What follows belongs to an exercise in optimizing a design on an open flow for small area, a short achievable clock period and few clock cycles per item; a production flow would make more cautious choices. Where RTL was checked, it was by simulation tests only, not by an equivalence proof against the original. The series may have gaps, and a smaller design here may also do less where the tests do not look. For runs 2 to 8, only the layout was checked, not whether the RTL still works. Power and IR drop assume default switching activity.

==> flow/design.v <==
module suma_fp(input clk, input rst, input start, input [31:0] A, B, output [31:0] Y, output done);
reg idle;                      
reg done_r;                    
reg [23:0] upMA, upMB;         
reg [7:0] eA, eB;              
reg shift_listo;               
reg suma_lista;                
reg [31:0] cont_shift;
reg [7:0] veces_shift;         
reg caerle_encima;             
reg comparador;
reg normalizado;               
reg signoA, signoB;
reg [24:0] comp2_A, comp2_B, posA, posB, res_mantissa;
reg [31:0] resultado_final;
always @ (posedge clk) begin
  done_r <= 1'b0;
  if (rst) begin
    idle = 1'b1;
  end else if (idle) begin
    if (start) begin
      cont_shift = 32'b0;
      upMA = {1'b1, A[22:0]};
      upMB = {1'b1, B[22:0]};
      eA = A[30:23];
      eB = B[30:23];
      signoA = A[31];
      signoB = B[31];
      shift_listo = 1'b0;
      suma_lista = 1'b0;
      caerle_encima = 1'b0;
      normalizado = 1'b0;
      if (eA > eB) begin
        veces_shift = eA-eB;
        comparador = 1'b0;
      end else if (eA < eB) begin
        veces_shift = eB-eA;
        comparador = 1'b1;
      end else begin
        veces_shift = 0;
      end
      idle = 1'b0;
    end
  end else begin
    if (cont_shift == {24'b0, veces_shift}) begin
      shift_listo = 1;
    end else begin
      if (comparador) begin
        upMA = upMA >> 1;
        eA = eA + 1;
      end else begin
        upMB = upMB >> 1;
        eB = eB + 1;
      end
      cont_shift = cont_shift + 1'b1;
    end
    if (shift_listo == 1) begin         
      if (signoA ^ signoB) begin        
        if (suma_lista == 0) begin      
          comp2_A = {1'b1, ~(upMA)+1'b1};
          comp2_B = {1'b1, ~(upMB)+1'b1};
          if (signoA) begin             
            posB = {1'b0, upMB};
            posA = comp2_A;
          end else begin
            posA = {1'b0, upMA};
            posB = comp2_B;
          end
          res_mantissa = posA + posB;
          if (res_mantissa[24]) begin    
            res_mantissa = ~(res_mantissa)+1'b1;
            caerle_encima = 1'b1;
          end
          if (res_mantissa == 25'b0) begin   
            resultado_final = 32'b0;
            idle = 1'b1;
            done_r <= 1'b1;
          end
          suma_lista = 1'b1;
        end else begin                  
          if (res_mantissa[24:23] == 2'b01) begin
            normalizado = 1'b1;
          end else if (res_mantissa[24:23] == 2'b00) begin
            res_mantissa = res_mantissa << 1;
            eA = eA - 1;
          end else begin
            res_mantissa = res_mantissa >> 1;
            eA = eA + 1;
            normalizado = 1'b1;
          end
          if (normalizado) begin
            if (caerle_encima) begin
              res_mantissa[24] = 1'b1;
            end
            resultado_final = {res_mantissa[24], eA, res_mantissa[22:0]};
            idle = 1'b1;
            done_r <= 1'b1;
          end
        end
      end else begin        
        posA = {1'b0, upMA};
        posB = {1'b0, upMB};
        res_mantissa = posA + posB;
        if (res_mantissa[23] == 0) begin
          res_mantissa = res_mantissa >> 1;
          eA = eA + 1;
        end else if (res_mantissa[24]) begin
          res_mantissa = res_mantissa >> 1;
          eA = eA + 1;
        end
        res_mantissa[24] = signoA && signoB;
        resultado_final = {res_mantissa[24], eA, res_mantissa[22:0]};
        idle = 1'b1;
        done_r <= 1'b1;
      end
    end  
  end
end
assign Y = resultado_final;
assign done = done_r;
endmodule
==> flow/run.sh <==
#!/bin/bash
# synth_recipe.tcl (not shown) runs the flow's synth.tcl, then flattens the netlist and writes it again
# the make line also repeats each setting of config.mk as NAME=value (left out here)
make -C /OpenROAD-flow-scripts/flow DESIGN_CONFIG=/design/flow/config.mk WORK_HOME=/design/flow/orfs CLKGATE_MAP_FILE= SYNTH_SCRIPT=/design/flow/synth_recipe.tcl finish
==> flow/config.mk <==
export PLATFORM = sky130hd
export DESIGN_NAME = suma_fp
export DESIGN_NICKNAME = suma_fp
export VERILOG_FILES = /design/flow/design.v
export SDC_FILE = /design/flow/constraint.sdc
export NUM_CORES = 4
export LEC_CHECK = 0
export CAP_MARGIN = 20
export CORE_MARGIN = 2
export CORE_UTILIZATION = 40
export PLACE_DENSITY = 0.6
export SLEW_MARGIN = 20
==> flow/constraint.sdc <==
create_clock -name core_clock -period 20.0 [get_ports {clk}]
set_input_delay 4.0000 -clock core_clock [delete_from_list [all_inputs] [get_ports {clk}]]
set_output_delay 4.0000 -clock core_clock [all_outputs]
set_load 0.01 [all_outputs]
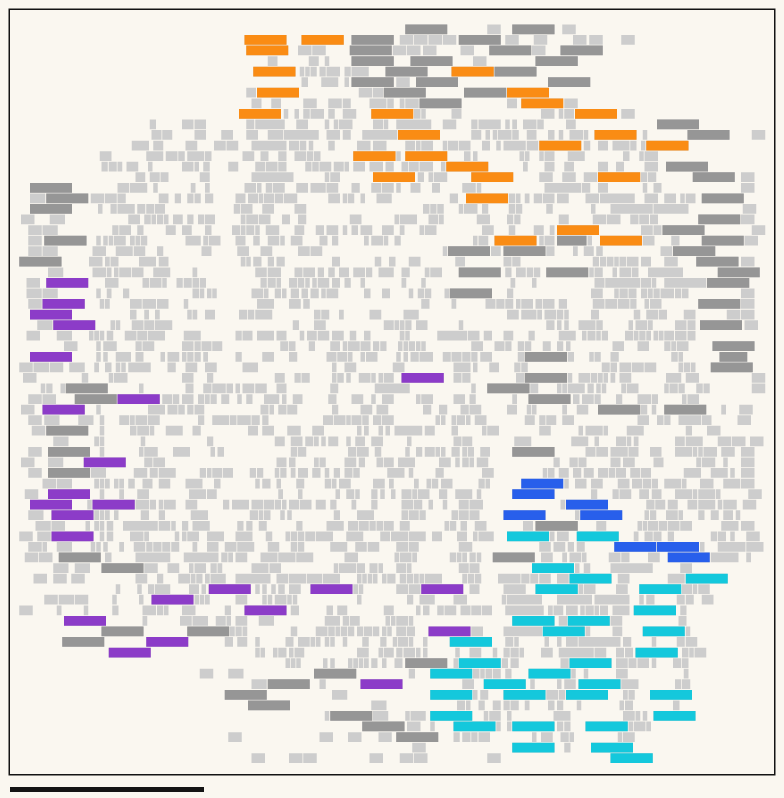
(run_1/flops_by_reg.png)
Bar = 50 um. Other sequential cells in the stronger grey, the rest of the logic in the fainter grey.
res_mantissa: drawn in orange, sequential cells 25. veces_shift: drawn in blue, sequential cells 8. cont_shift: drawn in cyan, sequential cells 32, where south-east. upMA: drawn in purple, sequential cells 24.
Another 73 sequential cells are not coloured.

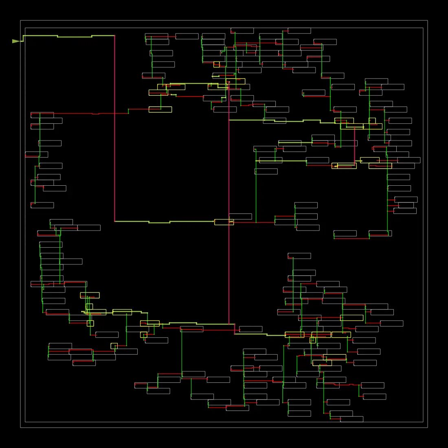
(run_1/clocks.png)
clock buffer count: 17
Final Skew: 0.0153 ns
sequential cell count: 162

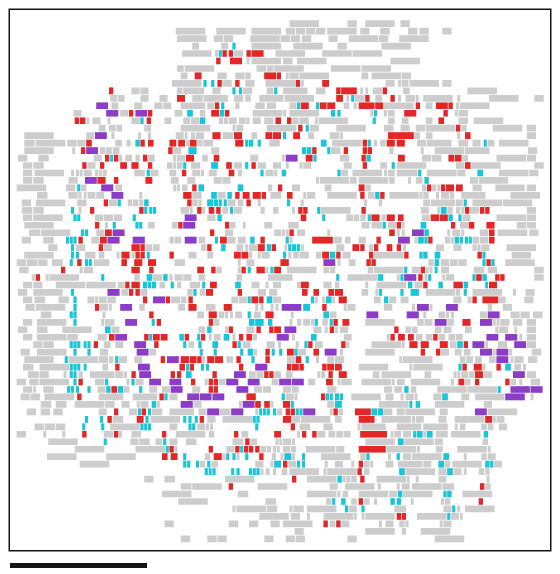
(run_1/logic_types.png)
Bar = 50 um.
fa/ha/maj cells: drawn in purple, cells 70, most used ha_1. nand cells: drawn in cyan, cells 307, most used nand2_1. aoi and oai cells: drawn in red, cells 352, most used a21oi_1.

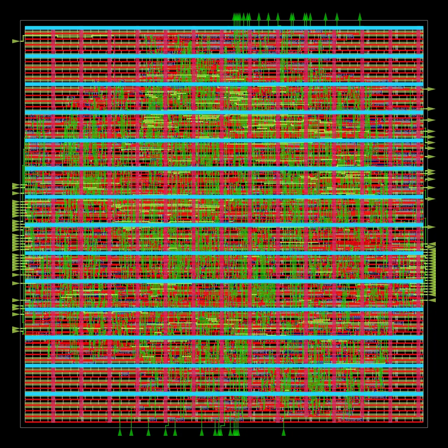
(run_1/chip.png)
Die Span Y: 197 um
design area: 17000 um^2
Chip Width: 197 um

==> key figures, run 1 <==
Run status
  – Run status: no timing/DRC/antenna violations

Yosys
  – Net Count, Synth: 1873
  – Syn_area_per_cell: 8.56 um^2
  – Yosys warnings: 1
  – Yosys reg bits: 162
  – Syn Std Cell Area: 14900 um^2
  – Post-synth EDFFs: 160
  – Predominant post-synthesis flop cell: edfxtp_1
  – Cells after Synth: 1736
  – Unique masters post-synth: 83
  – Asr flop ratio synth: 0
  – Seq/Total Area, Yosys: 0.326

Drt
  – DRC viols: 0
  – WL met1: 21500 um
  – Drt initial violations: 1134
  – Vias/cell: 5.88
  – Final ANT Viol Nets: 0
  – Drt pass-1 iters: 5
  – DR WL/cell: 20.4 um
  – Met2 routed WL: 21800 um
  – DR vias: 13300
  – Max Used Layer: met4
  – Met3 wire length: 2250 um
  – Routed WL: 46200 um

Floorplanning
  – Starting Density: 0.406
  – FP Rows: 70
  – Core area: 36600 um^2
  – Top Ports: 100
  – Die ar.: 38700 um^2

Timing
  – Final setup vio count: 0
  – Worst Max-Slew Pin Slew: 1.00 ns
  – Final hold vios: 0
  – Min Tclk post-route: 8.56 ns
  – Fin Setup TNS: 0 ns
  – Fin. max-slew vios: 0
  – Rel. slew slack: 0.332
  – RSZ-0062 raised after global routing: no
  – Tcrit/Tclk final: 0.428
  – Fmax achieved: 117 MHz

Final layout
  – Nets: 1925
  – Most frequent cells in the layout: 213 x nand2_1, 163 x nor2_1, 160 x edfxtp_1
  – Most common cell after layout, fill and taps aside: nand2_1
  – Layout area overhead: 14.2%
  – # diodes: 0
  – Share of layout cells above drive strength 1: 0.0789
  – Non-filler cells in the finished layout: 2268

Global routing
  – Initial antenna violation count: 0
  – Largest net degree at the start of global routing: 70
  – Number of global-route vias before repair: 12700
  – GR Util All Layers: 0.241
  – First-pass GRT wire length: 73000 um
  – Gr ovfl total: 0

Clock tree
  – Clk buf depth: 2
  – Clock sink count: 162
  – Htree depth: 4
  – Post-cts hold buffer count: 0
  – Cts bufs inserted: 17
  – Postcts setup bufs: 0
  – CTS root buffer: clkbuf_16
  – Clk slew on worst S/H paths: 0.07 ns
  – CTS tree: done
  – Clock Latency Late Sink: 0.45 ns
  – Post-cts resize count: 0

Setup path
  – Setup CP Type: reg2reg
  – Worst path arrival time: 8.69 ns
  – Startpoint types: register
  – R2R depth: 23
  – Max FO, Critical Path: 25
  – Critical path endpoint category: register
  – Critical Path RT: 20.13 ns

Placement
  – Port Buf Inserts: 99
  – Dpl cells: 2237
  – Dpl hpwl: 35800 um
  – Global placement routability congestion: 0.942

Min path
  – Hold Path Cell Cnt: 2
  – Hold Crit Class: reg2reg

Power and ir drop
  – Worst vdd ir: 0.0734 mV
  – Leak: 6.62 nW
  – Power density cells: 90.6 nW/um^2

Job
  – Number of max-cap violations: 0
Testbench counts for the RTL of run 1, summed over its fixed seeds: cycles 34,347, items 3,200.
-- run 1: final cells by class --
cell class / instances / area (um^2)
tap: 468 / 586
sequential: 162 / 4850
timing repair buffer: 123 / 1170
clock buffer: 17 / 425
inverter: 72 / 270
clock inverter: 14 / 228
multi-input combinational: 1412 / 9440
fill: 3577 / 19600
-- run 1: per-layer routing --
| layer | vias up | global-route usage |
|---|---|---|
| li1 | 6503 | - |
| met1 | 6418 | 0.336 |
| met2 | 384 | 0.402 |
| met3 | 36 | 0.0299 |
| met4 | 0 | 0.0526 |
| met5 | - | 0 |
-- run 1: metrics by stage --
stage	setup WS (ns)	cell area, um^2	util	hold slack, ns	power (mW)
3_5_place_dp	11.50	16300	0.446	0.632	1.16
4_1_cts	11.47	17000	0.463	0.654	1.53
2_1_floorplan	10.90	14900	-	0.554	0.951
5_1_grt	10.77	17000	0.463	0.676	1.62
6_report	11.44	17000	0.463	0.657	1.54
3_3_place_gp	11.48	16300	0.446	0.629	1.15
-- run 1: critical path, stage by stage, from the launching register on --
cell       delay [ns]
edfxtp_1         0.47
nor4_2           0.38
nand4_1          0.31
o41ai_4          0.44
buf_4            0.37
mux2i_1          0.44
and4_1           0.33
nand3_1          0.11
or2_2            0.29
o21ai_0          0.20
xnor2_1          0.10
ha_1             0.42
a21oi_1          0.35
mux2_2           0.22
a211o_1          0.10
a211o_1          0.17
o21ai_1          0.19
or4_1            0.74
nor4_1           0.44
nand4_1          0.15
a311oi_1         0.31
o2111ai_1        0.38
a311oi_4         0.88
buf_4            0.39
-- run 1: final timing paths --
path	from	endpoint	slack [ns]
setup / recovery	cont_shift[20]$_SDFFCE_PP0P_	resultado_final[12]$_DFFE_PP_	11.44
setup reg to reg	cont_shift[20]$_SDFFCE_PP0P_	resultado_final[12]$_DFFE_PP_	11.44
hold reg to reg	cont_shift[27]$_SDFFCE_PP0P_	cont_shift[27]$_SDFFCE_PP0P_	0.66
hold / removal	cont_shift[27]$_SDFFCE_PP0P_	cont_shift[27]$_SDFFCE_PP0P_	0.66
-- run 1: where the power goes --
part | internal, mW | switching [mW]
Clock | 0.223 | 0.151
Sequential | 0.420 | 0.0238
Combinational | 0.266 | 0.453
-- run 1: sequential cells by signal, indices dropped and copies added (netlist names), 8 cells and up --
register,cells
cont_shift,32
eA,8
res_mantissa,25
resultado_final,32
upMA,24
upMB,24
veces_shift,8
-- run 1: logic make-up after synthesis --
group,count (synthesis),share of synthesized area
flops,162,0.326
xor+xnor,157,0.0930
mux,91,0.0649
simple gates,632,0.203
buf+inv,162,0.0425
compound gates,462,0.210
fa+ha+maj,70,0.0605
-- run 1: Yosys cell counts (6+ instances only) --
| cell | number | area share |
|---|---|---|
| nand2b_1 | 11 | 0.0046 |
| a21o_1 | 65 | 0.033 |
| nor4_1 | 14 | 0.0059 |
| xnor2_1 | 87 | 0.051 |
| nand2_1 | 213 | 0.054 |
| nor3b_1 | 6 | 0.0030 |
| nor2b_1 | 13 | 0.0055 |
| and2_1 | 15 | 0.0063 |
| o21ai_0 | 71 | 0.024 |
| o211ai_1 | 11 | 0.0056 |
| or2_2 | 12 | 0.0051 |
| a311oi_1 | 9 | 0.0053 |
| nand4_1 | 28 | 0.012 |
| a31o_2 | 8 | 0.0047 |
| and4_1 | 10 | 0.0059 |
| a31oi_1 | 19 | 0.0080 |
| o22ai_1 | 18 | 0.0076 |
| mux2i_1 | 48 | 0.032 |
| ha_1 | 67 | 0.056 |
| edfxtp_1 | 160 | 0.32 |
| mux2_2 | 43 | 0.033 |
| or3_1 | 14 | 0.0059 |
| o2111ai_1 | 6 | 0.0035 |
| xor2_1 | 69 | 0.041 |
| o21a_1 | 14 | 0.0071 |
| nor2_1 | 164 | 0.041 |
| a211oi_1 | 12 | 0.0061 |
| or4_1 | 7 | 0.0035 |
| inv_1 | 70 | 0.018 |
| a221oi_1 | 7 | 0.0041 |
| a221o_1 | 6 | 0.0040 |
| o21bai_1 | 8 | 0.0040 |
| a21oi_1 | 132 | 0.044 |
| and3_1 | 21 | 0.0088 |
| o31ai_1 | 13 | 0.0066 |
| clkbuf_1 | 76 | 0.019 |
| buf_1 | 7 | 0.0018 |
| nor3_1 | 38 | 0.013 |
| nand3_1 | 47 | 0.016 |
==> run_1/wires.png <==
Bar = 50 um.
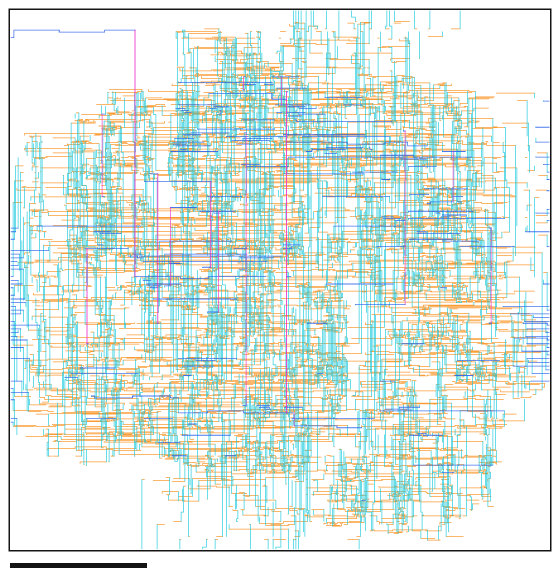

==> run 2, diff against run 1 <==
==> flow/design.v (replaced) <==
module suma_fp(input clk, input rst, input start, input [31:0] A, B, output [31:0] Y, output done);
wire        sA = A[31], sB = B[31];
wire [7:0]  eA = A[30:23], eB = B[30:23];
wire [23:0] mA = {1'b1, A[22:0]}, mB = {1'b1, B[22:0]};
wire        e_lt  = eA < eB;                  
wire        swap  = A[30:0] < B[30:0];        
wire [7:0]  d     = e_lt ? (eB - eA) : (eA - eB);
wire [23:0] Xm    = swap ? mB : mA;           
wire [23:0] Zm    = swap ? mA : mB;           
wire [7:0]  ex    = e_lt ? eB : eA;
wire        xs    = swap ? sB : sA;
wire        zs    = swap ? sA : sB;
wire        far   = d > 8'd23;
wire [23:0] Zs    = far ? 24'd0 : (Zm >> d[4:0]);
wire        sub   = sA ^ sB;
wire        q     = sub & zs & far;
wire        inv   = sub & ~q;
wire [24:0] R     = {1'b0, Xm ^ {24{q}}} + {inv, Zs ^ {24{inv}}} + {24'd0, sub};
reg [24:0] r_q;
reg [7:0]  e1_q;      
reg        neg_q;
reg        done_q;
always @(posedge clk) begin
  r_q    <= R;
  e1_q   <= ex + 8'd1;
  neg_q  <= xs | q;
  done_q <= start & ~rst;
end
reg [4:0] lz;
integer i;
always @* begin
  lz = 5'd25;
  for (i = 0; i < 25; i = i + 1)
    if (r_q[i]) lz = 5'd24 - i[4:0];
end
wire [24:0] nrm  = r_q << lz;
wire        zero = ~|r_q;
wire [7:0]  eo   = e1_q - {3'd0, lz};
assign Y    = zero ? 32'd0 : {neg_q, eo, nrm[23:1]};
assign done = done_q;
endmodule
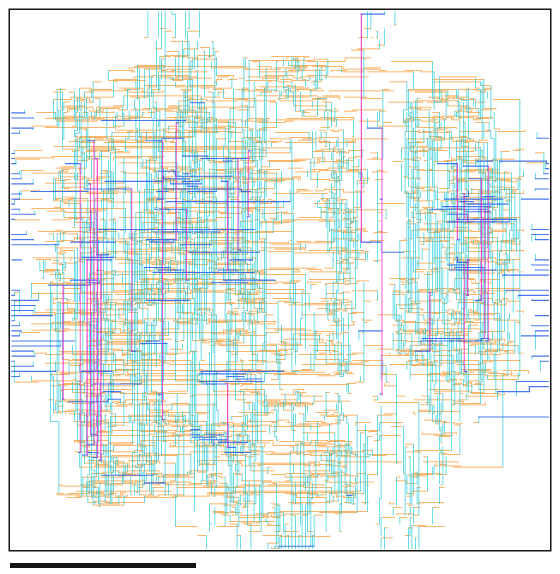
(run_2/wires.png)
Bar = 50 um.
metal 1: drawn in orange, wire length 11000 um. metal 2: drawn in cyan, wire length 11200 um. metal 3: drawn in blue, wire length 1230 um. metal 4: drawn in magenta, wire length 1030 um.

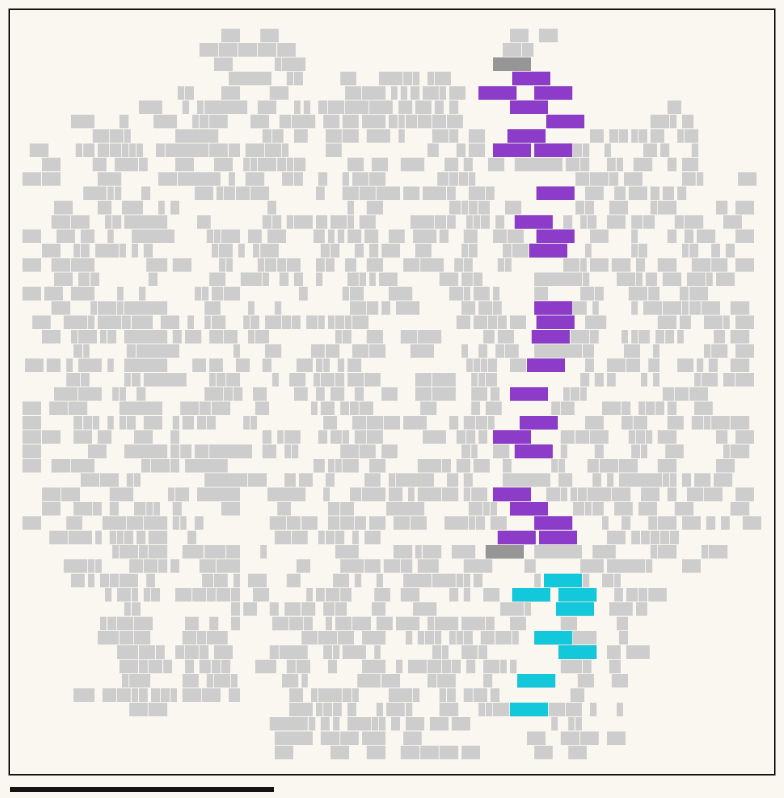
(run_2/flops_by_reg.png)
Bar = 50 um. Other sequential cells in the stronger grey, the rest of the logic in the fainter grey.
r_q: drawn in purple, sequential cells 25. e1_q: drawn in cyan, sequential cells 8, where south-east.

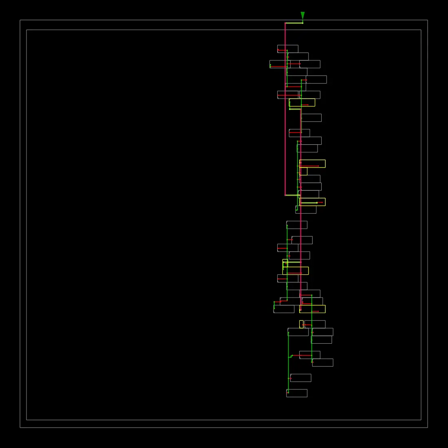
(run_2/clocks.png)
clock sink count: 35
clock buffer count: 6

==> key figures, run 2 <==
Timing
  – Final hold vios: 0 (unchanged)
  – Rel. slew slack: 0.380 (was 0.332)
  – Tcrit/Tclk final: 0.574 (was 0.428)
  – RSZ-0062 raised after global routing: no (unchanged)
  – Final WS setup: 8.51 ns (was 11.44 ns)
  – Final setup vio count: 0 (unchanged)
  – Min Tclk post-route: 11.49 ns (was 8.56 ns)
  – Fin. max-slew vios: 0 (unchanged)
  – Fin Setup TNS: 0 ns (unchanged)
  – Fmax achieved: 87.0 MHz (was 117 MHz)
  – Worst Max-Slew Pin Slew: 0.923 ns (was 1.00 ns)

Setup path
  – WP depth: 26 (was 23)
  – Worst path arrival time: 11.62 ns (was 8.69 ns)
  – CP delay by family, top: compound AO/OA/AOI/OAI gates (unchanged)
  – Critical Path Start: A[25] (was cont_shift[20]$_SDFFCE_PP0P_)
  – Delay of the slowest critical-path stage: 0.83 ns (was 0.88 ns)
  – Startpoint types: input port (was register)
  – Slowest cell on crit path: ha_1 (was a311oi_4)
  – Buf+Inv Stages, Crit Path: 3 (was 2)
  – Critical path endpoint category: register (unchanged)
  – End point of the critical path: r_q[24]$_DFF_P_ (was resultado_final[12]$_DFFE_PP_)
  – Critical Path RT: 20.13 ns (about the same)
  – Max FO, Critical Path: 30 (was 25)

Yosys
  – Synth top area cells: mux2i_1 11%, ha_1 11%, dfxtp_1 8.8% (was edfxtp_1 32%, ha_1 5.6%, nand2_1 5.4%)
  – Yosys top cell by area: mux2i_1 (was edfxtp_1)
  – Unique masters post-synth: 76 (was 83)
  – Most frequent cell after synthesis: a21oi_1 (was nand2_1)
  – Yosys reg bits: 35 (was 162)
  – Seq/Total Area, Yosys: 0.0882 (was 0.326)
  – Cells after Synth: 1074 (was 1736)
  – Syn Std Cell Area: 7940 um^2 (was 14900 um^2)
  – Net Count, Synth: 1213 (was 1873)
  – Yosys warnings: 1 (unchanged)
  – Predominant post-synthesis flop cell: dfxtp_1 (was edfxtp_1)
  – Syn_area_per_cell: 7.40 um^2 (was 8.56 um^2)
  – Top-area cell type share of the netlist area: 0.108 (was 0.323)
  – Post-synth EDFFs: 0 (was 160)
  – Post-synth top cells: 110 x a21oi_1, 93 x nor2_1, 87 x nand2_1 (was 213 x nand2_1, 164 x nor2_1, 160 x edfxtp_1)
  – Asr flop ratio synth: 0 (unchanged)

Floorplanning
  – Core area: 19500 um^2 (was 36600 um^2)
  – Die Span Y: 145 um (was 197 um)
  – Top Ports: 100 (unchanged)
  – Starting Density: 0.408 (was 0.406)
  – Die ar.: 21000 um^2 (was 38700 um^2)
  – FP Rows: 51 (was 70)
  – Chip Width: 145 um (was 197 um)

Final layout
  – Most common cell after layout, fill and taps aside: a21oi_1 (was nand2_1)
  – Max reg flops: 25
  – Design area: 9240 um^2 (was 17000 um^2)
  – Layout area overhead: 16.3% (was 14.2%)
  – Nets: 1274 (was 1925)
  – Share of layout cells above drive strength 1: 0.0660 (was 0.0789)
  – Register with the most flip-flops: r_q
  – Fillers: 1982 (was 3577)
  – Multi-input gate area: 6740 um^2 (was 9440 um^2)

Drt
  – Drt pass-1 iters: 6 (was 5)
  – DRC viols: 0 (unchanged)
  – Drt initial violations: 523 (was 1134)
  – DR vias: 8165 (was 13300)
  – DR WL/cell: 17.5 um (was 20.4 um)
  – Routed WL: 24500 um (was 46200 um)
  – Final ANT Viol Nets: 0 (unchanged)
  – Vias/cell: 5.83 (was 5.88)

Placement
  – Area after DPL: 9100 um^2 (was 16300 um^2)
  – Port Buf Inserts: 99 (unchanged)
  – Pre-CTS setup slack: 8.29 ns (was 11.50 ns)
  – Global placement routability congestion: 0.995 (was 0.942)
  – Dpl hpwl: 19900 um (was 35800 um)

Clock tree
  – CTS root buffer: clkbuf_16 (unchanged)
  – Htree depth: 2 (was 4)
  – Clk slew on worst S/H paths: 0.05 ns (was 0.07 ns)
  – Cts bufs inserted: 5 (was 17)
  – Post-cts hold buffer count: 0 (unchanged)

Job
  – Number of max-cap violations: 0 (unchanged)

Power and ir drop
  – Power density cells: 122 nW/um^2 (was 90.6 nW/um^2)
  – Leak: 3.93 nW (was 6.62 nW)
  – Worst vdd ir: 0.0495 mV (was 0.0734 mV)

Run status
  – Run status: no timing/DRC/antenna violations (unchanged)

Global routing
  – Largest net degree at the start of global routing: 51 (was 70)
  – Initial antenna violation count: 0 (unchanged)
  – First-pass GRT wire length: 40000 um (was 73000 um)
  – Gr ovfl total: 0 (unchanged)
  – Number of global-route vias before repair: 7774 (was 12700)
  – GR Util All Layers: 0.226 (was 0.241)

Min path
  – Hold Crit Class: in2reg (was reg2reg)
run 2: changes by cell type after synthesis, moves of 20 or more:
cell      previous run  this run
xor2_1              69         8
mux2_2              43        11
mux2i_1             48        86
nor2_1             164        93
a21o_1              65        21
clkbuf_1            76        27
edfxtp_1           160         0
nand2_1            213        87
a22oi_1              1        21
a21oi_1            132       110
dfxtp_1              2        35
run 2: logic make-up after synthesis:
logic type,after synthesis,share of synthesized area
DFF,35,0.0882
adders and majority gates,72,0.118
buffers and inverters,123,0.0649
xor gates and xnor gates,82,0.0904
AOI/OAI and AO/OA,333,0.271
muxes,118,0.182
and+or+nand+nor,311,0.186
run 2: metrics by stage:
stage / cells / hold WS [ns] / util / total power, mW
after floorplan: 1074 / 4.07 / - / 0.746
after CTS: 1401 / 4.26 / 0.475 / 1.12
after global routing: 1401 / 4.28 / 0.475 / 1.22
final: 1401 / 4.26 / 0.475 / 1.13
after detailed placement: 1393 / 4.55 / 0.467 / 1.05
after global placement: 1393 / 4.53 / 0.467 / 1.04
run 2: report_power, final:
| group | leakage [nW] | total [mW] | internal, mW | switching, mW |
|---|---|---|---|---|
| clock network | 0.0669 | 0.0714 | 0.0458 | 0.0256 |
| logic | 3.57 | 0.908 | 0.422 | 0.486 |
| registers | 0.295 | 0.147 | 0.103 | 0.0439 |
| total | 3.93 | 1.13 | 0.571 | 0.556 |
run 2: final cells by class:
| type | instances | area share |
|---|---|---|
| Timing Repair Buffer | 111 | 0.117 |
| Sequential cell | 35 | 0.0758 |
| Clock buffer | 6 | 0.0140 |
| Inverter | 66 | 0.0268 |
| Tap cell | 265 | 0.0359 |
| Clock inverter | 2 | 0.00135 |
| Multi-Input combinational cell | 916 | 0.729 |
run 2: worst min path at each step:
stage	from	endpoint	slack (ns)	depth (start not counted)
after global placement	rst	done_q$_DFF_P_	4.53	2
after global routing	rst	done_q$_DFF_P_	4.28	2
after CTS	rst	done_q$_DFF_P_	4.26	2
final	rst	done_q$_DFF_P_	4.26	2
after floorplan	rst	done_q$_DFF_P_	4.07	1
after detailed placement	rst	done_q$_DFF_P_	4.55	2
run 2: layer usage:
| metal | up-vias | share of wire | track usage |
|---|---|---|---|
| met5 | - | 0 | 0 |
| li1 | 4076 | - | - |
| met3 | 56 | 0.050 | 0.0173 |
| met2 | 286 | 0.46 | 0.378 |
| met4 | 0 | 0.042 | 0.0960 |
| met1 | 3747 | 0.45 | 0.300 |
==> run 3, diff against run 2 <==
--- a/flow/config.mk
+++ b/flow/config.mk
@@ -7,2 +7,3 @@
 export LEC_CHECK = 0
+export ABC_CLOCK_PERIOD_IN_PS = 6000
 export CAP_MARGIN = 20
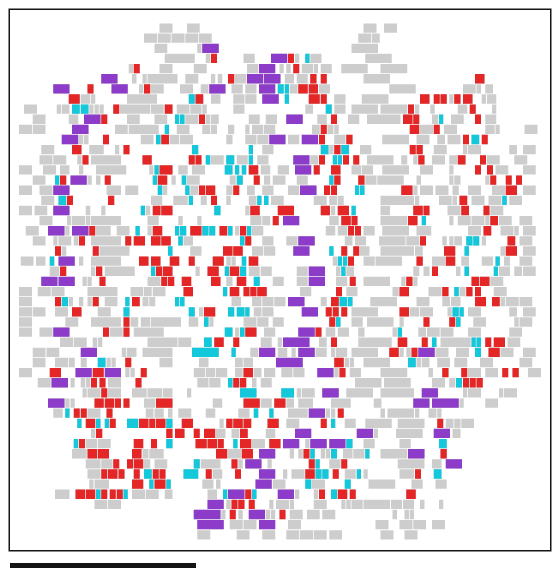
(run_3/logic_types.png)
Bar = 50 um.
nand cells: drawn in cyan, cells 139, most used nand2_1, where all over the die. fa/ha/maj cells: drawn in purple, cells 72, most used ha_1. aoi and oai cells: drawn in red, cells 284, most used a21oi_1, where all over the die.

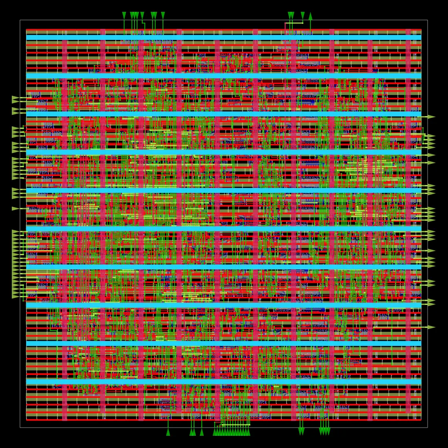
(run_3/chip.png)
Core Util, Final: 0.475
Chip Width: 145 um

==> key figures, run 3 <==
Final layout
  – Most frequent cells in the layout: 110 x a21oi_1, 99 x clkdlybuf4s50_1, 92 x nor2_1 (unchanged)
  – Register with the most flip-flops: r_q (unchanged)
  – Non-filler cells in the finished layout: 1401 (unchanged)
  – Most common cell after layout, fill and taps aside: a21oi_1 (unchanged)
  – # diodes: 0 (unchanged)
  – Design area: 9240 um^2 (unchanged)
  – Share of layout cells above drive strength 1: 0.0660 (unchanged)
  – Nets: 1274 (unchanged)
  – Layout area overhead: 16.3% (unchanged)
  – Max reg flops: 25 (unchanged)

Yosys
  – Yosys warnings: 1 (unchanged)
  – Cells after Synth: 1074 (unchanged)
  – Syn Std Cell Area: 7940 um^2 (unchanged)
  – Seq/Total Area, Yosys: 0.0882 (unchanged)
  – Unique masters post-synth: 76 (unchanged)
  – Most frequent cell after synthesis: a21oi_1 (unchanged)
  – Post-synth top cells: 110 x a21oi_1, 93 x nor2_1, 87 x nand2_1 (unchanged)
  – Post-synth EDFFs: 0 (unchanged)
  – Top-area cell type share of the netlist area: 0.108 (unchanged)
  – Net Count, Synth: 1213 (unchanged)
  – Predominant post-synthesis flop cell: dfxtp_1 (unchanged)
  – Synth top area cells: mux2i_1 11%, ha_1 11%, dfxtp_1 8.8% (unchanged)
  – Yosys reg bits: 35 (unchanged)
  – Syn_area_per_cell: 7.40 um^2 (unchanged)
  – Asr flop ratio synth: 0 (unchanged)

Timing
  – Tcrit/Tclk final: 0.574 (unchanged)
  – Final hold vios: 0 (unchanged)
  – Fmax achieved: 87.0 MHz (unchanged)
  – Worst Max-Slew Pin Slew: 0.923 ns (unchanged)
  – Fin. max-slew vios: 0 (unchanged)
  – Min Tclk post-route: 11.49 ns (unchanged)
  – Final setup vio count: 0 (unchanged)
  – Final WS setup: 8.51 ns (unchanged)
  – Rel. slew slack: 0.380 (unchanged)
  – RSZ-0062 raised after global routing: no (unchanged)
  – Fin Setup TNS: 0 ns (unchanged)

Clock tree
  – Postcts setup bufs: 0 (unchanged)
  – Clock sink count: 35 (unchanged)
  – CTS root buffer: clkbuf_16 (unchanged)
  – CTS tree: done (unchanged)
  – Clk buf depth: 2 (unchanged)
  – Htree depth: 2 (unchanged)
  – Cts bufs inserted: 5 (unchanged)
  – Post-cts hold buffer count: 0 (unchanged)
  – Clk slew on worst S/H paths: 0.05 ns (about the same)

Setup path
  – Critical Path RT: 20.13 ns (about the same)
  – Delay of the slowest critical-path stage: 0.83 ns (about the same)
  – Critical path endpoint category: register (unchanged)
  – Worst path arrival time: 11.62 ns (about the same)
  – Startpoint types: input port (unchanged)
  – Setup CP Type: in2reg (unchanged)
  – Max FO, Critical Path: 30 (unchanged)
  – Slowest cell on crit path: ha_1 (unchanged)

Power and ir drop
  – Clock power frac: 0.063 (about the same)
  – Worst vdd ir: 0.0495 mV (unchanged)
  – Total power: 1.13 mW (unchanged)
  – P_sw: 0.556 mW (unchanged)
  – Leak: 3.93 nW (unchanged)
  – Comb pwr share: 0.806 (about the same)
  – Power density cells: 122 nW/um^2 (unchanged)
  – Sw Share: 0.493 (unchanged)
  – Int Pwr: 0.571 mW (unchanged)
  – Reg power frac: 0.130 (about the same)

Global routing
  – Met3 Use GR: 0.0173 (unchanged)
  – GR Util All Layers: 0.226 (unchanged)
  – Gr busiest metal: met2 (unchanged)
  – Initial antenna violation count: 0 (unchanged)
  – First-pass GRT wire length: 40000 um (unchanged)
  – Gr ovfl total: 0 (unchanged)
  – Number of global-route vias before repair: 7774 (unchanged)
  – Met1 Use GR: 0.300 (unchanged)
  – Routing usage on met2: 0.378 (unchanged)

Drt
  – Drt pass-1 iters: 6 (unchanged)
  – Drt initial violations: 523 (unchanged)
  – DRC viols: 0 (unchanged)
  – Final ANT Viol Nets: 0 (unchanged)
  – DR vias: 8165 (unchanged)
  – DR WL/cell: 17.5 um (unchanged)
  – Routed WL: 24500 um (unchanged)
  – Vias/cell: 5.83 (unchanged)

Floorplanning
  – Starting Density: 0.408 (unchanged)
  – Die ar.: 21000 um^2 (unchanged)
  – Top Ports: 100 (unchanged)
  – FP Rows: 51 (unchanged)
  – Core area: 19500 um^2 (unchanged)

Min path
  – Hold Path Sink: done_q$_DFF_P_ (unchanged)
  – Min-delay src: rst (unchanged)
  – Hold Path Cell Cnt: 2 (unchanged)
  – Hold Crit Class: in2reg (unchanged)

Placement
  – Pre-CTS setup slack: 8.29 ns (unchanged)
  – Dpl cells: 1393 (unchanged)
  – Global placement routability congestion: 0.995 (unchanged)
  – Area after DPL: 9100 um^2 (unchanged)
  – Dpl hpwl: 19900 um (unchanged)
  – Port Buf Inserts: 99 (unchanged)

Job
  – Number of max-cap violations: 0 (unchanged)

Run status
  – Run status: no timing/DRC/antenna violations (unchanged)
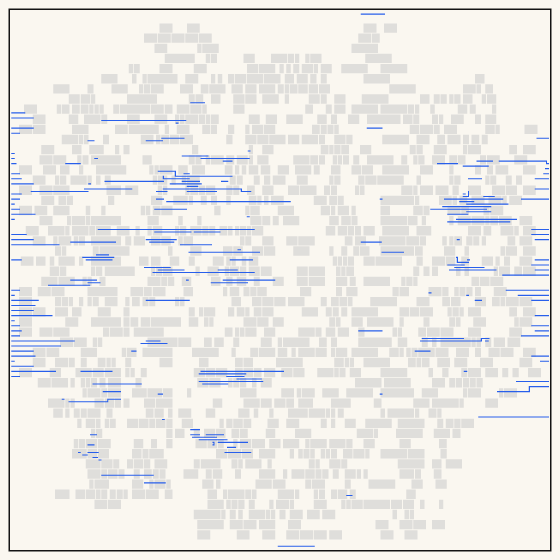
(run_3/layer_met3.png)
The layer carries 1230 um of wire. The wires run mostly horizontal.

==> run 3: cell counts after synthesis <==
Identical to the previous run, type by type.
==> run 3: metal layers <==
| layer | share of wire | up-vias |
|---|---|---|
| met5 | 0 | - |
| met4 | 0.042 | 0 |
| met3 | 0.050 | 56 |
| met2 | 0.46 | 286 |
| met1 | 0.45 | 3747 |
| li1 | - | 4076 |
==> run 3: stage by stage <==
step                utilization  hold slack [ns]
floorplan                     -             4.07
global placement          0.467             4.53
detailed placement        0.467             4.55
CTS                       0.475             4.26
global route              0.475             4.28
finish                    0.475             4.26
==> run 3: final cells by class <==
class / instances / area (um^2)
fillers: 1982 / 10200
clock buffers: 6 / 129
well taps: 265 / 332
flip-flops and latches: 35 / 701
inverters: 66 / 248
multi-input cells: 916 / 6740
clock inverters: 2 / 12.5
repair buffers: 111 / 1080
==> run 3: worst max-delay path by stage <==
stage,start,end,slack [ns],cells after the start
floorplan,B[23],r_q[24]$_DFF_P_,10.24,29
global placement,A[25],r_q[24]$_DFF_P_,8.45,26
detailed placement,A[25],r_q[24]$_DFF_P_,8.29,26
CTS,A[25],r_q[24]$_DFF_P_,8.53,26
global route,A[25],r_q[24]$_DFF_P_,7.70,26
finish,A[25],r_q[24]$_DFF_P_,8.51,26
==> run 3: worst max-delay path, delay by kind of cell <==
kind | cells | cell delay (ns)
AOI/OAI and AO/OA | 14 | 4.54
muxes | 1 | 0.17
and+or+nand+nor | 3 | 0.47
adders and majority gates | 3 | 1.46
xor gates and xnor gates | 2 | 0.31
buffers and inverters | 3 | 0.67
==> run 3: logic make-up (layout without fill, tap and decap cells) <==
kind of cell	Yosys count	count (layout)	share of synthesized area
simple gates	311	311	0.186
flops	35	35	0.0882
compound gates	333	333	0.271
buf+inv	123	185	0.0649
fa+ha+maj	72	72	0.118
xor+xnor	82	82	0.0904
mux	118	118	0.182
==> run 3: power groups by stage <==
stage	logic, mW	clock network (mW)	registers [mW]
6_report	0.908	0.0714	0.147
5_1_grt	0.992	0.0759	0.152
4_1_cts	0.904	0.0735	0.146
3_5_place_dp	0.899	0	0.148
3_3_place_gp	0.897	0	0.147
2_1_floorplan	0.619	0	0.127
==> run 4, diff against run 3 <==
--- a/flow/config.mk
+++ b/flow/config.mk
@@ -7,3 +7,3 @@
 export LEC_CHECK = 0
-export ABC_CLOCK_PERIOD_IN_PS = 6000
+export ABC_CLOCK_PERIOD_IN_PS = 3000
 export CAP_MARGIN = 20
==> key figures, run 4 <==
Setup path
  – Delay of the slowest critical-path stage: 0.83 ns (about the same)
  – Critical Path RT: 20.13 ns (about the same)
  – Setup CP Type: in2reg (unchanged)
  – Slowest cell on crit path: ha_1 (unchanged)
  – Buf+Inv Stages, Crit Path: 3 (unchanged)
  – Max FO, Critical Path: 30 (unchanged)
  – Worst path arrival time: 11.62 ns (about the same)
  – Critical path endpoint category: register (unchanged)
  – Startpoint types: input port (unchanged)
  – CP delay by family, top: compound AO/OA/AOI/OAI gates (unchanged)

Yosys
  – Predominant post-synthesis flop cell: dfxtp_1 (unchanged)
  – Xor/xnor cell area share of the yosys netlist: 0.0904 (unchanged)
  – Synth top area cells: mux2i_1 11%, ha_1 11%, dfxtp_1 8.8% (unchanged)
  – Yosys top cell by area: mux2i_1 (unchanged)
  – Most frequent cell after synthesis: a21oi_1 (unchanged)
  – Yosys reg bits: 35 (unchanged)
  – Net Count, Synth: 1213 (unchanged)
  – Largest family of logic cells by synthesized area: compound AO/OA/AOI/OAI gates (unchanged)
  – Post-synth top cells: 110 x a21oi_1, 93 x nor2_1, 87 x nand2_1 (unchanged)
  – Top-area cell type share of the netlist area: 0.108 (unchanged)
  – Mux share of post-synthesis cell area: 0.182 (unchanged)
  – Unique masters post-synth: 76 (unchanged)
  – Asr flop ratio synth: 0 (unchanged)
  – Seq/Total Area, Yosys: 0.0882 (unchanged)
  – Yosys warnings: 1 (unchanged)
  – Syn_area_per_cell: 7.40 um^2 (unchanged)
  – Simple-Gate Fraction of Synth Area: 0.186 (unchanged)
  – Synth Area in Adders: 0.118 (unchanged)
  – Post-synth EDFFs: 0 (unchanged)
  – Cells after Synth: 1074 (unchanged)
  – Syn Std Cell Area: 7940 um^2 (unchanged)
  – Compound-Gate Fraction of Synth Area: 0.271 (unchanged)

Clock tree
  – Clock sink count: 35 (unchanged)
  – Htree depth: 2 (unchanged)
  – Cts bufs inserted: 5 (unchanged)
  – Clk buf depth: 2 (unchanged)
  – Postcts setup bufs: 0 (unchanged)
  – Post-cts hold buffer count: 0 (unchanged)
  – Clk slew on worst S/H paths: 0.05 ns (about the same)
  – CTS tree: done (unchanged)
  – Post-cts resize count: 0 (unchanged)
  – CTS root buffer: clkbuf_16 (unchanged)

Final layout
  – # diodes: 0 (unchanged)
  – Max reg flops: 25 (unchanged)
  – Non-filler cells in the finished layout: 1401 (unchanged)
  – Nets: 1274 (unchanged)
  – Design area: 9240 um^2 (unchanged)
  – Fillers: 1982 (unchanged)
  – Share of layout cells above drive strength 1: 0.0660 (unchanged)
  – Most common cell after layout, fill and taps aside: a21oi_1 (unchanged)
  – Most frequent cells in the layout: 110 x a21oi_1, 99 x clkdlybuf4s50_1, 92 x nor2_1 (unchanged)
  – Layout area overhead: 16.3% (unchanged)
  – Register with the most flip-flops: r_q (unchanged)

Timing
  – WHS: 4.26 ns (unchanged)
  – Final setup vio count: 0 (unchanged)
  – RSZ-0062 raised after global routing: no (unchanged)
  – Fin. max-slew vios: 0 (unchanged)
  – Rel. slew slack: 0.380 (unchanged)
  – Worst Max-Slew Pin Slew: 0.923 ns (unchanged)
  – Fmax achieved: 87.0 MHz (unchanged)
  – Tcrit/Tclk final: 0.574 (unchanged)
  – Fin Setup TNS: 0 ns (unchanged)
  – Final hold vios: 0 (unchanged)
  – Min Tclk post-route: 11.49 ns (unchanged)

Drt
  – Met2 routed WL: 11200 um (unchanged)
  – Drt pass-1 iters: 6 (unchanged)
  – Routed WL: 24500 um (unchanged)
  – Vias/cell: 5.83 (unchanged)
  – WL met1: 11000 um (unchanged)
  – Max Used Layer: met4 (unchanged)
  – DR vias: 8165 (unchanged)
  – DRC viols: 0 (unchanged)
  – DR WL/cell: 17.5 um (unchanged)
  – Final ANT Viol Nets: 0 (unchanged)
  – Drt initial violations: 523 (unchanged)
  – Met3 wire length: 1230 um (unchanged)

Floorplanning
  – FP Rows: 51 (unchanged)
  – Starting Density: 0.408 (unchanged)
  – Die ar.: 21000 um^2 (unchanged)
  – Core area: 19500 um^2 (unchanged)
  – Die Span Y: 145 um (unchanged)
  – Top Ports: 100 (unchanged)
  – Chip Width: 145 um (unchanged)

Global routing
  – First-pass GRT wire length: 40000 um (unchanged)
  – Gr ovfl total: 0 (unchanged)
  – GR Util All Layers: 0.226 (unchanged)
  – Initial antenna violation count: 0 (unchanged)
  – Number of global-route vias before repair: 7774 (unchanged)
  – Largest net degree at the start of global routing: 51 (unchanged)

Placement
  – Area after DPL: 9100 um^2 (unchanged)
  – Port Buf Inserts: 99 (unchanged)
  – Global placement routability congestion: 0.995 (unchanged)
  – Dpl cells: 1393 (unchanged)
  – Dpl hpwl: 19900 um (unchanged)

Job
  – Number of max-cap violations: 0 (unchanged)

Power and ir drop
  – Leak: 3.93 nW (unchanged)
  – Worst vdd ir: 0.0495 mV (unchanged)
  – Power density cells: 122 nW/um^2 (unchanged)

Min path
  – Hold Crit Class: in2reg (unchanged)

Run status
  – Run status: no timing/DRC/antenna violations (unchanged)
[run 4: final timing paths]
path   from               to  slack (ns)  cells after the start
min     rst   done_q$_DFF_P_        4.26                      2
max   A[25]  r_q[24]$_DFF_P_        8.51                     26
[run 4: stage by stage]
stage	worst slack, ns	total power, mW	utilization
global placement	8.45	1.04	0.467
detailed placement	8.29	1.05	0.467
floorplan	10.24	0.746	-
finish	8.51	1.13	0.475
global route	7.70	1.22	0.475
CTS	8.53	1.12	0.475
[run 4: cells by family after synthesis]
group | Yosys count
flip-flops | 35
buffers and inverters | 123
AO/OA/AOI/OAI | 333
adder cells (fa/ha/maj) | 72
XOR/XNOR | 82
AND/OR/NAND/NOR | 311
multiplexers | 118
[run 4: cell type report]
cell class                 instances  area [um^2]  area share
clock buffer                       6          129      0.0140
clock inverter                     2         12.5     0.00135
inverter                          66          248      0.0268
multi-input combinational        916         6740       0.729
sequential                        35          701      0.0758
tap                              265          332      0.0359
timing repair buffer             111         1080       0.117
[run 4: power breakdown]
group          leakage, nW  internal [mW]  switching [mW]
Clock               0.0669         0.0458          0.0256
Sequential           0.295          0.103          0.0439
Combinational         3.57          0.422           0.486
Total                 3.93          0.571           0.556
[run 4: layer usage]
metal	vias to the layer above	global-route usage
li1	4076	-
met1	3747	0.300
met2	286	0.378
met3	56	0.0173
met4	0	0.0960
met5	-	0
==> run 5, diff against run 4 <==
--- a/flow/config.mk
+++ b/flow/config.mk
@@ -7,3 +7,3 @@
 export LEC_CHECK = 0
-export ABC_CLOCK_PERIOD_IN_PS = 3000
+export ABC_AREA = 1
 export CAP_MARGIN = 20
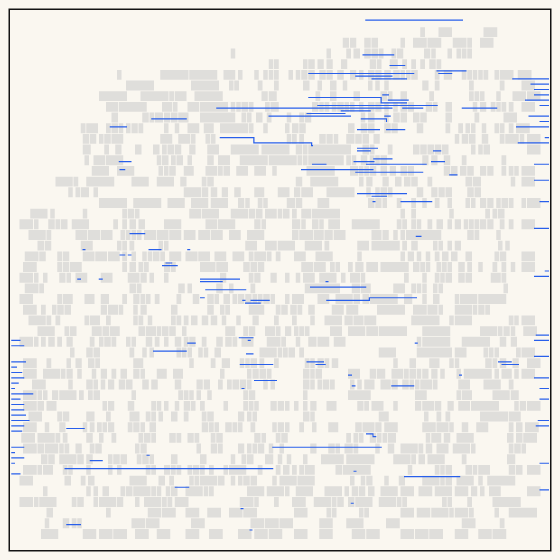
(run_5/layer_met3.png)
114 nets have wire on it. The wires run mostly horizontal.

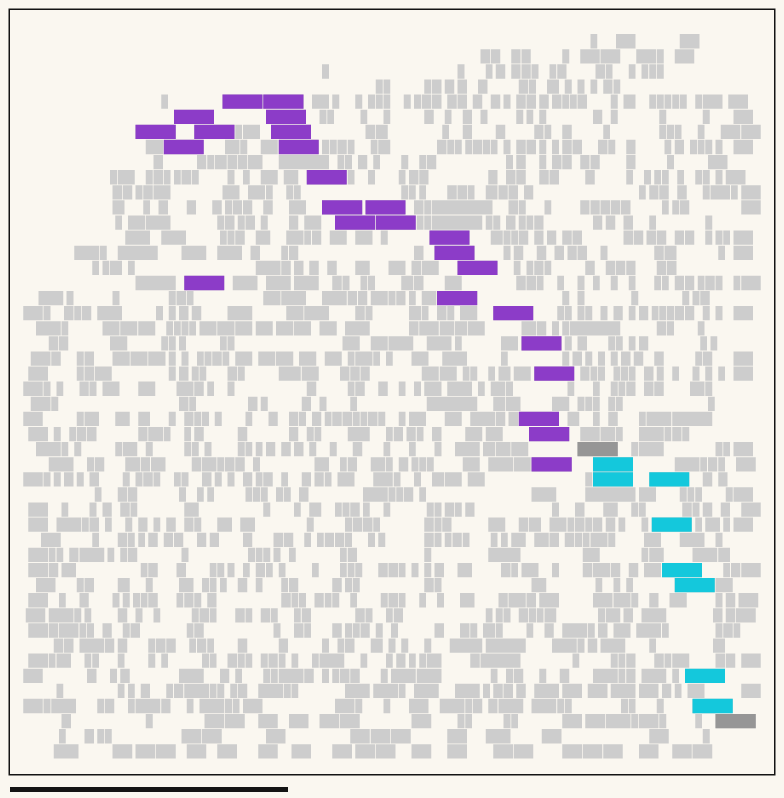
(run_5/flops_by_reg.png)
Bar = 50 um. Other sequential cells in the stronger grey, the rest of the logic in the fainter grey.
e1_q: drawn in cyan, sequential cells 8. r_q: drawn in purple, sequential cells 25.

==> key figures, run 5 <==
Run status
  – Run status: no timing/DRC/antenna violations (unchanged)

Clock tree
  – Post-cts resize count: 0 (unchanged)
  – Postcts setup bufs: 0 (unchanged)
  – Post-cts hold buffer count: 0 (unchanged)
  – CTS tree: done (unchanged)
  – Clk buf depth: 2 (unchanged)
  – CTS root buffer: clkbuf_16 (unchanged)
  – Clock sink count: 35 (unchanged)
  – Htree depth: 2 (unchanged)
  – Clk slew on worst S/H paths: 0.05 ns (about the same)

Setup path
  – Critical Path RT: 20.22 ns (was 20.13 ns)
  – Worst path arrival time: 11.05 ns (was 11.62 ns)
  – CP most frequent cell: o21ai_1
  – Max FO, Critical Path: 30 (unchanged)
  – Startpoint types: input port (unchanged)
  – Delay of the slowest critical-path stage: 0.54 ns (was 0.83 ns)
  – Slowest cell on crit path: or3_1 (was ha_1)
  – Critical path endpoint category: register (unchanged)
  – Setup CP Type: in2reg (unchanged)

Yosys
  – Unique masters post-synth: 48 (was 76)
  – Predominant post-synthesis flop cell: dfxtp_1 (unchanged)
  – Syn_area_per_cell: 5.66 um^2 (was 7.40 um^2)
  – Most frequent cell after synthesis: nand2_1 (was a21oi_1)
  – Yosys top cell by area: nand2_1 (was mux2i_1)
  – Post-synth EDFFs: 0 (unchanged)
  – Asr flop ratio synth: 0 (unchanged)
  – Cells after Synth: 1261 (was 1074)
  – Synth top area cells: nand2_1 20%, nand3_1 13%, ha_1 12% (was mux2i_1 11%, ha_1 11%, dfxtp_1 8.8%)
  – Top-area cell type share of the netlist area: 0.195 (was 0.108)
  – Syn Std Cell Area: 7130 um^2 (was 7940 um^2)
  – Yosys warnings: 1 (unchanged)
  – Seq/Total Area, Yosys: 0.0982 (was 0.0882)
  – Net Count, Synth: 1400 (was 1213)
  – Yosys reg bits: 35 (unchanged)
  – Post-synth top cells: 371 x nand2_1, 185 x nand3_1, 153 x inv_1 (was 110 x a21oi_1, 93 x nor2_1, 87 x nand2_1)

Floorplanning
  – Top Ports: 100 (unchanged)
  – Starting Density: 0.411 (was 0.408)
  – Core area: 17400 um^2 (was 19500 um^2)
  – Chip Width: 138 um (was 145 um)
  – Die Span Y: 138 um (was 145 um)
  – Die ar.: 18900 um^2 (was 21000 um^2)
  – FP Rows: 48 (was 51)

Drt
  – DRC viols: 0 (unchanged)
  – DR vias: 8026 (was 8165)
  – Routed WL: 21300 um (was 24500 um)
  – Vias/cell: 5.18 (was 5.83)
  – Drt pass-1 iters: 6 (unchanged)
  – Drt initial violations: 600 (was 523)
  – DR WL/cell: 13.7 um (was 17.5 um)
  – Final ANT Viol Nets: 0 (unchanged)

Timing
  – Worst Max-Slew Pin Slew: 0.904 ns (was 0.923 ns)
  – Final setup vio count: 0 (unchanged)
  – Fin Setup TNS: 0 ns (unchanged)
  – Tcrit/Tclk final: 0.541 (was 0.574)
  – Fmax achieved: 92.3 MHz (was 87.0 MHz)
  – Rel. slew slack: 0.396 (was 0.380)
  – Min Tclk post-route: 10.83 ns (was 11.49 ns)
  – Fin. max-slew vios: 0 (unchanged)
  – Final WS setup: 9.17 ns (was 8.51 ns)
  – Final hold vios: 0 (unchanged)
  – RSZ-0062 raised after global routing: no (unchanged)
  – WHS: 4.24 ns (was 4.26 ns)

Final layout
  – Max reg flops: 25 (unchanged)
  – Share of layout cells above drive strength 1: 0.0272 (was 0.0660)
  – Nets: 1462 (was 1274)
  – Fillers: 1903 (was 1982)
  – Non-filler cells in the finished layout: 1549 (was 1401)
  – Register with the most flip-flops: r_q (unchanged)
  – Most frequent cells in the layout: 371 x nand2_1, 184 x nand3_1, 153 x inv_1 (was 110 x a21oi_1, 99 x clkdlybuf4s50_1, 92 x nor2_1)
  – Most common cell after layout, fill and taps aside: nand2_1 (was a21oi_1)
  – # diodes: 0 (unchanged)
  – Design area: 8400 um^2 (was 9240 um^2)
  – Layout area overhead: 17.8% (was 16.3%)

Min path
  – Hold Crit Class: in2reg (unchanged)
  – Min-delay src: rst (unchanged)
  – Hold Path Cell Cnt: 2 (unchanged)
  – Hold Path Sink: done_q$_DFF_P_ (unchanged)

Power and ir drop
  – Power density cells: 141 nW/um^2 (was 122 nW/um^2)
  – Leak: 4.23 nW (was 3.93 nW)
  – Worst vdd ir: 0.124 mV (was 0.0495 mV)

Global routing
  – First-pass GRT wire length: 35500 um (was 40000 um)
  – Number of global-route vias before repair: 7462 (was 7774)
  – GR Util All Layers: 0.234 (was 0.226)
  – Gr ovfl total: 0 (unchanged)
  – Initial antenna violation count: 0 (unchanged)
  – Largest net degree at the start of global routing: 94 (was 51)

Placement
  – Area after DPL: 8240 um^2 (was 9100 um^2)
  – Global placement routability congestion: 0.893 (was 0.995)
  – Port Buf Inserts: 99 (unchanged)
  – Pre-CTS setup slack: 8.87 ns (was 8.29 ns)
  – Dpl hpwl: 17800 um (was 19900 um)
  – Dpl cells: 1541 (was 1393)

Job
  – Number of max-cap violations: 0 (unchanged)
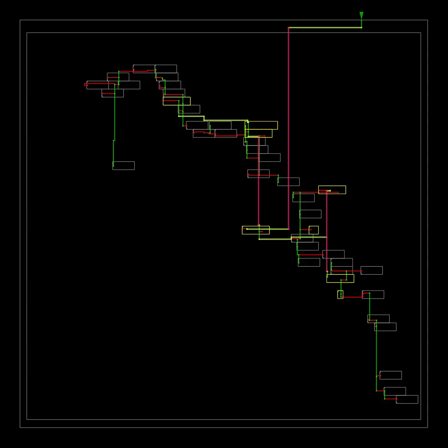
(run_5/clocks.png)
Clock net power: 0.0882 mW
cts bufs inserted: 5

-- run 5: cell types whose count changed in the layout (fill, tap and decap cells not counted), moves of 16 or more --
cell and change:
nor2_1 -35, a22oi_1 -21, a21o_1 -19, nand2_1 +284
nand3_1 +154, o21ai_0 +41, a21oi_1 -48, xnor2_1 -59
mux2i_1 -85, xor2_1 +51, mux4_2 -19, nor3_1 -16
inv_1 +90
-- run 5: cell type report --
| class | instances | area [um^2] | area share |
|---|---|---|---|
| Multi-Input combinational cell | 1013 | 5590 | 0.666 |
| Sequential cell | 35 | 701 | 0.0834 |
| Clock inverter | 3 | 43.8 | 0.00521 |
| Tap cell | 225 | 282 | 0.0335 |
| Inverter | 160 | 601 | 0.0715 |
| Timing Repair Buffer | 108 | 1060 | 0.126 |
| Clock buffer | 5 | 125 | 0.0149 |
-- run 5: routing by layer --
metal / global-route usage / wire, um / part of all wire
met4: 0.0830 / 652 / 0.031
met3: 0.0235 / 817 / 0.038
met1: 0.296 / 9730 / 0.46
met2: 0.410 / 10100 / 0.47
met5: 0 / 0 / 0
-- run 5: cells by family (layout without fill, tap and decap cells) --
group	count (synthesis)	count (layout)	synth area share
simple gates	650	650	0.388
flops	35	35	0.0982
mux	1	1	0.00140
buf+inv	213	276	0.119
compound gates	214	214	0.167
xor+xnor	76	76	0.0944
fa+ha+maj	72	72	0.132
-- run 5: how the worst max path moves through the flow --
stage,start,to,slack (ns)
after global placement,A[29],r_q[20]$_DFF_P_,9.08
after global routing,A[26],r_q[20]$_DFF_P_,8.39
after CTS,A[29],r_q[20]$_DFF_P_,9.17
final,A[29],r_q[20]$_DFF_P_,9.17
after floorplan,A[23],r_q[18]$_DFF_P_,11.05
after detailed placement,A[29],r_q[20]$_DFF_P_,8.87
-- run 5: power breakdown --
group	internal, mW	total (mW)	switching, mW
clock	0.0587	0.0882	0.0296
sequential	0.104	0.141	0.0367
combinational	0.391	0.956	0.564
-- run 5: critical path: cells and delay by family --
kind,cells,cell delay [ns]
adder cells (fa/ha/maj),3,0.95
buffers and inverters,8,1.65
AND/OR/NAND/NOR,8,1.88
AO/OA/AOI/OAI,13,2.24
XOR/XNOR,2,0.29
-- run 5: metrics by stage --
step	power (mW)	util
finish	1.18	0.484
global route	1.32	0.484
CTS	1.18	0.484
detailed placement	1.09	0.474
global placement	1.09	0.474
floorplan	0.774	-
==> run_5/logic_types.png <==
Bar = 50 um.
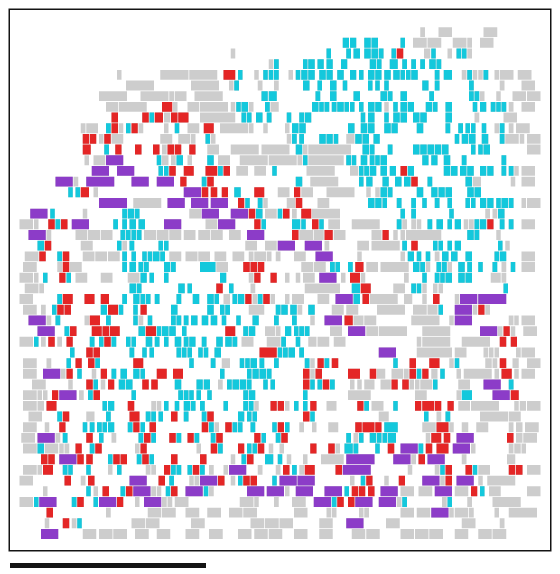

==> run 6, diff against run 5 <==
==> flow/flow/run.sh (new file) <==
#!/bin/bash
set -e
export BUFFER_PORTS_ARGS="-buffer_cell sky130_fd_sc_hd__buf_1"
bash standard.sh > standard.log 2>&1
==> flow/standard.sh (new file) <==
#!/bin/bash
# synth_recipe.tcl (not shown) runs the flow's synth.tcl, then flattens the netlist and writes it again
# the make line also repeats each setting of config.mk as NAME=value (left out here)
make -C /OpenROAD-flow-scripts/flow DESIGN_CONFIG=/design/flow/config.mk WORK_HOME=/design/flow/orfs CLKGATE_MAP_FILE= SYNTH_SCRIPT=/design/flow/synth_recipe.tcl "${@:-finish}"
--- a/flow/config.mk
+++ b/flow/config.mk
@@ -7,3 +7,2 @@
 export LEC_CHECK = 0
-export ABC_AREA = 1
 export CAP_MARGIN = 20
removed: flow/run.sh
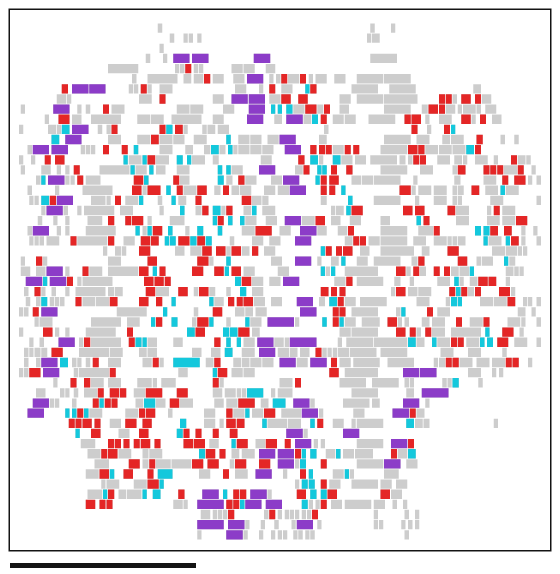
(run_6/logic_types.png)
Bar = 50 um.
aoi and oai cells: drawn in red, cells 284, most used a21oi_1, where all over the die. nand cells: drawn in cyan, cells 139, most used nand2_1. fa/ha/maj cells: drawn in purple, cells 72, most used ha_1.

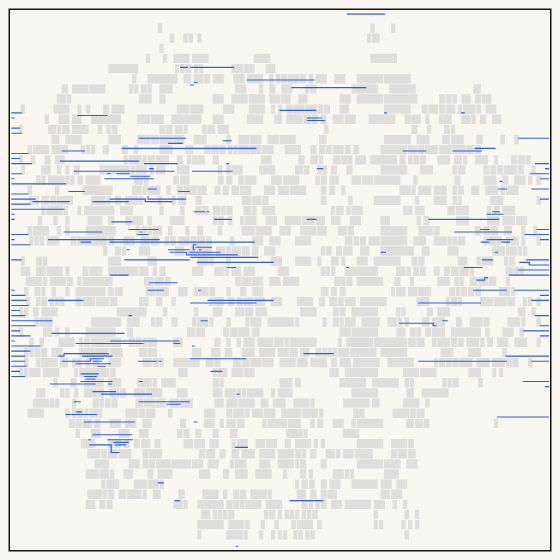
(run_6/layer_met3.png)
The layer carries 1280 um of wire. 160 nets have wire on it. The layer holds 5.3% of the routed length.

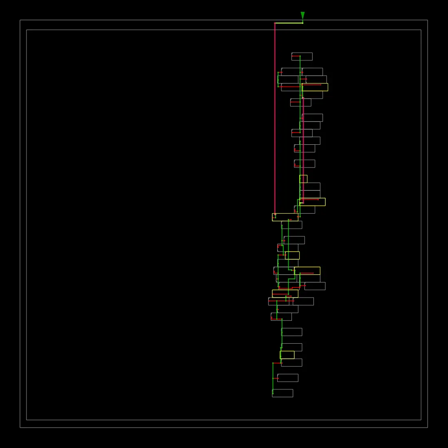
(run_6/clocks.png)
clock buffer count: 7
Clock net power: 0.0778 mW
sequential cell count: 35

==> key figures, run 6 <==
Run status
  – Run status: no timing/DRC/antenna violations (unchanged)

Drt
  – Drt initial violations: 560 (was 600)
  – DRC viols: 0 (unchanged)
  – DR vias: 8238 (was 8026)
  – Drt pass-1 iters: 5 (was 6)
  – Final ANT Viol Nets: 0 (unchanged)
  – DR WL/cell: 17.3 um (was 13.7 um)
  – Vias/cell: 5.88 (was 5.18)
  – Routed WL: 24200 um (was 21300 um)

Setup path
  – Setup CP Type: in2reg (unchanged)
  – Worst path arrival time: 11.35 ns (was 11.05 ns)
  – Critical Path RT: 20.12 ns (was 20.22 ns)
  – Startpoint types: input port (unchanged)
  – Max FO, Critical Path: 30 (unchanged)
  – Critical path endpoint category: register (unchanged)
  – Critical Path Start: A[25] (was A[29])

Power and ir drop
  – Clock power frac: 0.075 (was 0.074)
  – Total power: 1.03 mW (was 1.18 mW)
  – Sw Share: 0.535 (was 0.532)
  – Leak: 3.67 nW (was 4.23 nW)
  – Power density cells: 120 nW/um^2 (was 141 nW/um^2)
  – Int Pwr: 0.481 mW (was 0.554 mW)
  – P_sw: 0.553 mW (was 0.631 mW)
  – Worst vdd ir: 0.0466 mV (was 0.124 mV)
  – Reg power frac: 0.142 (was 0.119)
  – Comb pwr share: 0.783 (was 0.807)

Timing
  – Tcrit/Tclk final: 0.561 (was 0.541)
  – Final hold vios: 0 (unchanged)
  – Final WS setup: 8.77 ns (was 9.17 ns)
  – Worst Max-Slew Pin Slew: 0.953 ns (was 0.904 ns)
  – Final setup vio count: 0 (unchanged)
  – Fin. max-slew vios: 0 (unchanged)
  – Min Tclk post-route: 11.23 ns (was 10.83 ns)
  – RSZ-0062 raised after global routing: no (unchanged)
  – Fin Setup TNS: 0 ns (unchanged)
  – Fmax achieved: 89.1 MHz (was 92.3 MHz)
  – Rel. slew slack: 0.360 (was 0.396)

Clock tree
  – Clk buf depth: 2 (unchanged)
  – CTS tree: done (unchanged)
  – Cts bufs inserted: 5 (unchanged)
  – Clock sink count: 35 (unchanged)
  – Postcts setup bufs: 0 (unchanged)
  – Post-cts resize count: 0 (unchanged)
  – Post-cts hold buffer count: 0 (unchanged)
  – Htree depth: 2 (unchanged)
  – Clk slew on worst S/H paths: 0.05 ns (about the same)
  – CTS root buffer: clkbuf_16 (unchanged)

Floorplanning
  – Die Span Y: 145 um (was 138 um)
  – Starting Density: 0.408 (was 0.411)
  – Die ar.: 21000 um^2 (was 18900 um^2)
  – FP Rows: 51 (was 48)
  – Chip Width: 145 um (was 138 um)
  – Core area: 19500 um^2 (was 17400 um^2)
  – Top Ports: 100 (unchanged)

Final layout
  – Share of layout cells above drive strength 1: 0.0669 (was 0.0272)
  – Layout area overhead: 8.73% (was 17.8%)
  – Fillers: 2058 (was 1903)
  – Register with the most flip-flops: r_q (unchanged)
  – # diodes: 0 (unchanged)
  – Max reg flops: 25 (unchanged)
  – Most common cell after layout, fill and taps aside: a21oi_1 (was nand2_1)
  – Nets: 1274 (was 1462)
  – Non-filler cells in the finished layout: 1401 (was 1549)
  – Most frequent cells in the layout: 110 x a21oi_1, 99 x buf_1, 92 x nor2_1 (was 371 x nand2_1, 184 x nand3_1, 153 x inv_1)

Yosys
  – Yosys top cell by area: mux2i_1 (was nand2_1)
  – Top-area cell type share of the netlist area: 0.108 (was 0.195)
  – Syn_area_per_cell: 7.40 um^2 (was 5.66 um^2)
  – Yosys warnings: 1 (unchanged)
  – Asr flop ratio synth: 0 (unchanged)
  – Post-synth EDFFs: 0 (unchanged)
  – Yosys reg bits: 35 (unchanged)
  – Predominant post-synthesis flop cell: dfxtp_1 (unchanged)
  – Seq/Total Area, Yosys: 0.0882 (was 0.0982)
  – Syn Std Cell Area: 7940 um^2 (was 7130 um^2)
  – Synth top area cells: mux2i_1 11%, ha_1 11%, dfxtp_1 8.8% (was nand2_1 20%, nand3_1 13%, ha_1 12%)
  – Cells after Synth: 1074 (was 1261)
  – Unique masters post-synth: 76 (was 48)
  – Net Count, Synth: 1213 (was 1400)
  – Post-synth top cells: 110 x a21oi_1, 93 x nor2_1, 87 x nand2_1 (was 371 x nand2_1, 185 x nand3_1, 153 x inv_1)
  – Most frequent cell after synthesis: a21oi_1 (was nand2_1)

Global routing
  – Gr ovfl total: 0 (unchanged)
  – First-pass GRT wire length: 39300 um (was 35500 um)
  – Number of global-route vias before repair: 7553 (was 7462)
  – Initial antenna violation count: 0 (unchanged)
  – GR Util All Layers: 0.222 (was 0.234)
  – Largest net degree at the start of global routing: 51 (was 94)

Placement
  – Global placement routability congestion: 0.940 (was 0.893)
  – Dpl cells: 1393 (was 1541)
  – Dpl hpwl: 19700 um (was 17800 um)
  – Pre-CTS setup slack: 8.62 ns (was 8.87 ns)
  – Port Buf Inserts: 99 (unchanged)

Min path
  – Min-delay src: rst (unchanged)
  – Hold Crit Class: in2reg (unchanged)

Job
  – Number of max-cap violations: 0 (unchanged)
run 6: cell types whose count changed after synthesis, sizes merged, moves of 17 or more:
cell	change
nor2	+37
nand3	-154
a21o	+20
o21ai	-48
a211oi	+17
a22oi	+21
nand2	-285
a21oi	+48
xnor2	+59
mux4	+19
mux2i	+85
inv	-91
xor2	-53
run 6: critical path: stages:
cell,delay (ns)
buf_1,0.12
inv_1,0.08
ha_1,0.83
nand3_1,0.29
a21o_4,0.31
a21oi_1,0.50
a211o_1,0.77
mux2i_1,0.19
a21o_1,0.23
a21o_1,0.23
a221oi_1,0.44
xnor2_1,0.15
fa_1,0.42
inv_1,0.08
fa_1,0.20
nor2b_1,0.05
o21a_1,0.17
o21ai_0,0.26
a31oi_1,0.24
a211oi_1,0.36
nor3_1,0.10
a2111oi_0,0.61
o21bai_1,0.13
a21oi_1,0.25
o21ai_0,0.15
xnor2_1,0.15
run 6: cells by family after synthesis:
family / Yosys count / synth area share
buf+inv: 123 / 0.0649
flops: 35 / 0.0882
fa+ha+maj: 72 / 0.118
mux: 118 / 0.182
xor+xnor: 82 / 0.0904
compound gates: 333 / 0.271
simple gates: 311 / 0.186
run 6: cell type report:
type / instances / area [um^2] / area share
Clock inverter: 1 / 7.51 / 0.000869
Clock buffer: 7 / 153 / 0.0177
Inverter: 66 / 248 / 0.0287
Timing Repair Buffer: 111 / 462 / 0.0535
Sequential cell: 35 / 701 / 0.0811
Tap cell: 265 / 332 / 0.0384
Multi-Input combinational cell: 916 / 6740 / 0.780
run 6: worst paths after layout:
| check | end | cells after the start |
|---|---|---|
| setup / recovery | r_q[24]$_DFF_P_ | 26 |
| hold / removal | done_q$_DFF_P_ | 2 |
run 6: power groups by stage:
stage | sequential, mW | combinational (mW) | clock, mW
after global placement | 0.147 | 0.798 | 0
after detailed placement | 0.147 | 0.802 | 0
after floorplan | 0.127 | 0.619 | 0
after global routing | 0.152 | 0.896 | 0.0823
after CTS | 0.145 | 0.806 | 0.0797
final | 0.146 | 0.810 | 0.0778
run 6: routing by layer:
metal	share of wire	up-vias	track usage
li1	-	4086	-
met1	0.46	3789	0.300
met2	0.44	306	0.359
met3	0.053	57	0.0151
met4	0.046	0	0.106
met5	0	-	0
run 6: stage by stage:
| stage | utilization | area, um^2 | hold slack, ns |
|---|---|---|---|
| after floorplan | - | 7940 | 4.07 |
| after global placement | 0.436 | 8480 | 4.15 |
| after global routing | 0.444 | 8640 | 3.89 |
| after detailed placement | 0.436 | 8480 | 4.16 |
| final | 0.444 | 8640 | 3.88 |
| after CTS | 0.444 | 8640 | 3.87 |
==> run_6/chip.png <==
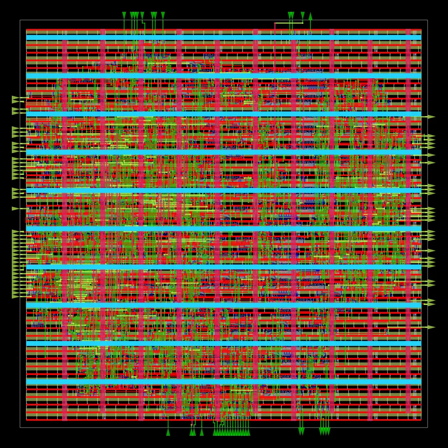

==> run 7, diff against run 6 <==
--- a/flow/design.v
+++ b/flow/design.v
@@ -17,3 +17,27 @@
 wire        inv   = sub & ~q;
-wire [24:0] R     = {1'b0, Xm ^ {24{q}}} + {inv, Zs ^ {24{inv}}} + {24'd0, sub};
+wire [23:0] opa   = Xm ^ {24{q}};
+wire [23:0] opb   = Zs ^ {24{inv}};
+wire [23:0] g0 = opa & opb;
+wire [23:0] p0 = opa ^ opb;
+wire [24:0] G [0:5];
+wire [24:0] P [0:5];
+assign G[0] = {g0, sub};
+assign P[0] = {p0, 1'b0};
+genvar l, k;
+generate
+  for (l = 0; l < 5; l = l + 1) begin : lv
+    for (k = 0; k < 25; k = k + 1) begin : bt
+      if ((k >> l) & 1) begin : cmb
+        localparam integer J = ((k >> l) << l) - 1;
+        assign G[l+1][k] = G[l][k] | (P[l][k] & G[l][J]);
+        assign P[l+1][k] = P[l][k] & P[l][J];
+      end else begin : pas
+        assign G[l+1][k] = G[l][k];
+        assign P[l+1][k] = P[l][k];
+      end
+    end
+  end
+endgenerate
+wire [24:0] cy = G[5];                
+wire [24:0] R  = {cy[24] ^ inv, p0 ^ cy[23:0]};
 reg [24:0] r_q;
==> flow/flow/run.sh (replaced) <==
#!/bin/bash
set -e
export BUFFER_PORTS_ARGS="-buffer_cell sky130_fd_sc_hd__buf_1"
export SETUP_SLACK_MARGIN=11
bash standard.sh > standard.log 2>&1
--- a/flow/config.mk
+++ b/flow/config.mk
@@ -7,2 +7,3 @@
 export LEC_CHECK = 0
+export ABC_AREA = 1
 export CAP_MARGIN = 20
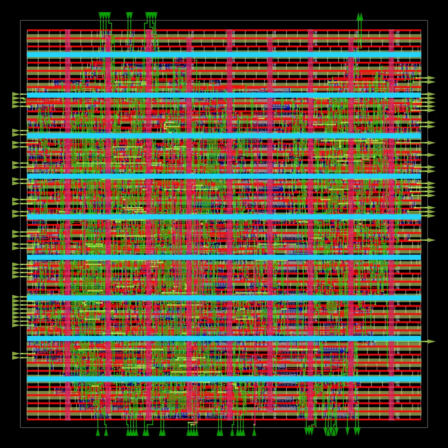
(run_7/chip.png)
non-filler cells in the finished layout: 1614
Top Ports: 100
FP Rows: 48
Core Util, Final: 0.516

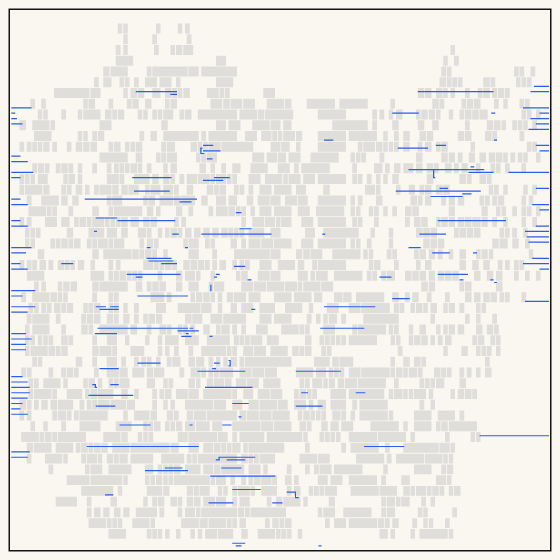
(run_7/layer_met3.png)
The wires run mostly horizontal. The layer holds 3.7% of the routed length. The layer carries 818 um of wire.

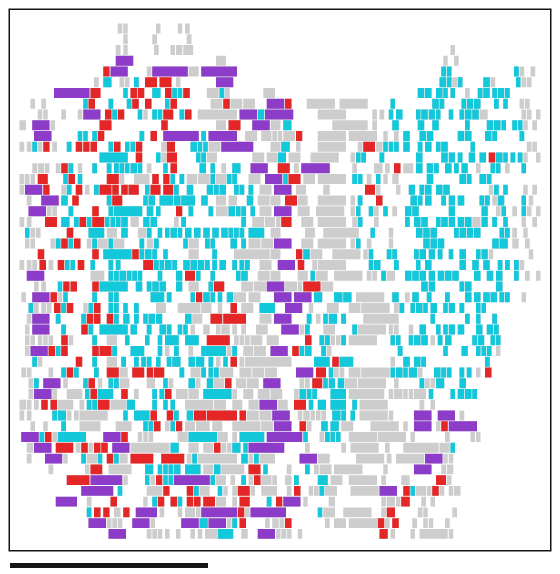
(run_7/logic_types.png)
Bar = 50 um.
aoi and oai cells: drawn in red, cells 172, most used o21ai_0. fa/ha/maj cells: drawn in purple, cells 74, most used ha_1. nand cells: drawn in cyan, cells 608, most used nand2_1.

==> key figures, run 7 <==
Run status
  – Run status: no timing/DRC/antenna violations (unchanged)

Clock tree
  – Htree depth: 2 (unchanged)
  – Clock sink count: 35 (unchanged)
  – Clk slew on worst S/H paths: 0.05 ns (about the same)
  – CTS tree: done (unchanged)
  – Cts bufs inserted: 5 (unchanged)
  – CTS root buffer: clkbuf_16 (unchanged)

Power and ir drop
  – Leak: 4.50 nW (was 3.67 nW)
  – Power density cells: 127 nW/um^2 (was 120 nW/um^2)
  – Total power: 1.13 mW (was 1.03 mW)
  – Worst vdd ir: 0.0932 mV (was 0.0466 mV)

Timing
  – Final WS setup: 11.19 ns (was 8.77 ns)
  – Worst Max-Slew Pin Slew: 1.05 ns (was 0.953 ns)
  – Tcrit/Tclk final: 0.440 (was 0.561)
  – Fin. max-slew vios: 0 (unchanged)
  – Fin Setup TNS: 0 ns (unchanged)
  – RSZ-0062 raised after global routing: no (unchanged)
  – Final setup vio count: 0 (unchanged)
  – Final hold vios: 0 (unchanged)
  – Rel. slew slack: 0.297 (was 0.360)

Final layout
  – Share of layout cells above drive strength 1: 0.140 (was 0.0669)
  – Most common cell after layout, fill and taps aside: nand2_1 (was a21oi_1)
  – Register with the most flip-flops: r_q (unchanged)
  – Layout area overhead: 26.5% (was 8.73%)
  – Nets: 1529 (was 1274)
  – # diodes: 0 (unchanged)
  – Most frequent cells in the layout: 375 x nand2_1, 180 x nand3_1, 149 x inv_1 (was 110 x a21oi_1, 99 x buf_1, 92 x nor2_1)

Global routing
  – Initial antenna violation count: 0 (unchanged)
  – Gr ovfl total: 0 (unchanged)
  – Number of global-route vias before repair: 7103 (was 7553)
  – First-pass GRT wire length: 33300 um (was 39300 um)
  – GR Util All Layers: 0.215 (was 0.222)

Min path
  – Hold Crit Class: in2reg (unchanged)

Setup path
  – Critical Path RT: 20.22 ns (was 20.12 ns)
  – Buf+Inv Stages, Crit Path: 6 (was 3)
  – Startpoint types: input port (unchanged)
  – Critical path endpoint category: register (unchanged)
  – Setup CP Type: in2reg (unchanged)
  – End point of the critical path: r_q[17]$_DFF_P_ (was r_q[24]$_DFF_P_)
  – Worst path arrival time: 9.03 ns (was 11.35 ns)
  – Max FO, Critical Path: 9 (was 30)
  – WP depth: 42 (was 26)
  – Delay of the slowest critical-path stage: 0.31 ns (was 0.83 ns)
  – Slowest cell on crit path: ha_4 (was ha_1)
  – Critical Path Start: A[28] (was A[25])

Floorplanning
  – Chip Width: 137 um (was 145 um)
  – Die Span Y: 137 um (was 145 um)
  – Starting Density: 0.408 (about the same)
  – Core area: 17200 um^2 (was 19500 um^2)

Yosys
  – Post-synth top cells: 399 x nand2_1, 188 x nand3_1, 156 x inv_1 (was 110 x a21oi_1, 93 x nor2_1, 87 x nand2_1)
  – Yosys warnings: 1 (unchanged)
  – Yosys top cell by area: nand2_1 (was mux2i_1)
  – Most frequent cell after synthesis: nand2_1 (was a21oi_1)
  – Unique masters post-synth: 46 (was 76)
  – Yosys reg bits: 35 (unchanged)
  – Post-synth EDFFs: 0 (unchanged)
  – Net Count, Synth: 1396 (was 1213)
  – Predominant post-synthesis flop cell: dfxtp_1 (unchanged)
  – Top-area cell type share of the netlist area: 0.213 (was 0.108)
  – Cells after Synth: 1255 (was 1074)
  – Synth top area cells: nand2_1 21%, nand3_1 13%, ha_1 12% (was mux2i_1 11%, ha_1 11%, dfxtp_1 8.8%)
  – Syn Std Cell Area: 7030 um^2 (was 7940 um^2)
  – Seq/Total Area, Yosys: 0.0996 (was 0.0882)
  – Asr flop ratio synth: 0 (unchanged)

Drt
  – DRC viols: 0 (unchanged)
  – Drt pass-1 iters: 5 (unchanged)
  – Drt initial violations: 468 (was 560)
  – Final ANT Viol Nets: 0 (unchanged)
  – Vias/cell: 5.16 (was 5.88)
  – Routed WL: 21900 um (was 24200 um)
  – DR vias: 8336 (was 8238)

Placement
  – Global placement routability congestion: 0.891 (was 0.940)
  – Pre-CTS setup slack: 9.35 ns (was 8.62 ns)
  – Dpl hpwl: 15300 um (was 19700 um)
  – Port Buf Inserts: 99 (unchanged)

Job
  – Number of max-cap violations: 0 (unchanged)
==> run 7: changes by cell type after synthesis, moves of 21 or more <==
cell,before,now
a21o_1,21,0
nor2_1,93,71
xor2_1,8,57
xnor2_1,74,9
nand3_1,30,188
inv_1,63,156
a21oi_1,110,45
o21ai_0,57,90
a22oi_1,21,0
mux2i_1,86,2
nand2_1,87,399
==> run 7: per-stage QoR <==
stage	area (um^2)	hold slack, ns	std cells
after CTS	8050	3.86	1559
final	8900	3.87	1614
after global placement	7490	4.15	1532
after floorplan	7030	4.07	1255
after detailed placement	7490	4.15	1532
after global routing	8900	3.89	1614
==> run 7: routing by layer <==
| metal | GRT usage | part of all wire |
|---|---|---|
| met5 | 0 | 0 |
| met3 | 0.00704 | 0.037 |
| met4 | 0.0677 | 0.032 |
| met1 | 0.300 | 0.45 |
| met2 | 0.358 | 0.48 |
==> run 7: logic make-up after synthesis <==
kind of cell,after synthesis,synth area share
simple gates,691,0.415
buf+inv,212,0.119
compound gates,173,0.137
fa+ha+maj,74,0.139
xor+xnor,67,0.0861
flops,35,0.0996
mux,3,0.00445
==> run 7: final cells by class <==
class	count	area [um^2]
flip-flops and latches	35	701
well taps	225	282
inverters	161	624
multi-input cells	1020	6170
clock inverters	1	5.00
clock buffers	7	133
fillers	1831	8340
repair buffers	165	988
==> run 7: worst min path at each step <==
stage	cells past startpoint	slack [ns]	startpoint	endpoint
final	2	3.87	rst	done_q$_DFF_P_
after global routing	2	3.89	rst	done_q$_DFF_P_
after CTS	2	3.86	rst	done_q$_DFF_P_
after detailed placement	2	4.15	rst	done_q$_DFF_P_
after global placement	2	4.15	rst	done_q$_DFF_P_
after floorplan	1	4.07	rst	done_q$_DFF_P_
==> run 7: timing repair <==
action | CTS | global route
resized for setup | 44 | 121
buffers inserted | 13 | 46
gates cloned | 6 | 9
endpoints found under the setup margin | 18 | 18
pin swaps | 11 | 50
==> run 7: power breakdown <==
group	total [mW]	internal (mW)	switching, mW
Combinational	0.926	0.338	0.589
Clock	0.0724	0.0459	0.0265
Sequential	0.134	0.104	0.0300
==> run_7/wires.png <==
Bar = 50 um.
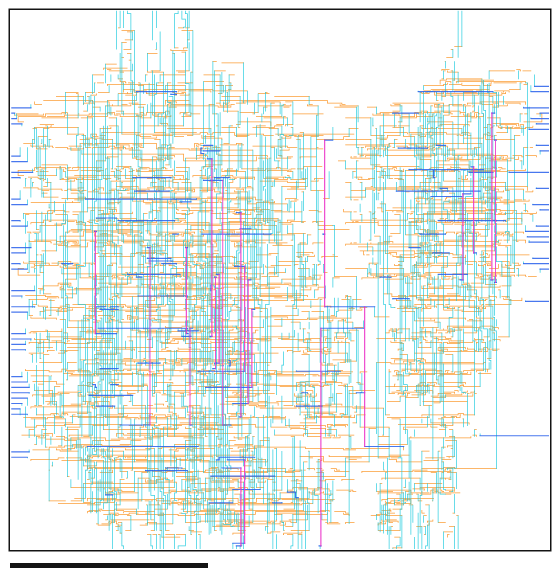

==> run 8, diff against run 7 <==
==> flow/flow/run.sh (replaced) <==
#!/bin/bash
set -e
export BUFFER_PORTS_ARGS="-buffer_cell sky130_fd_sc_hd__buf_1"
export SETUP_SLACK_MARGIN=0
bash standard.sh > standard.log 2>&1
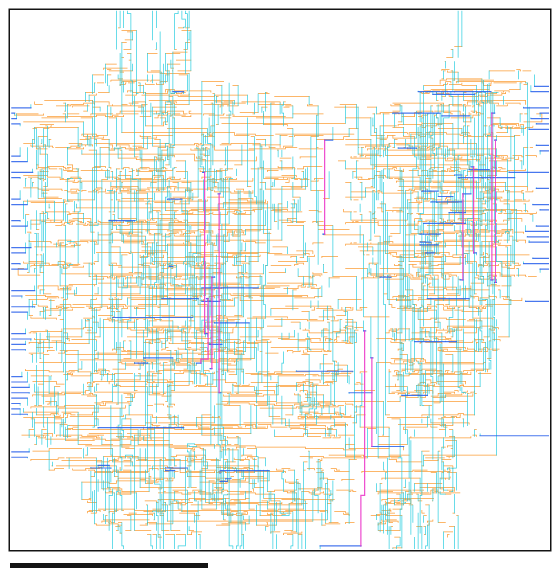
(run_8/wires.png)
Bar = 50 um.
metal 3: drawn in blue, wire length 562 um. metal 2: drawn in cyan, wire length 8260 um. metal 1: drawn in orange, wire length 9320 um. metal 4: drawn in magenta, wire length 356 um.

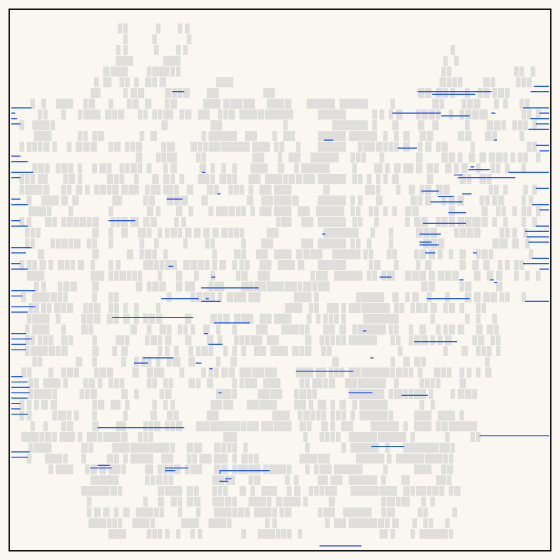
(run_8/layer_met3.png)
102 nets have wire on it. The layer holds 3.0% of the routed length. The wires run mostly horizontal.

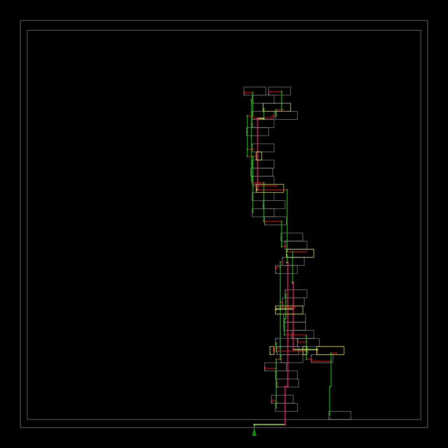
(run_8/clocks.png)
Clock net power: 0.0720 mW

==> key figures, run 8 <==
Run status
  – Run status: no timing/DRC/antenna violations (unchanged)

Timing
  – Tcrit/Tclk final: 0.516 (was 0.440)
  – Fin Setup TNS: 0 ns (unchanged)
  – Rel. slew slack: 0.330 (was 0.297)
  – Fin. max-slew vios: 0 (unchanged)
  – Worst Max-Slew Pin Slew: 1.00 ns (was 1.05 ns)
  – Min Tclk post-route: 10.33 ns (was 8.81 ns)
  – RSZ-0062 raised after global routing: no (unchanged)
  – Final setup vio count: 0 (unchanged)
  – Fmax achieved: 96.8 MHz (was 114 MHz)

Final layout
  – Max reg flops: 25 (unchanged)
  – Most common cell after layout, fill and taps aside: nand2_1 (unchanged)
  – Most frequent cells in the layout: 398 x nand2_1, 188 x nand3_1, 156 x inv_1 (was 375 x nand2_1, 180 x nand3_1, 149 x inv_1)
  – Design area: 7640 um^2 (was 8900 um^2)
  – Share of layout cells above drive strength 1: 0.0221 (was 0.140)
  – Layout area overhead: 8.59% (was 26.5%)
  – Register with the most flip-flops: r_q (unchanged)
  – # diodes: 0 (unchanged)

Placement
  – Port Buf Inserts: 99 (unchanged)
  – Global placement routability congestion: 0.891 (unchanged)
  – Area after DPL: 7490 um^2 (unchanged)
  – Dpl hpwl: 15300 um (unchanged)

Yosys
  – Yosys top cell by area: nand2_1 (unchanged)
  – Syn_area_per_cell: 5.60 um^2 (unchanged)
  – Post-synth EDFFs: 0 (unchanged)
  – Largest family of logic cells by synthesized area: simple AND/OR/NAND/NOR gates (unchanged)
  – Top-area cell type share of the netlist area: 0.213 (unchanged)
  – Seq/Total Area, Yosys: 0.0996 (unchanged)
  – Simple-Gate Fraction of Synth Area: 0.415 (unchanged)
  – Predominant post-synthesis flop cell: dfxtp_1 (unchanged)
  – Asr flop ratio synth: 0 (unchanged)
  – Mux share of post-synthesis cell area: 0.00445 (unchanged)
  – Yosys reg bits: 35 (unchanged)
  – Xor/xnor cell area share of the yosys netlist: 0.0861 (unchanged)
  – Compound-Gate Fraction of Synth Area: 0.137 (unchanged)
  – Post-synth top cells: 399 x nand2_1, 188 x nand3_1, 156 x inv_1 (unchanged)
  – Yosys warnings: 1 (unchanged)
  – Net Count, Synth: 1396 (unchanged)
  – Cells after Synth: 1255 (unchanged)
  – Syn Std Cell Area: 7030 um^2 (unchanged)
  – Synth top area cells: nand2_1 21%, nand3_1 13%, ha_1 12% (unchanged)
  – Most frequent cell after synthesis: nand2_1 (unchanged)
  – Synth Area in Adders: 0.139 (unchanged)

Clock tree
  – Clock sink count: 35 (unchanged)
  – Postcts setup bufs: 0 (was 13)
  – Clk buf depth: 2 (unchanged)
  – Clk slew on worst S/H paths: 0.05 ns (about the same)
  – CTS root buffer: clkbuf_16 (unchanged)
  – CTS tree: done (unchanged)
  – Cts bufs inserted: 5 (unchanged)
  – Htree depth: 2 (unchanged)
  – Post-cts hold buffer count: 0 (unchanged)
  – Post-cts resize count: 0 (was 44)

Power and ir drop
  – Sw Share: 0.580 (was 0.569)
  – P_sw: 0.595 mW (was 0.645 mW)
  – Comb pwr share: 0.799 (was 0.818)
  – Int Pwr: 0.430 mW (was 0.488 mW)
  – Power density cells: 134 nW/um^2 (was 127 nW/um^2)
  – Worst vdd ir: 0.0937 mV (was 0.0932 mV)
  – Clock power frac: 0.070 (was 0.064)
  – Reg power frac: 0.131 (was 0.119)

Setup path
  – Buf+Inv Stages, Crit Path: 4 (was 6)
  – Setup CP Type: in2reg (unchanged)
  – CP delay by family, top: simple AND/OR/NAND/NOR gates (unchanged)
  – CP most frequent cell: nand2_1
  – Max FO, Critical Path: 29 (was 9)
  – Slowest cell on crit path: xor2_1 (was ha_4)
  – Critical Path RT: 20.17 ns (was 20.22 ns)
  – Worst path arrival time: 10.50 ns (was 9.03 ns)
  – Delay of the slowest critical-path stage: 0.70 ns (was 0.31 ns)
  – Critical path endpoint category: register (unchanged)
  – Startpoint types: input port (unchanged)

Global routing
  – Initial antenna violation count: 0 (unchanged)
  – First-pass GRT wire length: 31700 um (was 33300 um)
  – Number of global-route vias before repair: 6788 (was 7103)
  – Gr ovfl total: 0 (unchanged)
  – GR Util All Layers: 0.204 (was 0.215)
  – Largest net degree at the start of global routing: 87 (was 44)

Drt
  – Final ANT Viol Nets: 0 (unchanged)
  – DR vias: 7682 (was 8336)
  – DRC viols: 0 (unchanged)
  – Drt initial violations: 434 (was 468)
  – Drt pass-1 iters: 5 (unchanged)
  – DR WL/cell: 12.0 um (was 13.6 um)
  – Routed WL: 18500 um (was 21900 um)
  – Vias/cell: 4.99 (was 5.16)

Min path
  – Hold Crit Class: in2reg (unchanged)
  – Hold Path Cell Cnt: 2 (unchanged)

Floorplanning
  – Die Span Y: 137 um (unchanged)
  – Chip Width: 137 um (unchanged)
  – Top Ports: 100 (unchanged)
  – Starting Density: 0.408 (unchanged)
  – Die ar.: 18700 um^2 (unchanged)
  – FP Rows: 48 (unchanged)

Job
  – Number of max-cap violations: 0 (unchanged)
[run 8: changes by cell type in the layout (fill, tap and decap cells not counted), moves of 11 or more]
| cell | previous run | this run |
|---|---|---|
| nand2_2 | 19 | 1 |
| nand2_1 | 375 | 398 |
| buf_4 | 54 | 4 |
| o21ai_0 | 59 | 89 |
| o21ai_1 | 25 | 6 |
| ha_1 | 56 | 67 |
[run 8: worst paths after layout]
| kind | startpoint | to | slack [ns] |
|---|---|---|---|
| setup / recovery | A[27] | r_q[20]$_DFF_P_ | 9.67 |
| hold / removal | rst | done_q$_DFF_P_ | 3.87 |
[run 8: cell families after synthesis]
group | Yosys count
buffers and inverters | 212
XOR/XNOR | 67
AND/OR/NAND/NOR | 691
flip-flops | 35
adder cells (fa/ha/maj) | 74
AO/OA/AOI/OAI | 173
multiplexers | 3
[run 8: final cells by class]
type / count / area, um^2 / share of cell area
clock buffers: 7 / 133 / 0.0174
multi-input cells: 1008 / 5510 / 0.722
repair buffers: 103 / 402 / 0.0526
clock inverters: 1 / 5.00 / 0.000655
well taps: 225 / 282 / 0.0369
inverters: 161 / 604 / 0.0791
flip-flops and latches: 35 / 701 / 0.0917
[run 8: routing by layer]
metal  up-vias  wire (um)  track usage  share of wire
met3        23        561      0.00667          0.030
met4         0        355       0.0602          0.019
met5         -          0            0              0
li1       4183          -            -              -
met1      3305       9320        0.295           0.50
met2       171       8260        0.329           0.45
[run 8: metrics by stage]
step / utilization / setup WS (ns) / total power, mW / instances / hold slack (ns)
2_1_floorplan: - / 11.00 / 0.761 / 1255 / 4.07
3_3_place_gp: 0.435 / 9.61 / 0.948 / 1532 / 4.15
3_5_place_dp: 0.435 / 9.35 / 0.953 / 1532 / 4.15
4_1_cts: 0.443 / 9.67 / 1.03 / 1540 / 3.86
5_1_grt: 0.443 / 8.81 / 1.17 / 1540 / 3.89
6_report: 0.443 / 9.67 / 1.02 / 1540 / 3.87
[run 8: power by group through the flow]
stage / Sequential (mW) / Clock, mW / Combinational, mW
3_5_place_dp: 0.135 / 0 / 0.818
5_1_grt: 0.141 / 0.0769 / 0.951
3_3_place_gp: 0.135 / 0 / 0.813
6_report: 0.134 / 0.0720 / 0.819
2_1_floorplan: 0.126 / 0 / 0.635
4_1_cts: 0.134 / 0.0746 / 0.821
==> run_8/chip.png <==
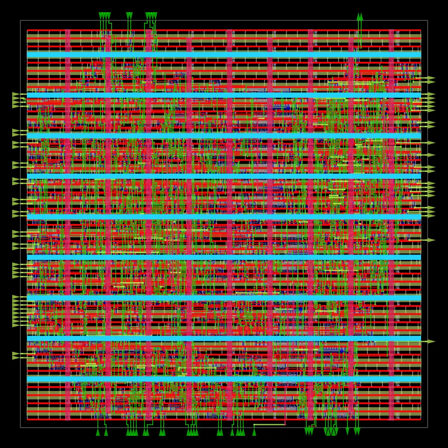

==> run 9, diff against run 8 <==
==> flow/design.v (replaced) <==
module suma_fp(input clk, input rst, input start, input [31:0] A, B, output [31:0] Y, output done);
wire        sA = A[31], sB = B[31];
wire [7:0]  eA = A[30:23], eB = B[30:23];
wire [23:0] mA = {1'b1, A[22:0]}, mB = {1'b1, B[22:0]};
wire        e_lt  = eA < eB;                  
wire [7:0]  d     = e_lt ? (eB - eA) : (eA - eB);
wire [23:0] Xm    = e_lt ? mB : mA;           
wire [23:0] Zm    = e_lt ? mA : mB;           
wire [7:0]  ex    = e_lt ? eB : eA;
wire        xs    = e_lt ? sB : sA;
wire        zs    = e_lt ? sA : sB;
wire        far   = d > 8'd23;
wire [23:0] Zs    = far ? 24'd0 : (Zm >> d[4:0]);
wire        sub   = sA ^ sB;
wire        q     = sub & zs & far;
wire [23:0] opa = Xm;
wire [23:0] opb = Zs ^ {24{sub}};
wire [23:0] g0  = opa & opb;
wire [23:0] p0  = opa ^ opb;
wire [23:0] G [0:5];
wire [23:0] P [0:5];
assign G[0] = g0;
assign P[0] = p0;
genvar l, k;
generate
  for (l = 0; l < 5; l = l + 1) begin : lv
    for (k = 0; k < 24; k = k + 1) begin : bt
      if ((k >> l) & 1) begin : cmb
        localparam integer J = ((k >> l) << l) - 1;
        assign G[l+1][k] = G[l][k] | (P[l][k] & G[l][J]);
        assign P[l+1][k] = P[l][k] & P[l][J];
      end else begin : pas
        assign G[l+1][k] = G[l][k];
        assign P[l+1][k] = P[l][k];
      end
    end
  end
endgenerate
wire        cout = G[5][23];
wire        eac  = sub & ~q & cout;
wire [23:0] cy   = {G[5][22:0] | (P[5][22:0] & {23{eac}}), eac};
wire [23:0] S    = p0 ^ cy;
wire        inv  = sub & (q | ~cout);
wire        neg  = sub ? (q | (cout ? xs : zs)) : sA;
reg [24:0] r_q;       
reg        inv_q;     
reg [7:0]  e1_q;      
reg        neg_q;
reg        done_q;
always @(posedge clk) begin
  r_q    <= {~sub & cout, S};
  inv_q  <= inv;
  e1_q   <= ex + 8'd1;
  neg_q  <= neg;
  done_q <= start & ~rst;
end
wire [24:0] rm = {r_q[24], r_q[23:0] ^ {24{inv_q}}};
reg [4:0] lz;
integer i;
always @* begin
  lz = 5'd25;
  for (i = 0; i < 25; i = i + 1)
    if (rm[i]) lz = 5'd24 - i[4:0];
end
wire [24:0] nrm  = rm << lz;
wire        zero = ~|rm;
wire [7:0]  eo   = e1_q - {3'd0, lz};
assign Y    = zero ? 32'd0 : {neg_q, eo, nrm[23:1]};
assign done = done_q;
endmodule
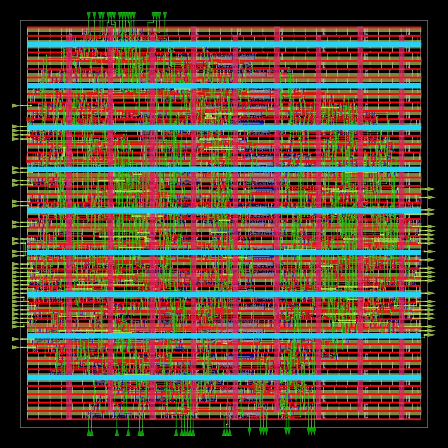
(run_9/chip.png)
Die Span Y: 133 um
Routed WL: 17800 um

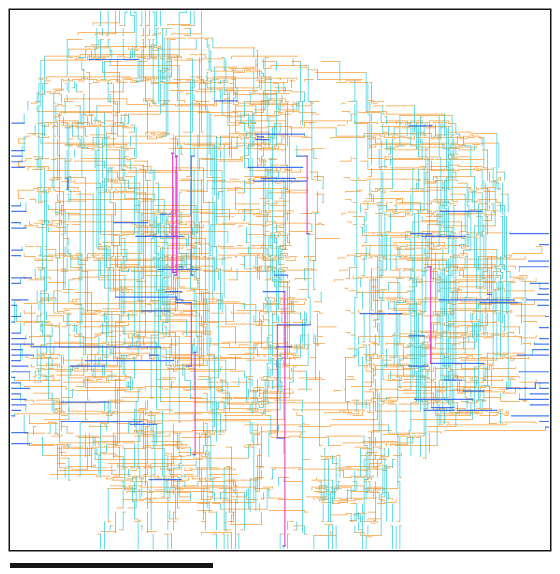
(run_9/wires.png)
Bar = 50 um.
metal 3: drawn in blue, wire length 621 um. metal 1: drawn in orange, wire length 8750 um. metal 2: drawn in cyan, wire length 8150 um. metal 4: drawn in magenta, wire length 262 um.

==> key figures, run 9 <==
Run status
  – Run status: no timing/DRC/antenna violations (unchanged)

Setup path
  – Buf+Inv Stages, Crit Path: 7 (was 4)
  – Setup CP Type: in2reg (unchanged)
  – CP delay by family, top: simple AND/OR/NAND/NOR gates (unchanged)
  – Critical Path RT: 20.14 ns (was 20.17 ns)
  – Max FO, Critical Path: 59 (was 29)
  – Delay of the slowest critical-path stage: 0.78 ns (was 0.70 ns)
  – CP most frequent cell: nand2_1 (unchanged)

Final layout
  – Nets: 1357 (was 1455)
  – Layout area overhead: 8.64% (was 8.59%)
  – # diodes: 0 (unchanged)
  – Fillers: 1844 (was 1967)
  – Share of layout cells above drive strength 1: 0.0265 (was 0.0221)
  – Most frequent cells in the layout: 317 x nand2_1, 159 x inv_1, 155 x nand3_1 (was 398 x nand2_1, 188 x nand3_1, 156 x inv_1)

Yosys
  – Yosys top cell by area: nand2_1 (unchanged)
  – Seq/Total Area, Yosys: 0.108 (was 0.0996)
  – Yosys warnings: 1 (unchanged)
  – Syn_area_per_cell: 5.58 um^2 (was 5.60 um^2)
  – Unique masters post-synth: 46 (unchanged)
  – Asr flop ratio synth: 0 (unchanged)
  – Predominant post-synthesis flop cell: dfxtp_1 (unchanged)
  – Cells after Synth: 1190 (was 1255)
  – Net Count, Synth: 1304 (was 1396)
  – Yosys reg bits: 36 (was 35)

Global routing
  – GR Util All Layers: 0.202 (was 0.204)
  – Number of global-route vias before repair: 6456 (was 6788)
  – Initial antenna violation count: 0 (unchanged)
  – Gr ovfl total: 0 (unchanged)
  – First-pass GRT wire length: 30400 um (was 31700 um)

Timing
  – Rel. slew slack: 0.337 (was 0.330)
  – Worst Max-Slew Pin Slew: 0.991 ns (was 1.00 ns)
  – Tcrit/Tclk final: 0.562 (was 0.516)
  – Final setup vio count: 0 (unchanged)

Placement
  – Pre-CTS setup slack: 8.47 ns (was 9.35 ns)
  – Global placement routability congestion: 0.970 (was 0.891)
  – Dpl hpwl: 14800 um (was 15300 um)

Clock tree
  – CTS tree: done (unchanged)
  – Post-cts hold buffer count: 0 (unchanged)
  – Postcts setup bufs: 0 (unchanged)
  – Clk buf depth: 2 (unchanged)
  – CTS root buffer: clkbuf_16 (unchanged)
  – Post-cts resize count: 0 (unchanged)
  – Htree depth: 2 (unchanged)
  – Cts bufs inserted: 5 (unchanged)

Power and ir drop
  – Power density cells: 143 nW/um^2 (was 134 nW/um^2)
  – Worst vdd ir: 0.0785 mV (was 0.0937 mV)

Min path
  – Hold Path Sink: done_q$_DFF_P_ (unchanged)
  – Hold Crit Class: in2reg (unchanged)
  – Min-delay src: rst (unchanged)

Drt
  – Final ANT Viol Nets: 0 (unchanged)
  – DR vias: 7284 (was 7682)
  – Drt pass-1 iters: 5 (unchanged)
  – DRC viols: 0 (unchanged)
  – DR WL/cell: 12.2 um (was 12.0 um)

Floorplanning
  – FP Rows: 47 (was 48)
  – Top Ports: 100 (unchanged)
  – Chip Width: 133 um (was 137 um)
  – Starting Density: 0.405 (was 0.408)
  – Core area: 16400 um^2 (was 17200 um^2)
Testbench counts for the RTL of run 9, summed over its fixed seeds: cycles 3,200, items 3,200.
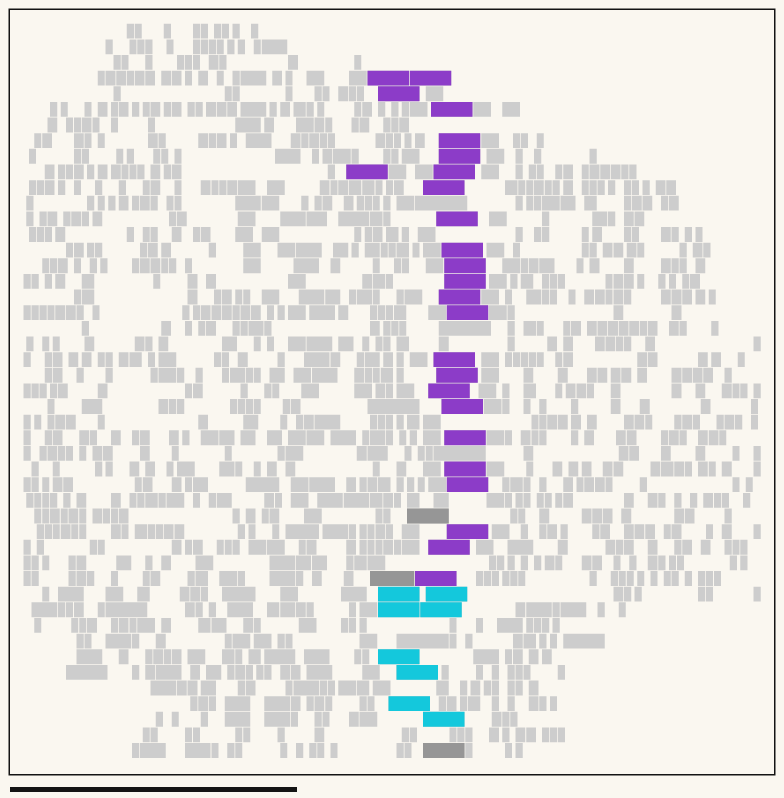
(run_9/flops_by_reg.png)
Bar = 50 um. Other sequential cells in the stronger grey, the rest of the logic in the fainter grey.
e1_q: drawn in cyan, sequential cells 8, where south. r_q: drawn in purple, sequential cells 25.
Another 3 sequential cells are not coloured.

[run 9: changes by cell type after synthesis, sizes merged, moves of 4 or more]
cell,before,now
nor2,71,85
o221ai,1,6
clkbuf,35,41
fa,7,3
a31oi,2,8
nand4,6,14
nand2,401,319
nand3,189,156
ha,67,44
o21a,0,4
o21ai,96,122
xnor2,9,25
[run 9: per-stage QoR]
| step | util | cells | instance area, um^2 | hold slack [ns] | power [mW] |
|---|---|---|---|---|---|
| after floorplan | - | 1190 | 6640 | 4.07 | 0.764 |
| after global placement | 0.431 | 1456 | 7080 | 4.15 | 0.963 |
| after detailed placement | 0.431 | 1456 | 7080 | 4.16 | 0.965 |
| after CTS | 0.440 | 1463 | 7220 | 3.87 | 1.04 |
| after global routing | 0.440 | 1463 | 7220 | 3.89 | 1.17 |
| final | 0.440 | 1463 | 7220 | 3.87 | 1.04 |
[run 9: power by group]
part	internal, mW	total [mW]	switching [mW]
Sequential	0.103	0.120	0.0169
Clock	0.0450	0.0703	0.0253
Combinational	0.280	0.845	0.565
Total	0.428	1.04	0.607
[run 9: per-layer routing]
layer | track usage | vias up | share of wire
li1 | - | 3964 | -
met1 | 0.280 | 3130 | 0.49
met2 | 0.345 | 172 | 0.46
met3 | 0.00690 | 18 | 0.035
met4 | 0.0526 | 0 | 0.015
met5 | 0 | - | 0
[run 9: cell families after synthesis]
group / Yosys count / share of synthesized area
buffers and inverters: 221 / 0.130
muxes: 1 / 0.00151
adders and majority gates: 47 / 0.0919
xor gates and xnor gates: 80 / 0.107
and+or+nand+nor: 591 / 0.378
DFF: 36 / 0.108
AOI/OAI and AO/OA: 214 / 0.183
[run 9: area by class of cell]
cell class,instances,area share
multi-input cells,933,0.701
flip-flops and latches,36,0.100
inverters,164,0.0860
repair buffers,103,0.0556
well taps,220,0.0381
clock buffers,5,0.0173
clock inverters,2,0.00173
[run 9: how the worst max path moves through the flow]
stage | slack (ns) | endpoint | depth (start not counted) | from
2_1_floorplan | 10.77 | r_q[16]$_DFF_P_ | 41 | A[23]
5_1_grt | 7.78 | r_q[23]$_DFF_P_ | 36 | A[23]
4_1_cts | 8.79 | r_q[23]$_DFF_P_ | 36 | A[23]
6_report | 8.76 | r_q[23]$_DFF_P_ | 36 | A[23]
3_3_place_gp | 8.66 | r_q[23]$_DFF_P_ | 36 | A[23]
3_5_place_dp | 8.47 | r_q[23]$_DFF_P_ | 36 | A[23]
==> run_9/clocks.png <==
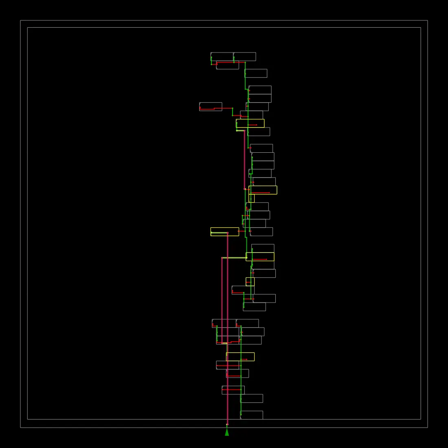

==> run 10, diff against run 9 <==
==> flow/flow/run.sh (replaced) <==
#!/bin/bash
set -e
export BUFFER_PORTS_ARGS="-buffer_cell sky130_fd_sc_hd__buf_1"
export SETUP_SLACK_MARGIN=10
bash standard.sh > standard.log 2>&1
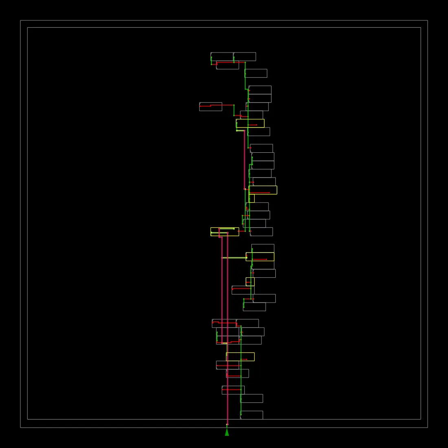
(run_10/clocks.png)
Clock net power: 0.0708 mW
clock buffer count: 5
sequential cell count: 36
clock sink count: 36

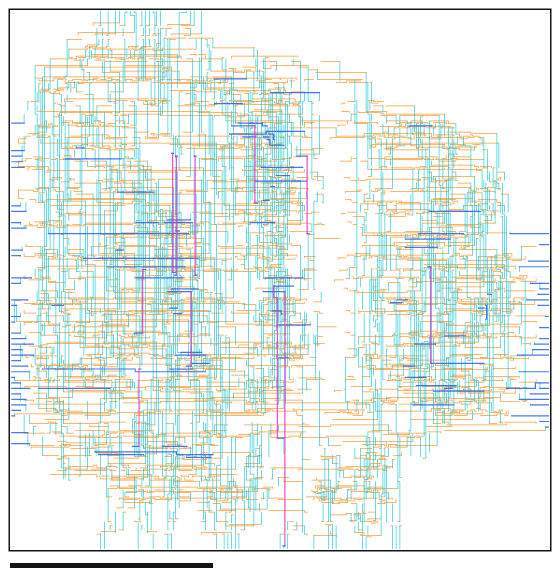
(run_10/wires.png)
Bar = 50 um.
metal 2: drawn in cyan, wire length 9260 um. metal 3: drawn in blue, wire length 775 um. metal 4: drawn in magenta, wire length 304 um. metal 1: drawn in orange, wire length 9100 um.

==> key figures, run 10 <==
Run status
  – Run status: no timing/DRC/antenna violations (unchanged)

Power and ir drop
  – Power density cells: 140 nW/um^2 (was 143 nW/um^2)
  – Leak: 3.68 nW (was 3.50 nW)

Timing
  – RSZ-0062 raised after global routing: yes (was no)
  – Final WS setup: 10.33 ns (was 8.76 ns)
  – Tcrit/Tclk final: 0.484 (was 0.562)
  – Rel. slew slack: 0.380 (was 0.337)
  – Fin Setup TNS: 0 ns (unchanged)
  – Final setup vio count: 0 (unchanged)
  – Final hold vios: 0 (unchanged)
  – Fmax achieved: 103 MHz (was 89.0 MHz)
  – Worst Max-Slew Pin Slew: 0.929 ns (was 0.991 ns)
  – Min Tclk post-route: 9.67 ns (was 11.24 ns)

Drt
  – DR vias: 7565 (was 7284)
  – DRC viols: 0 (unchanged)
  – Vias/cell: 5.06 (was 4.98)
  – Routed WL: 19400 um (was 17800 um)

Final layout
  – Design area: 7700 um^2 (was 7220 um^2)
  – # diodes: 0 (unchanged)
  – Register with the most flip-flops: r_q (unchanged)
  – Share of layout cells above drive strength 1: 0.0628 (was 0.0265)
  – Max reg flops: 25 (unchanged)
  – Most common cell after layout, fill and taps aside: nand2_1 (unchanged)
  – Fillers: 1791 (was 1844)
  – Nets: 1388 (was 1357)
  – Most frequent cells in the layout: 316 x nand2_1, 155 x inv_1, 155 x nand3_1 (was 317 x nand2_1, 159 x inv_1, 155 x nand3_1)

Job
  – Number of max-cap violations: 0 (unchanged)

Yosys
  – Top-area cell type share of the netlist area: 0.180 (unchanged)
  – Net Count, Synth: 1304 (unchanged)
  – Asr flop ratio synth: 0 (unchanged)
  – Yosys reg bits: 36 (unchanged)
  – Predominant post-synthesis flop cell: dfxtp_1 (unchanged)
  – Most frequent cell after synthesis: nand2_1 (unchanged)
  – Yosys top cell by area: nand2_1 (unchanged)
  – Yosys warnings: 1 (unchanged)
  – Post-synth EDFFs: 0 (unchanged)
  – Seq/Total Area, Yosys: 0.108 (unchanged)
  – Cells after Synth: 1190 (unchanged)
  – Unique masters post-synth: 46 (unchanged)

Min path
  – Hold Crit Class: in2reg (unchanged)
  – Hold Path Sink: done_q$_DFF_P_ (unchanged)
  – Hold Path Cell Cnt: 2 (unchanged)

Placement
  – Port Buf Inserts: 99 (unchanged)
  – Dpl cells: 1456 (unchanged)
  – Area after DPL: 7080 um^2 (unchanged)
  – Global placement routability congestion: 0.970 (unchanged)
  – Dpl hpwl: 14800 um (unchanged)
  – Pre-CTS setup slack: 8.47 ns (unchanged)

Floorplanning
  – Core area: 16400 um^2 (unchanged)
  – Top Ports: 100 (unchanged)

Setup path
  – Worst path arrival time: 9.87 ns (was 11.39 ns)
  – Setup CP Type: in2reg (unchanged)
  – Critical path endpoint category: register (unchanged)

Clock tree
  – Cts bufs inserted: 5 (unchanged)
  – Htree depth: 2 (unchanged)
  – CTS tree: done (unchanged)

Global routing
  – Initial antenna violation count: 0 (unchanged)
  – GR Util All Layers: 0.207 (was 0.202)
  – Number of global-route vias before repair: 6594 (was 6456)
  – Gr ovfl total: 0 (unchanged)
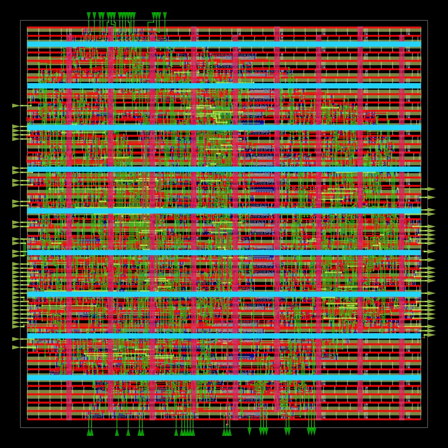
(run_10/chip.png)
FP Rows: 47
Core Util, Final: 0.470
Chip Width: 133 um
non-filler cells in the finished layout: 1494
Die ar.: 17700 um^2

-- run 10: cell types whose count changed in the layout (fill, tap and decap cells not counted), sizes merged --
cell / delta
buf: +24
clkbuf: +1
inv: -3
nand2: +1
clkinvlp: +4
nand3: +2
clkinv: +1
bufinv: +1
-- run 10: power breakdown --
group          internal [mW]  switching, mW  total [mW]  leakage, nW
Combinational          0.306          0.585       0.891         3.31
Clock                 0.0450         0.0258      0.0708       0.0657
Sequential             0.103         0.0172       0.121        0.304
Total                  0.454          0.628        1.08         3.68
-- run 10: metrics by stage --
step / hold WS, ns / power (mW)
floorplan: 4.07 / 0.764
global placement: 4.15 / 0.963
detailed placement: 4.16 / 0.965
CTS: 3.87 / 1.05
global route: 3.89 / 1.21
finish: 3.87 / 1.08
-- run 10: metal layers --
metal  vias up  share of wire  global-route usage
met5         -              0                   0
met4         0          0.016              0.0532
met3        23          0.040             0.00651
met2       213           0.48               0.361
met1      3297           0.47               0.282
li1       4032              -                   -
-- run 10: cell families (layout without fill, tap and decap cells) --
logic type | Yosys count | after routing | share of synthesized area
and+or+nand+nor | 591 | 594 | 0.378
AOI/OAI and AO/OA | 214 | 214 | 0.183
DFF | 36 | 36 | 0.108
muxes | 1 | 1 | 0.00151
adders and majority gates | 47 | 47 | 0.0919
xor gates and xnor gates | 80 | 80 | 0.107
buffers and inverters | 221 | 302 | 0.130
-- run 10: how the worst max path moves through the flow --
stage / startpoint / to / slack, ns / cells past startpoint
after global placement: A[23] / r_q[23]$_DFF_P_ / 8.66 / 36
final: A[23] / r_q[9]$_DFF_P_ / 10.33 / 41
after detailed placement: A[23] / r_q[23]$_DFF_P_ / 8.47 / 36
after floorplan: A[23] / r_q[16]$_DFF_P_ / 10.77 / 41
after global routing: A[23] / r_q[12]$_DFF_P_ / 9.85 / 41
after CTS: A[23] / r_q[17]$_DFF_P_ / 10.05 / 39
-- run 10: final cells by class --
cell class | instances | area [um^2] | share of cell area
Tap cell | 220 | 275 | 0.0357
Timing Repair inverter | 3 | 26.3 | 0.00341
Multi-Input combinational cell | 936 | 5240 | 0.680
Timing Repair Buffer | 128 | 639 | 0.0830
Clock buffer | 5 | 125 | 0.0162
Sequential cell | 36 | 722 | 0.0937
Inverter | 164 | 666 | 0.0864
Clock inverter | 2 | 12.5 | 0.00162
-- run 10: repair_timing --
item	in CTS	in global routing
pin swaps	4	7
hold buffers	0	0
cloned	3	4
resized for setup	19	33
endpoints found under the setup margin	27	27
buffers inserted	7	17
endpoints found under the hold margin	0	0
==> run_10/layer_met3.png <==
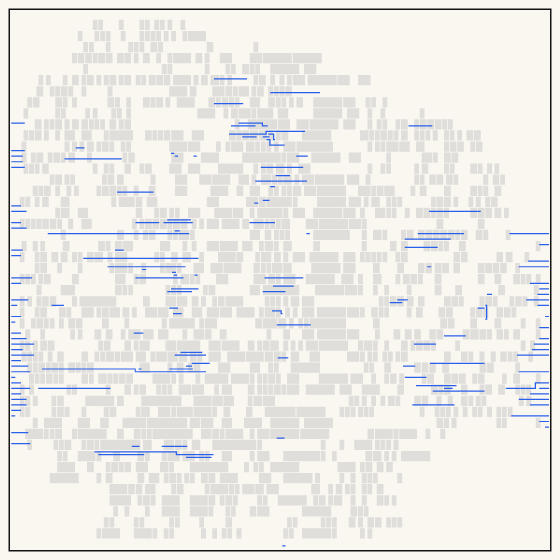

==> run 11, diff against run 10 <==
--- a/flow/design.v
+++ b/flow/design.v
@@ -4,6 +4,7 @@
 wire [23:0] mA = {1'b1, A[22:0]}, mB = {1'b1, B[22:0]};
-wire        e_lt  = eA < eB;                  
-wire [7:0]  d     = e_lt ? (eB - eA) : (eA - eB);
+wire [8:0]  de    = {1'b0, eA} - {1'b0, eB};
+wire        e_lt  = de[8];                    
+wire [7:0]  d     = de[7:0] ^ {8{e_lt}};
 wire [23:0] Xm    = e_lt ? mB : mA;           
-wire [23:0] Zm    = e_lt ? mA : mB;           
+wire [23:0] Zm    = e_lt ? {1'b0, mA[23:1]} : mB;    
 wire [7:0]  ex    = e_lt ? eB : eA;
@@ -11,4 +12,5 @@
 wire        zs    = e_lt ? sA : sB;
-wire        far   = d > 8'd23;
-wire [23:0] Zs    = far ? 24'd0 : (Zm >> d[4:0]);
+wire        big   = |d[7:5];
+wire        far   = big | (d[4] & d[3]) | (e_lt & d[4] & d[2] & d[1] & d[0]);
+wire [23:0] Zs    = big ? 24'd0 : (Zm >> d[4:0]);
 wire        sub   = sA ^ sB;
==> flow/flow/run.sh (replaced) <==
#!/bin/bash
set -e
export BUFFER_PORTS_ARGS="-buffer_cell sky130_fd_sc_hd__buf_1"
export SETUP_SLACK_MARGIN=12
bash standard.sh > standard.log 2>&1
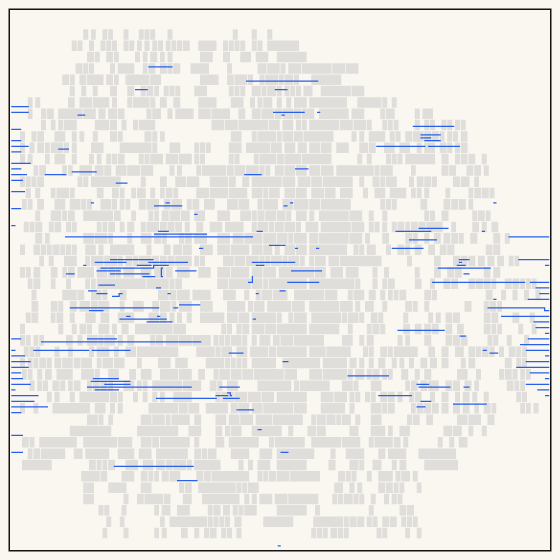
(run_11/layer_met3.png)
The layer carries 838 um of wire. The layer holds 4.1% of the routed length. 135 nets have wire on it. The wires run mostly horizontal.

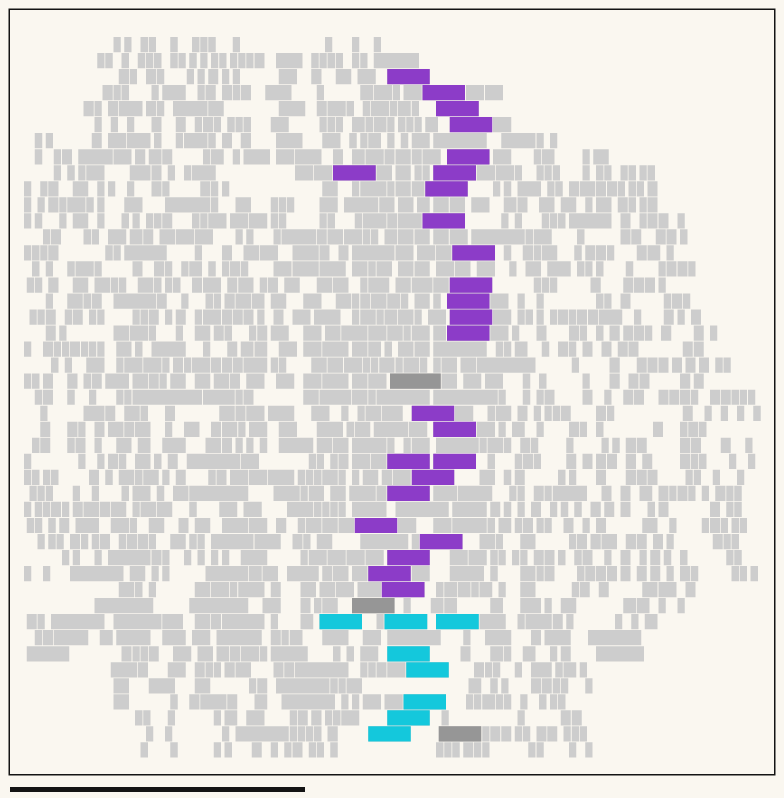
(run_11/flops_by_reg.png)
Bar = 50 um. Other sequential cells in the stronger grey, the rest of the logic in the fainter grey.
r_q: drawn in purple, sequential cells 25. e1_q: drawn in cyan, sequential cells 8, where south.

==> key figures, run 11 <==
Setup path
  – Worst path arrival time: 9.14 ns (was 9.87 ns)
  – Max FO, Critical Path: 7 (was 30)
  – CP most frequent cell: buf_4 (was inv_1)
  – Critical Path Start: A[23] (unchanged)
  – Slowest cell on crit path: ha_4 (was fa_1)

Yosys
  – Syn Std Cell Area: 6310 um^2 (was 6640 um^2)
  – Predominant post-synthesis flop cell: dfxtp_1 (unchanged)
  – Cells after Synth: 1103 (was 1190)
  – Asr flop ratio synth: 0 (unchanged)
  – Post-synth top cells: 306 x nand2_1, 139 x nand3_1, 123 x inv_1 (was 318 x nand2_1, 159 x inv_1, 155 x nand3_1)
  – Unique masters post-synth: 53 (was 46)

Floorplanning
  – Starting Density: 0.412 (was 0.405)

Global routing
  – Largest net degree at the start of global routing: 53 (was 60)
  – Initial antenna violation count: 0 (unchanged)
  – Gr ovfl total: 0 (unchanged)
  – First-pass GRT wire length: 32400 um (was 31100 um)

Placement
  – Port Buf Inserts: 99 (unchanged)
  – Global placement routability congestion: 0.938 (was 0.970)

Power and ir drop
  – Int Pwr: 0.613 mW (was 0.454 mW)
  – Worst vdd ir: 0.0734 mV (was 0.0786 mV)

Min path
  – Hold Crit Class: in2reg (unchanged)

Drt
  – Drt pass-1 iters: 5 (was 6)
  – Final ANT Viol Nets: 0 (unchanged)

Final layout
  – Design area: 8630 um^2 (was 7700 um^2)
  – Fillers: 1560 (was 1791)
  – Layout area overhead: 36.8% (was 16.0%)
  – # diodes: 0 (unchanged)
  – Nets: 1394 (was 1388)
  – Max reg flops: 25 (unchanged)

Timing
  – Fin. max-slew vios: 0 (unchanged)
  – Fmax achieved: 111 MHz (was 103 MHz)
  – WHS: 3.87 ns (about the same)
  – Final hold vios: 0 (unchanged)

Clock tree
  – CTS tree: done (unchanged)
  – Htree depth: 2 (unchanged)
  – CTS root buffer: clkbuf_16 (unchanged)

Run status
  – Run status: no timing/DRC/antenna violations (unchanged)
Testbench counts for the RTL of run 11, summed over its fixed seeds: cycles 3,200, items 3,200.
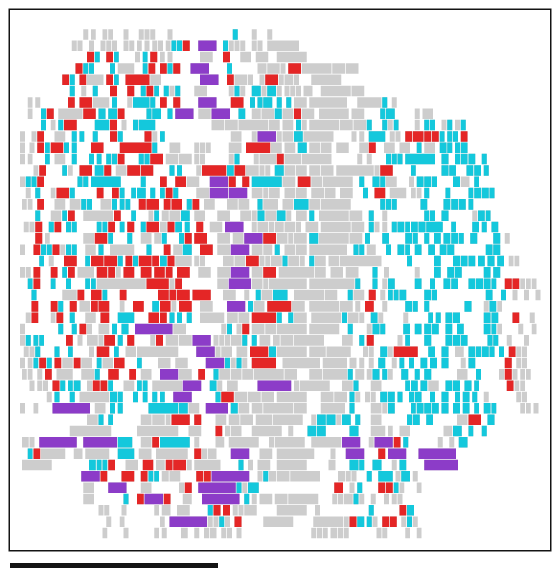
(run_11/logic_types.png)
Bar = 50 um.
fa/ha/maj cells: drawn in purple, cells 42, most used ha_1. nand cells: drawn in cyan, cells 461, most used nand2_1. aoi and oai cells: drawn in red, cells 197, most used o21ai_0, where all over the die.

## run 11: cell count changes after synthesis, sizes merged, moves of 7 or more
cell	previous run	this run
nand4	14	4
a21oi	48	41
inv	162	129
clkbuf	41	31
nor2	85	77
nand3	156	139
## run 11: layout make-up
type | count | area (um^2) | share of cell area
multi-input combinational | 892 | 5510 | 0.638
timing repair buffer | 217 | 1420 | 0.164
sequential | 36 | 724 | 0.0839
inverter | 131 | 541 | 0.0626
tap | 211 | 264 | 0.0306
clock buffer | 6 | 129 | 0.0149
clock inverter | 2 | 35.0 | 0.00406
timing repair inverter | 2 | 18.8 | 0.00217
## run 11: what timing repair did
item / 4_1_cts / 5_1_grt
setup buffers: 70 / 40
resized for setup: 101 / 73
pin swaps: 55 / 57
endpoints found under the setup margin: 31 / 45
cloned: 8 / 2
## run 11: worst max-delay path, delay by kind of cell
| kind | cells | cell delay [ns] |
|---|---|---|
| fa+ha+maj | 4 | 1.21 |
| compound gates | 6 | 0.80 |
| xor+xnor | 2 | 0.30 |
| simple gates | 16 | 1.47 |
| buf+inv | 15 | 1.36 |
## run 11: worst max-delay path by stage
stage                      endpoint  cells after the start  slack [ns]
floorplan            r_q[9]$_DFF_P_                     43       10.88
global placement     r_q[9]$_DFF_P_                     36        9.97
detailed placement   r_q[9]$_DFF_P_                     36        9.90
CTS                 r_q[23]$_DFF_P_                     35       11.35
global route        r_q[15]$_DFF_P_                     43       10.71
finish              r_q[15]$_DFF_P_                     43       11.03
## run 11: kinds of logic after synthesis
kind of cell	after synthesis	share of synthesized area
xor+xnor	83	0.123
buf+inv	180	0.114
fa+ha+maj	42	0.0868
compound gates	204	0.184
simple gates	557	0.376
mux	1	0.00159
flops	36	0.114
## run 11: power by group through the flow
stage | Clock, mW | Combinational [mW] | Sequential [mW]
floorplan | 0 | 0.704 | 0.117
global placement | 0 | 0.899 | 0.120
detailed placement | 0 | 0.898 | 0.121
CTS | 0.0864 | 1.04 | 0.119
global route | 0.0895 | 1.27 | 0.124
finish | 0.0862 | 1.14 | 0.121
## run 11: routing by layer
layer  wire, um  vias to the layer above  global-route usage
met1       8900                     3465               0.296
met3        837                       48              0.0120
met5          0                        -                   0
met4        624                        0              0.0892
li1           -                     3962                   -
met2      10300                      239               0.421
## run 11: per-stage QoR
step	setup WS, ns	utilization	total power, mW
finish	11.03	0.564	1.35
global route	10.71	0.564	1.48
CTS	11.35	0.526	1.25
detailed placement	9.90	0.447	1.02
global placement	9.97	0.447	1.02
floorplan	10.88	-	0.821

## Gallery

Register map, names as in the netlist.
Bar = 50 um. Other sequential cells in the stronger grey, the rest of the logic in the fainter grey.
image #1
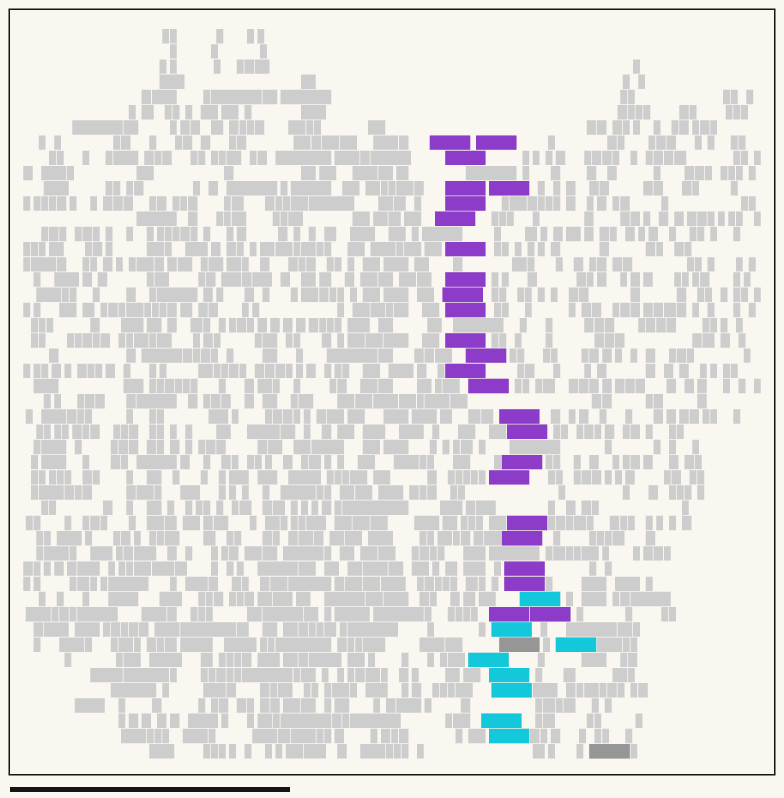
image #2
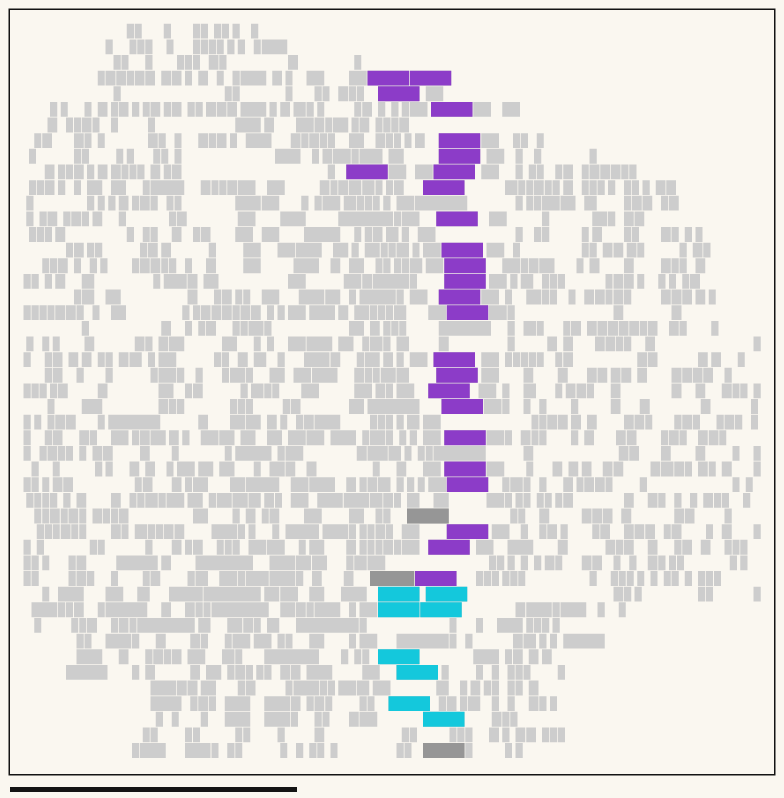
image #3
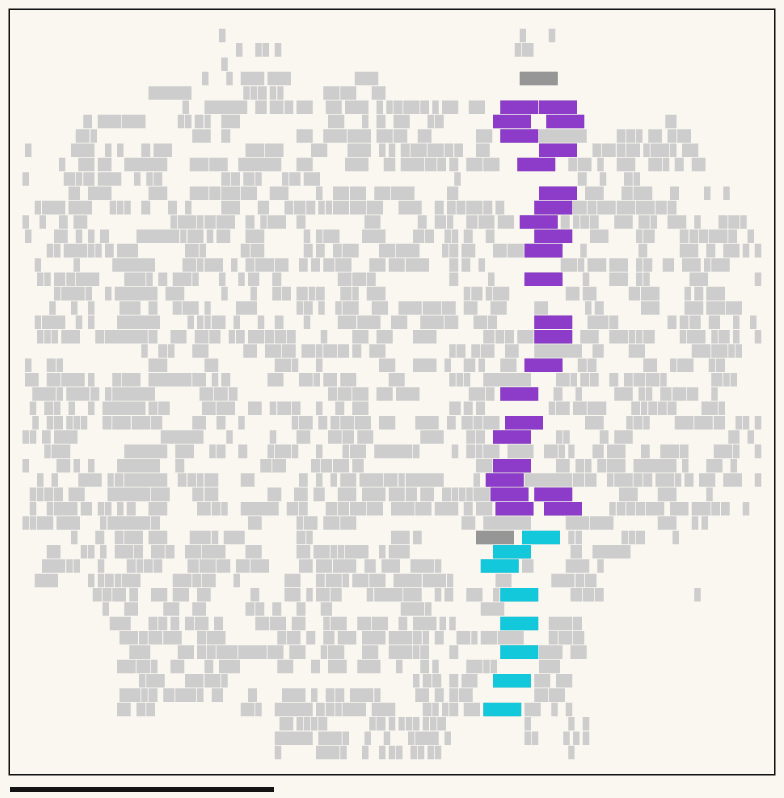
image #3: run 6
image #1: run 7
image #2: run 10


==> gallery <==
Wiring by layer.
Bar = 50 um.
panel A
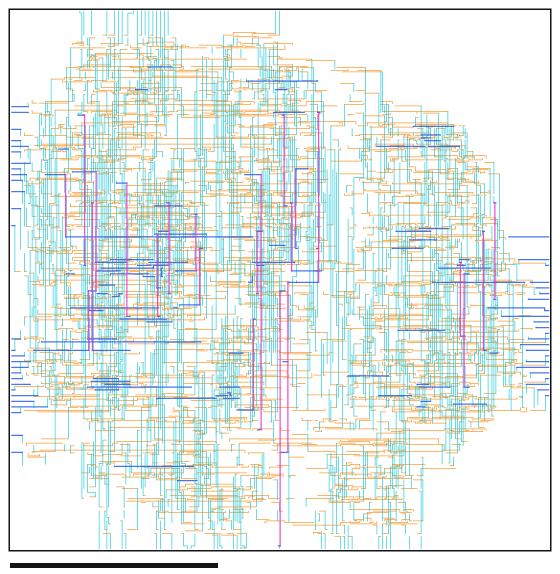
panel B
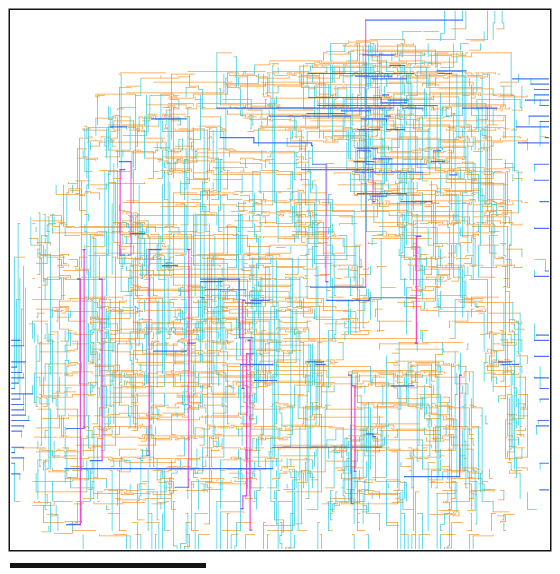
panel C
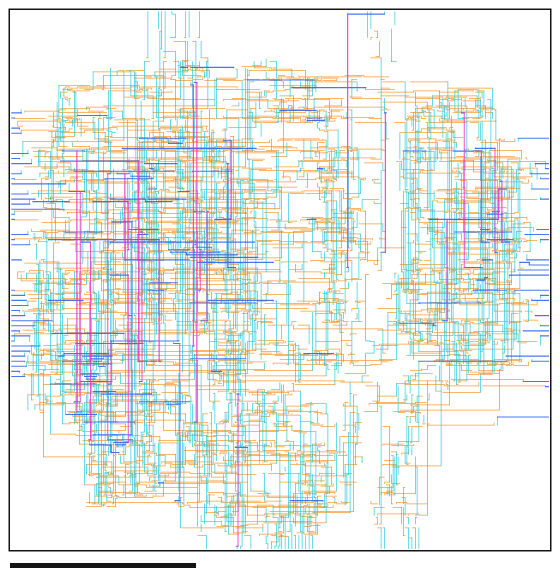
Run 6 is panel C.
Run 5 is panel B.
Run 11 is panel A.

==> afterwards: timing with drivers on the ports <==
In the flow no input, the clock included, has a driving cell. The finished layouts below were timed again as built, in two steps.
Step 1 sets driving cells, clkbuf_16 on the clock port and buf_2 on the other inputs (assumed; they add their load-dependent delay and slew).
Step 2 also shifts input and output timing later by t, the mid clock arrival at the registers, as if the neighbouring blocks saw the same clock.
a / b / c = no drivers / after step 1 / after step 2; a / b = the first two.
run | t (ns) | slack for setup (ns)
run 1 | 0.499 | 11.441 / 11.441 / 11.441
run 2 | 0.305 | 8.511 / 8.521 / 8.215
run 3 | 0.305 | 8.511 / 8.521 / 8.215
run 4 | 0.305 | 8.511 / 8.521 / 8.215
run 5 | 0.325 | 9.170 / 9.182 / 8.858
run 6 | 0.303 | 8.774 / 8.787 / 8.484
run 7 | 0.309 | 11.192 / 11.203 / 10.894
run 8 | 0.306 | 9.672 / 9.675 / 9.369
run 9 | 0.304 | 8.758 / 8.770 / 8.466
run 10 | 0.306 | 10.327 / 10.341 / 10.035
run 11 | 0.310 | 11.026 / 11.013 / 10.703
After both steps setup and hold are still met in every run listed.
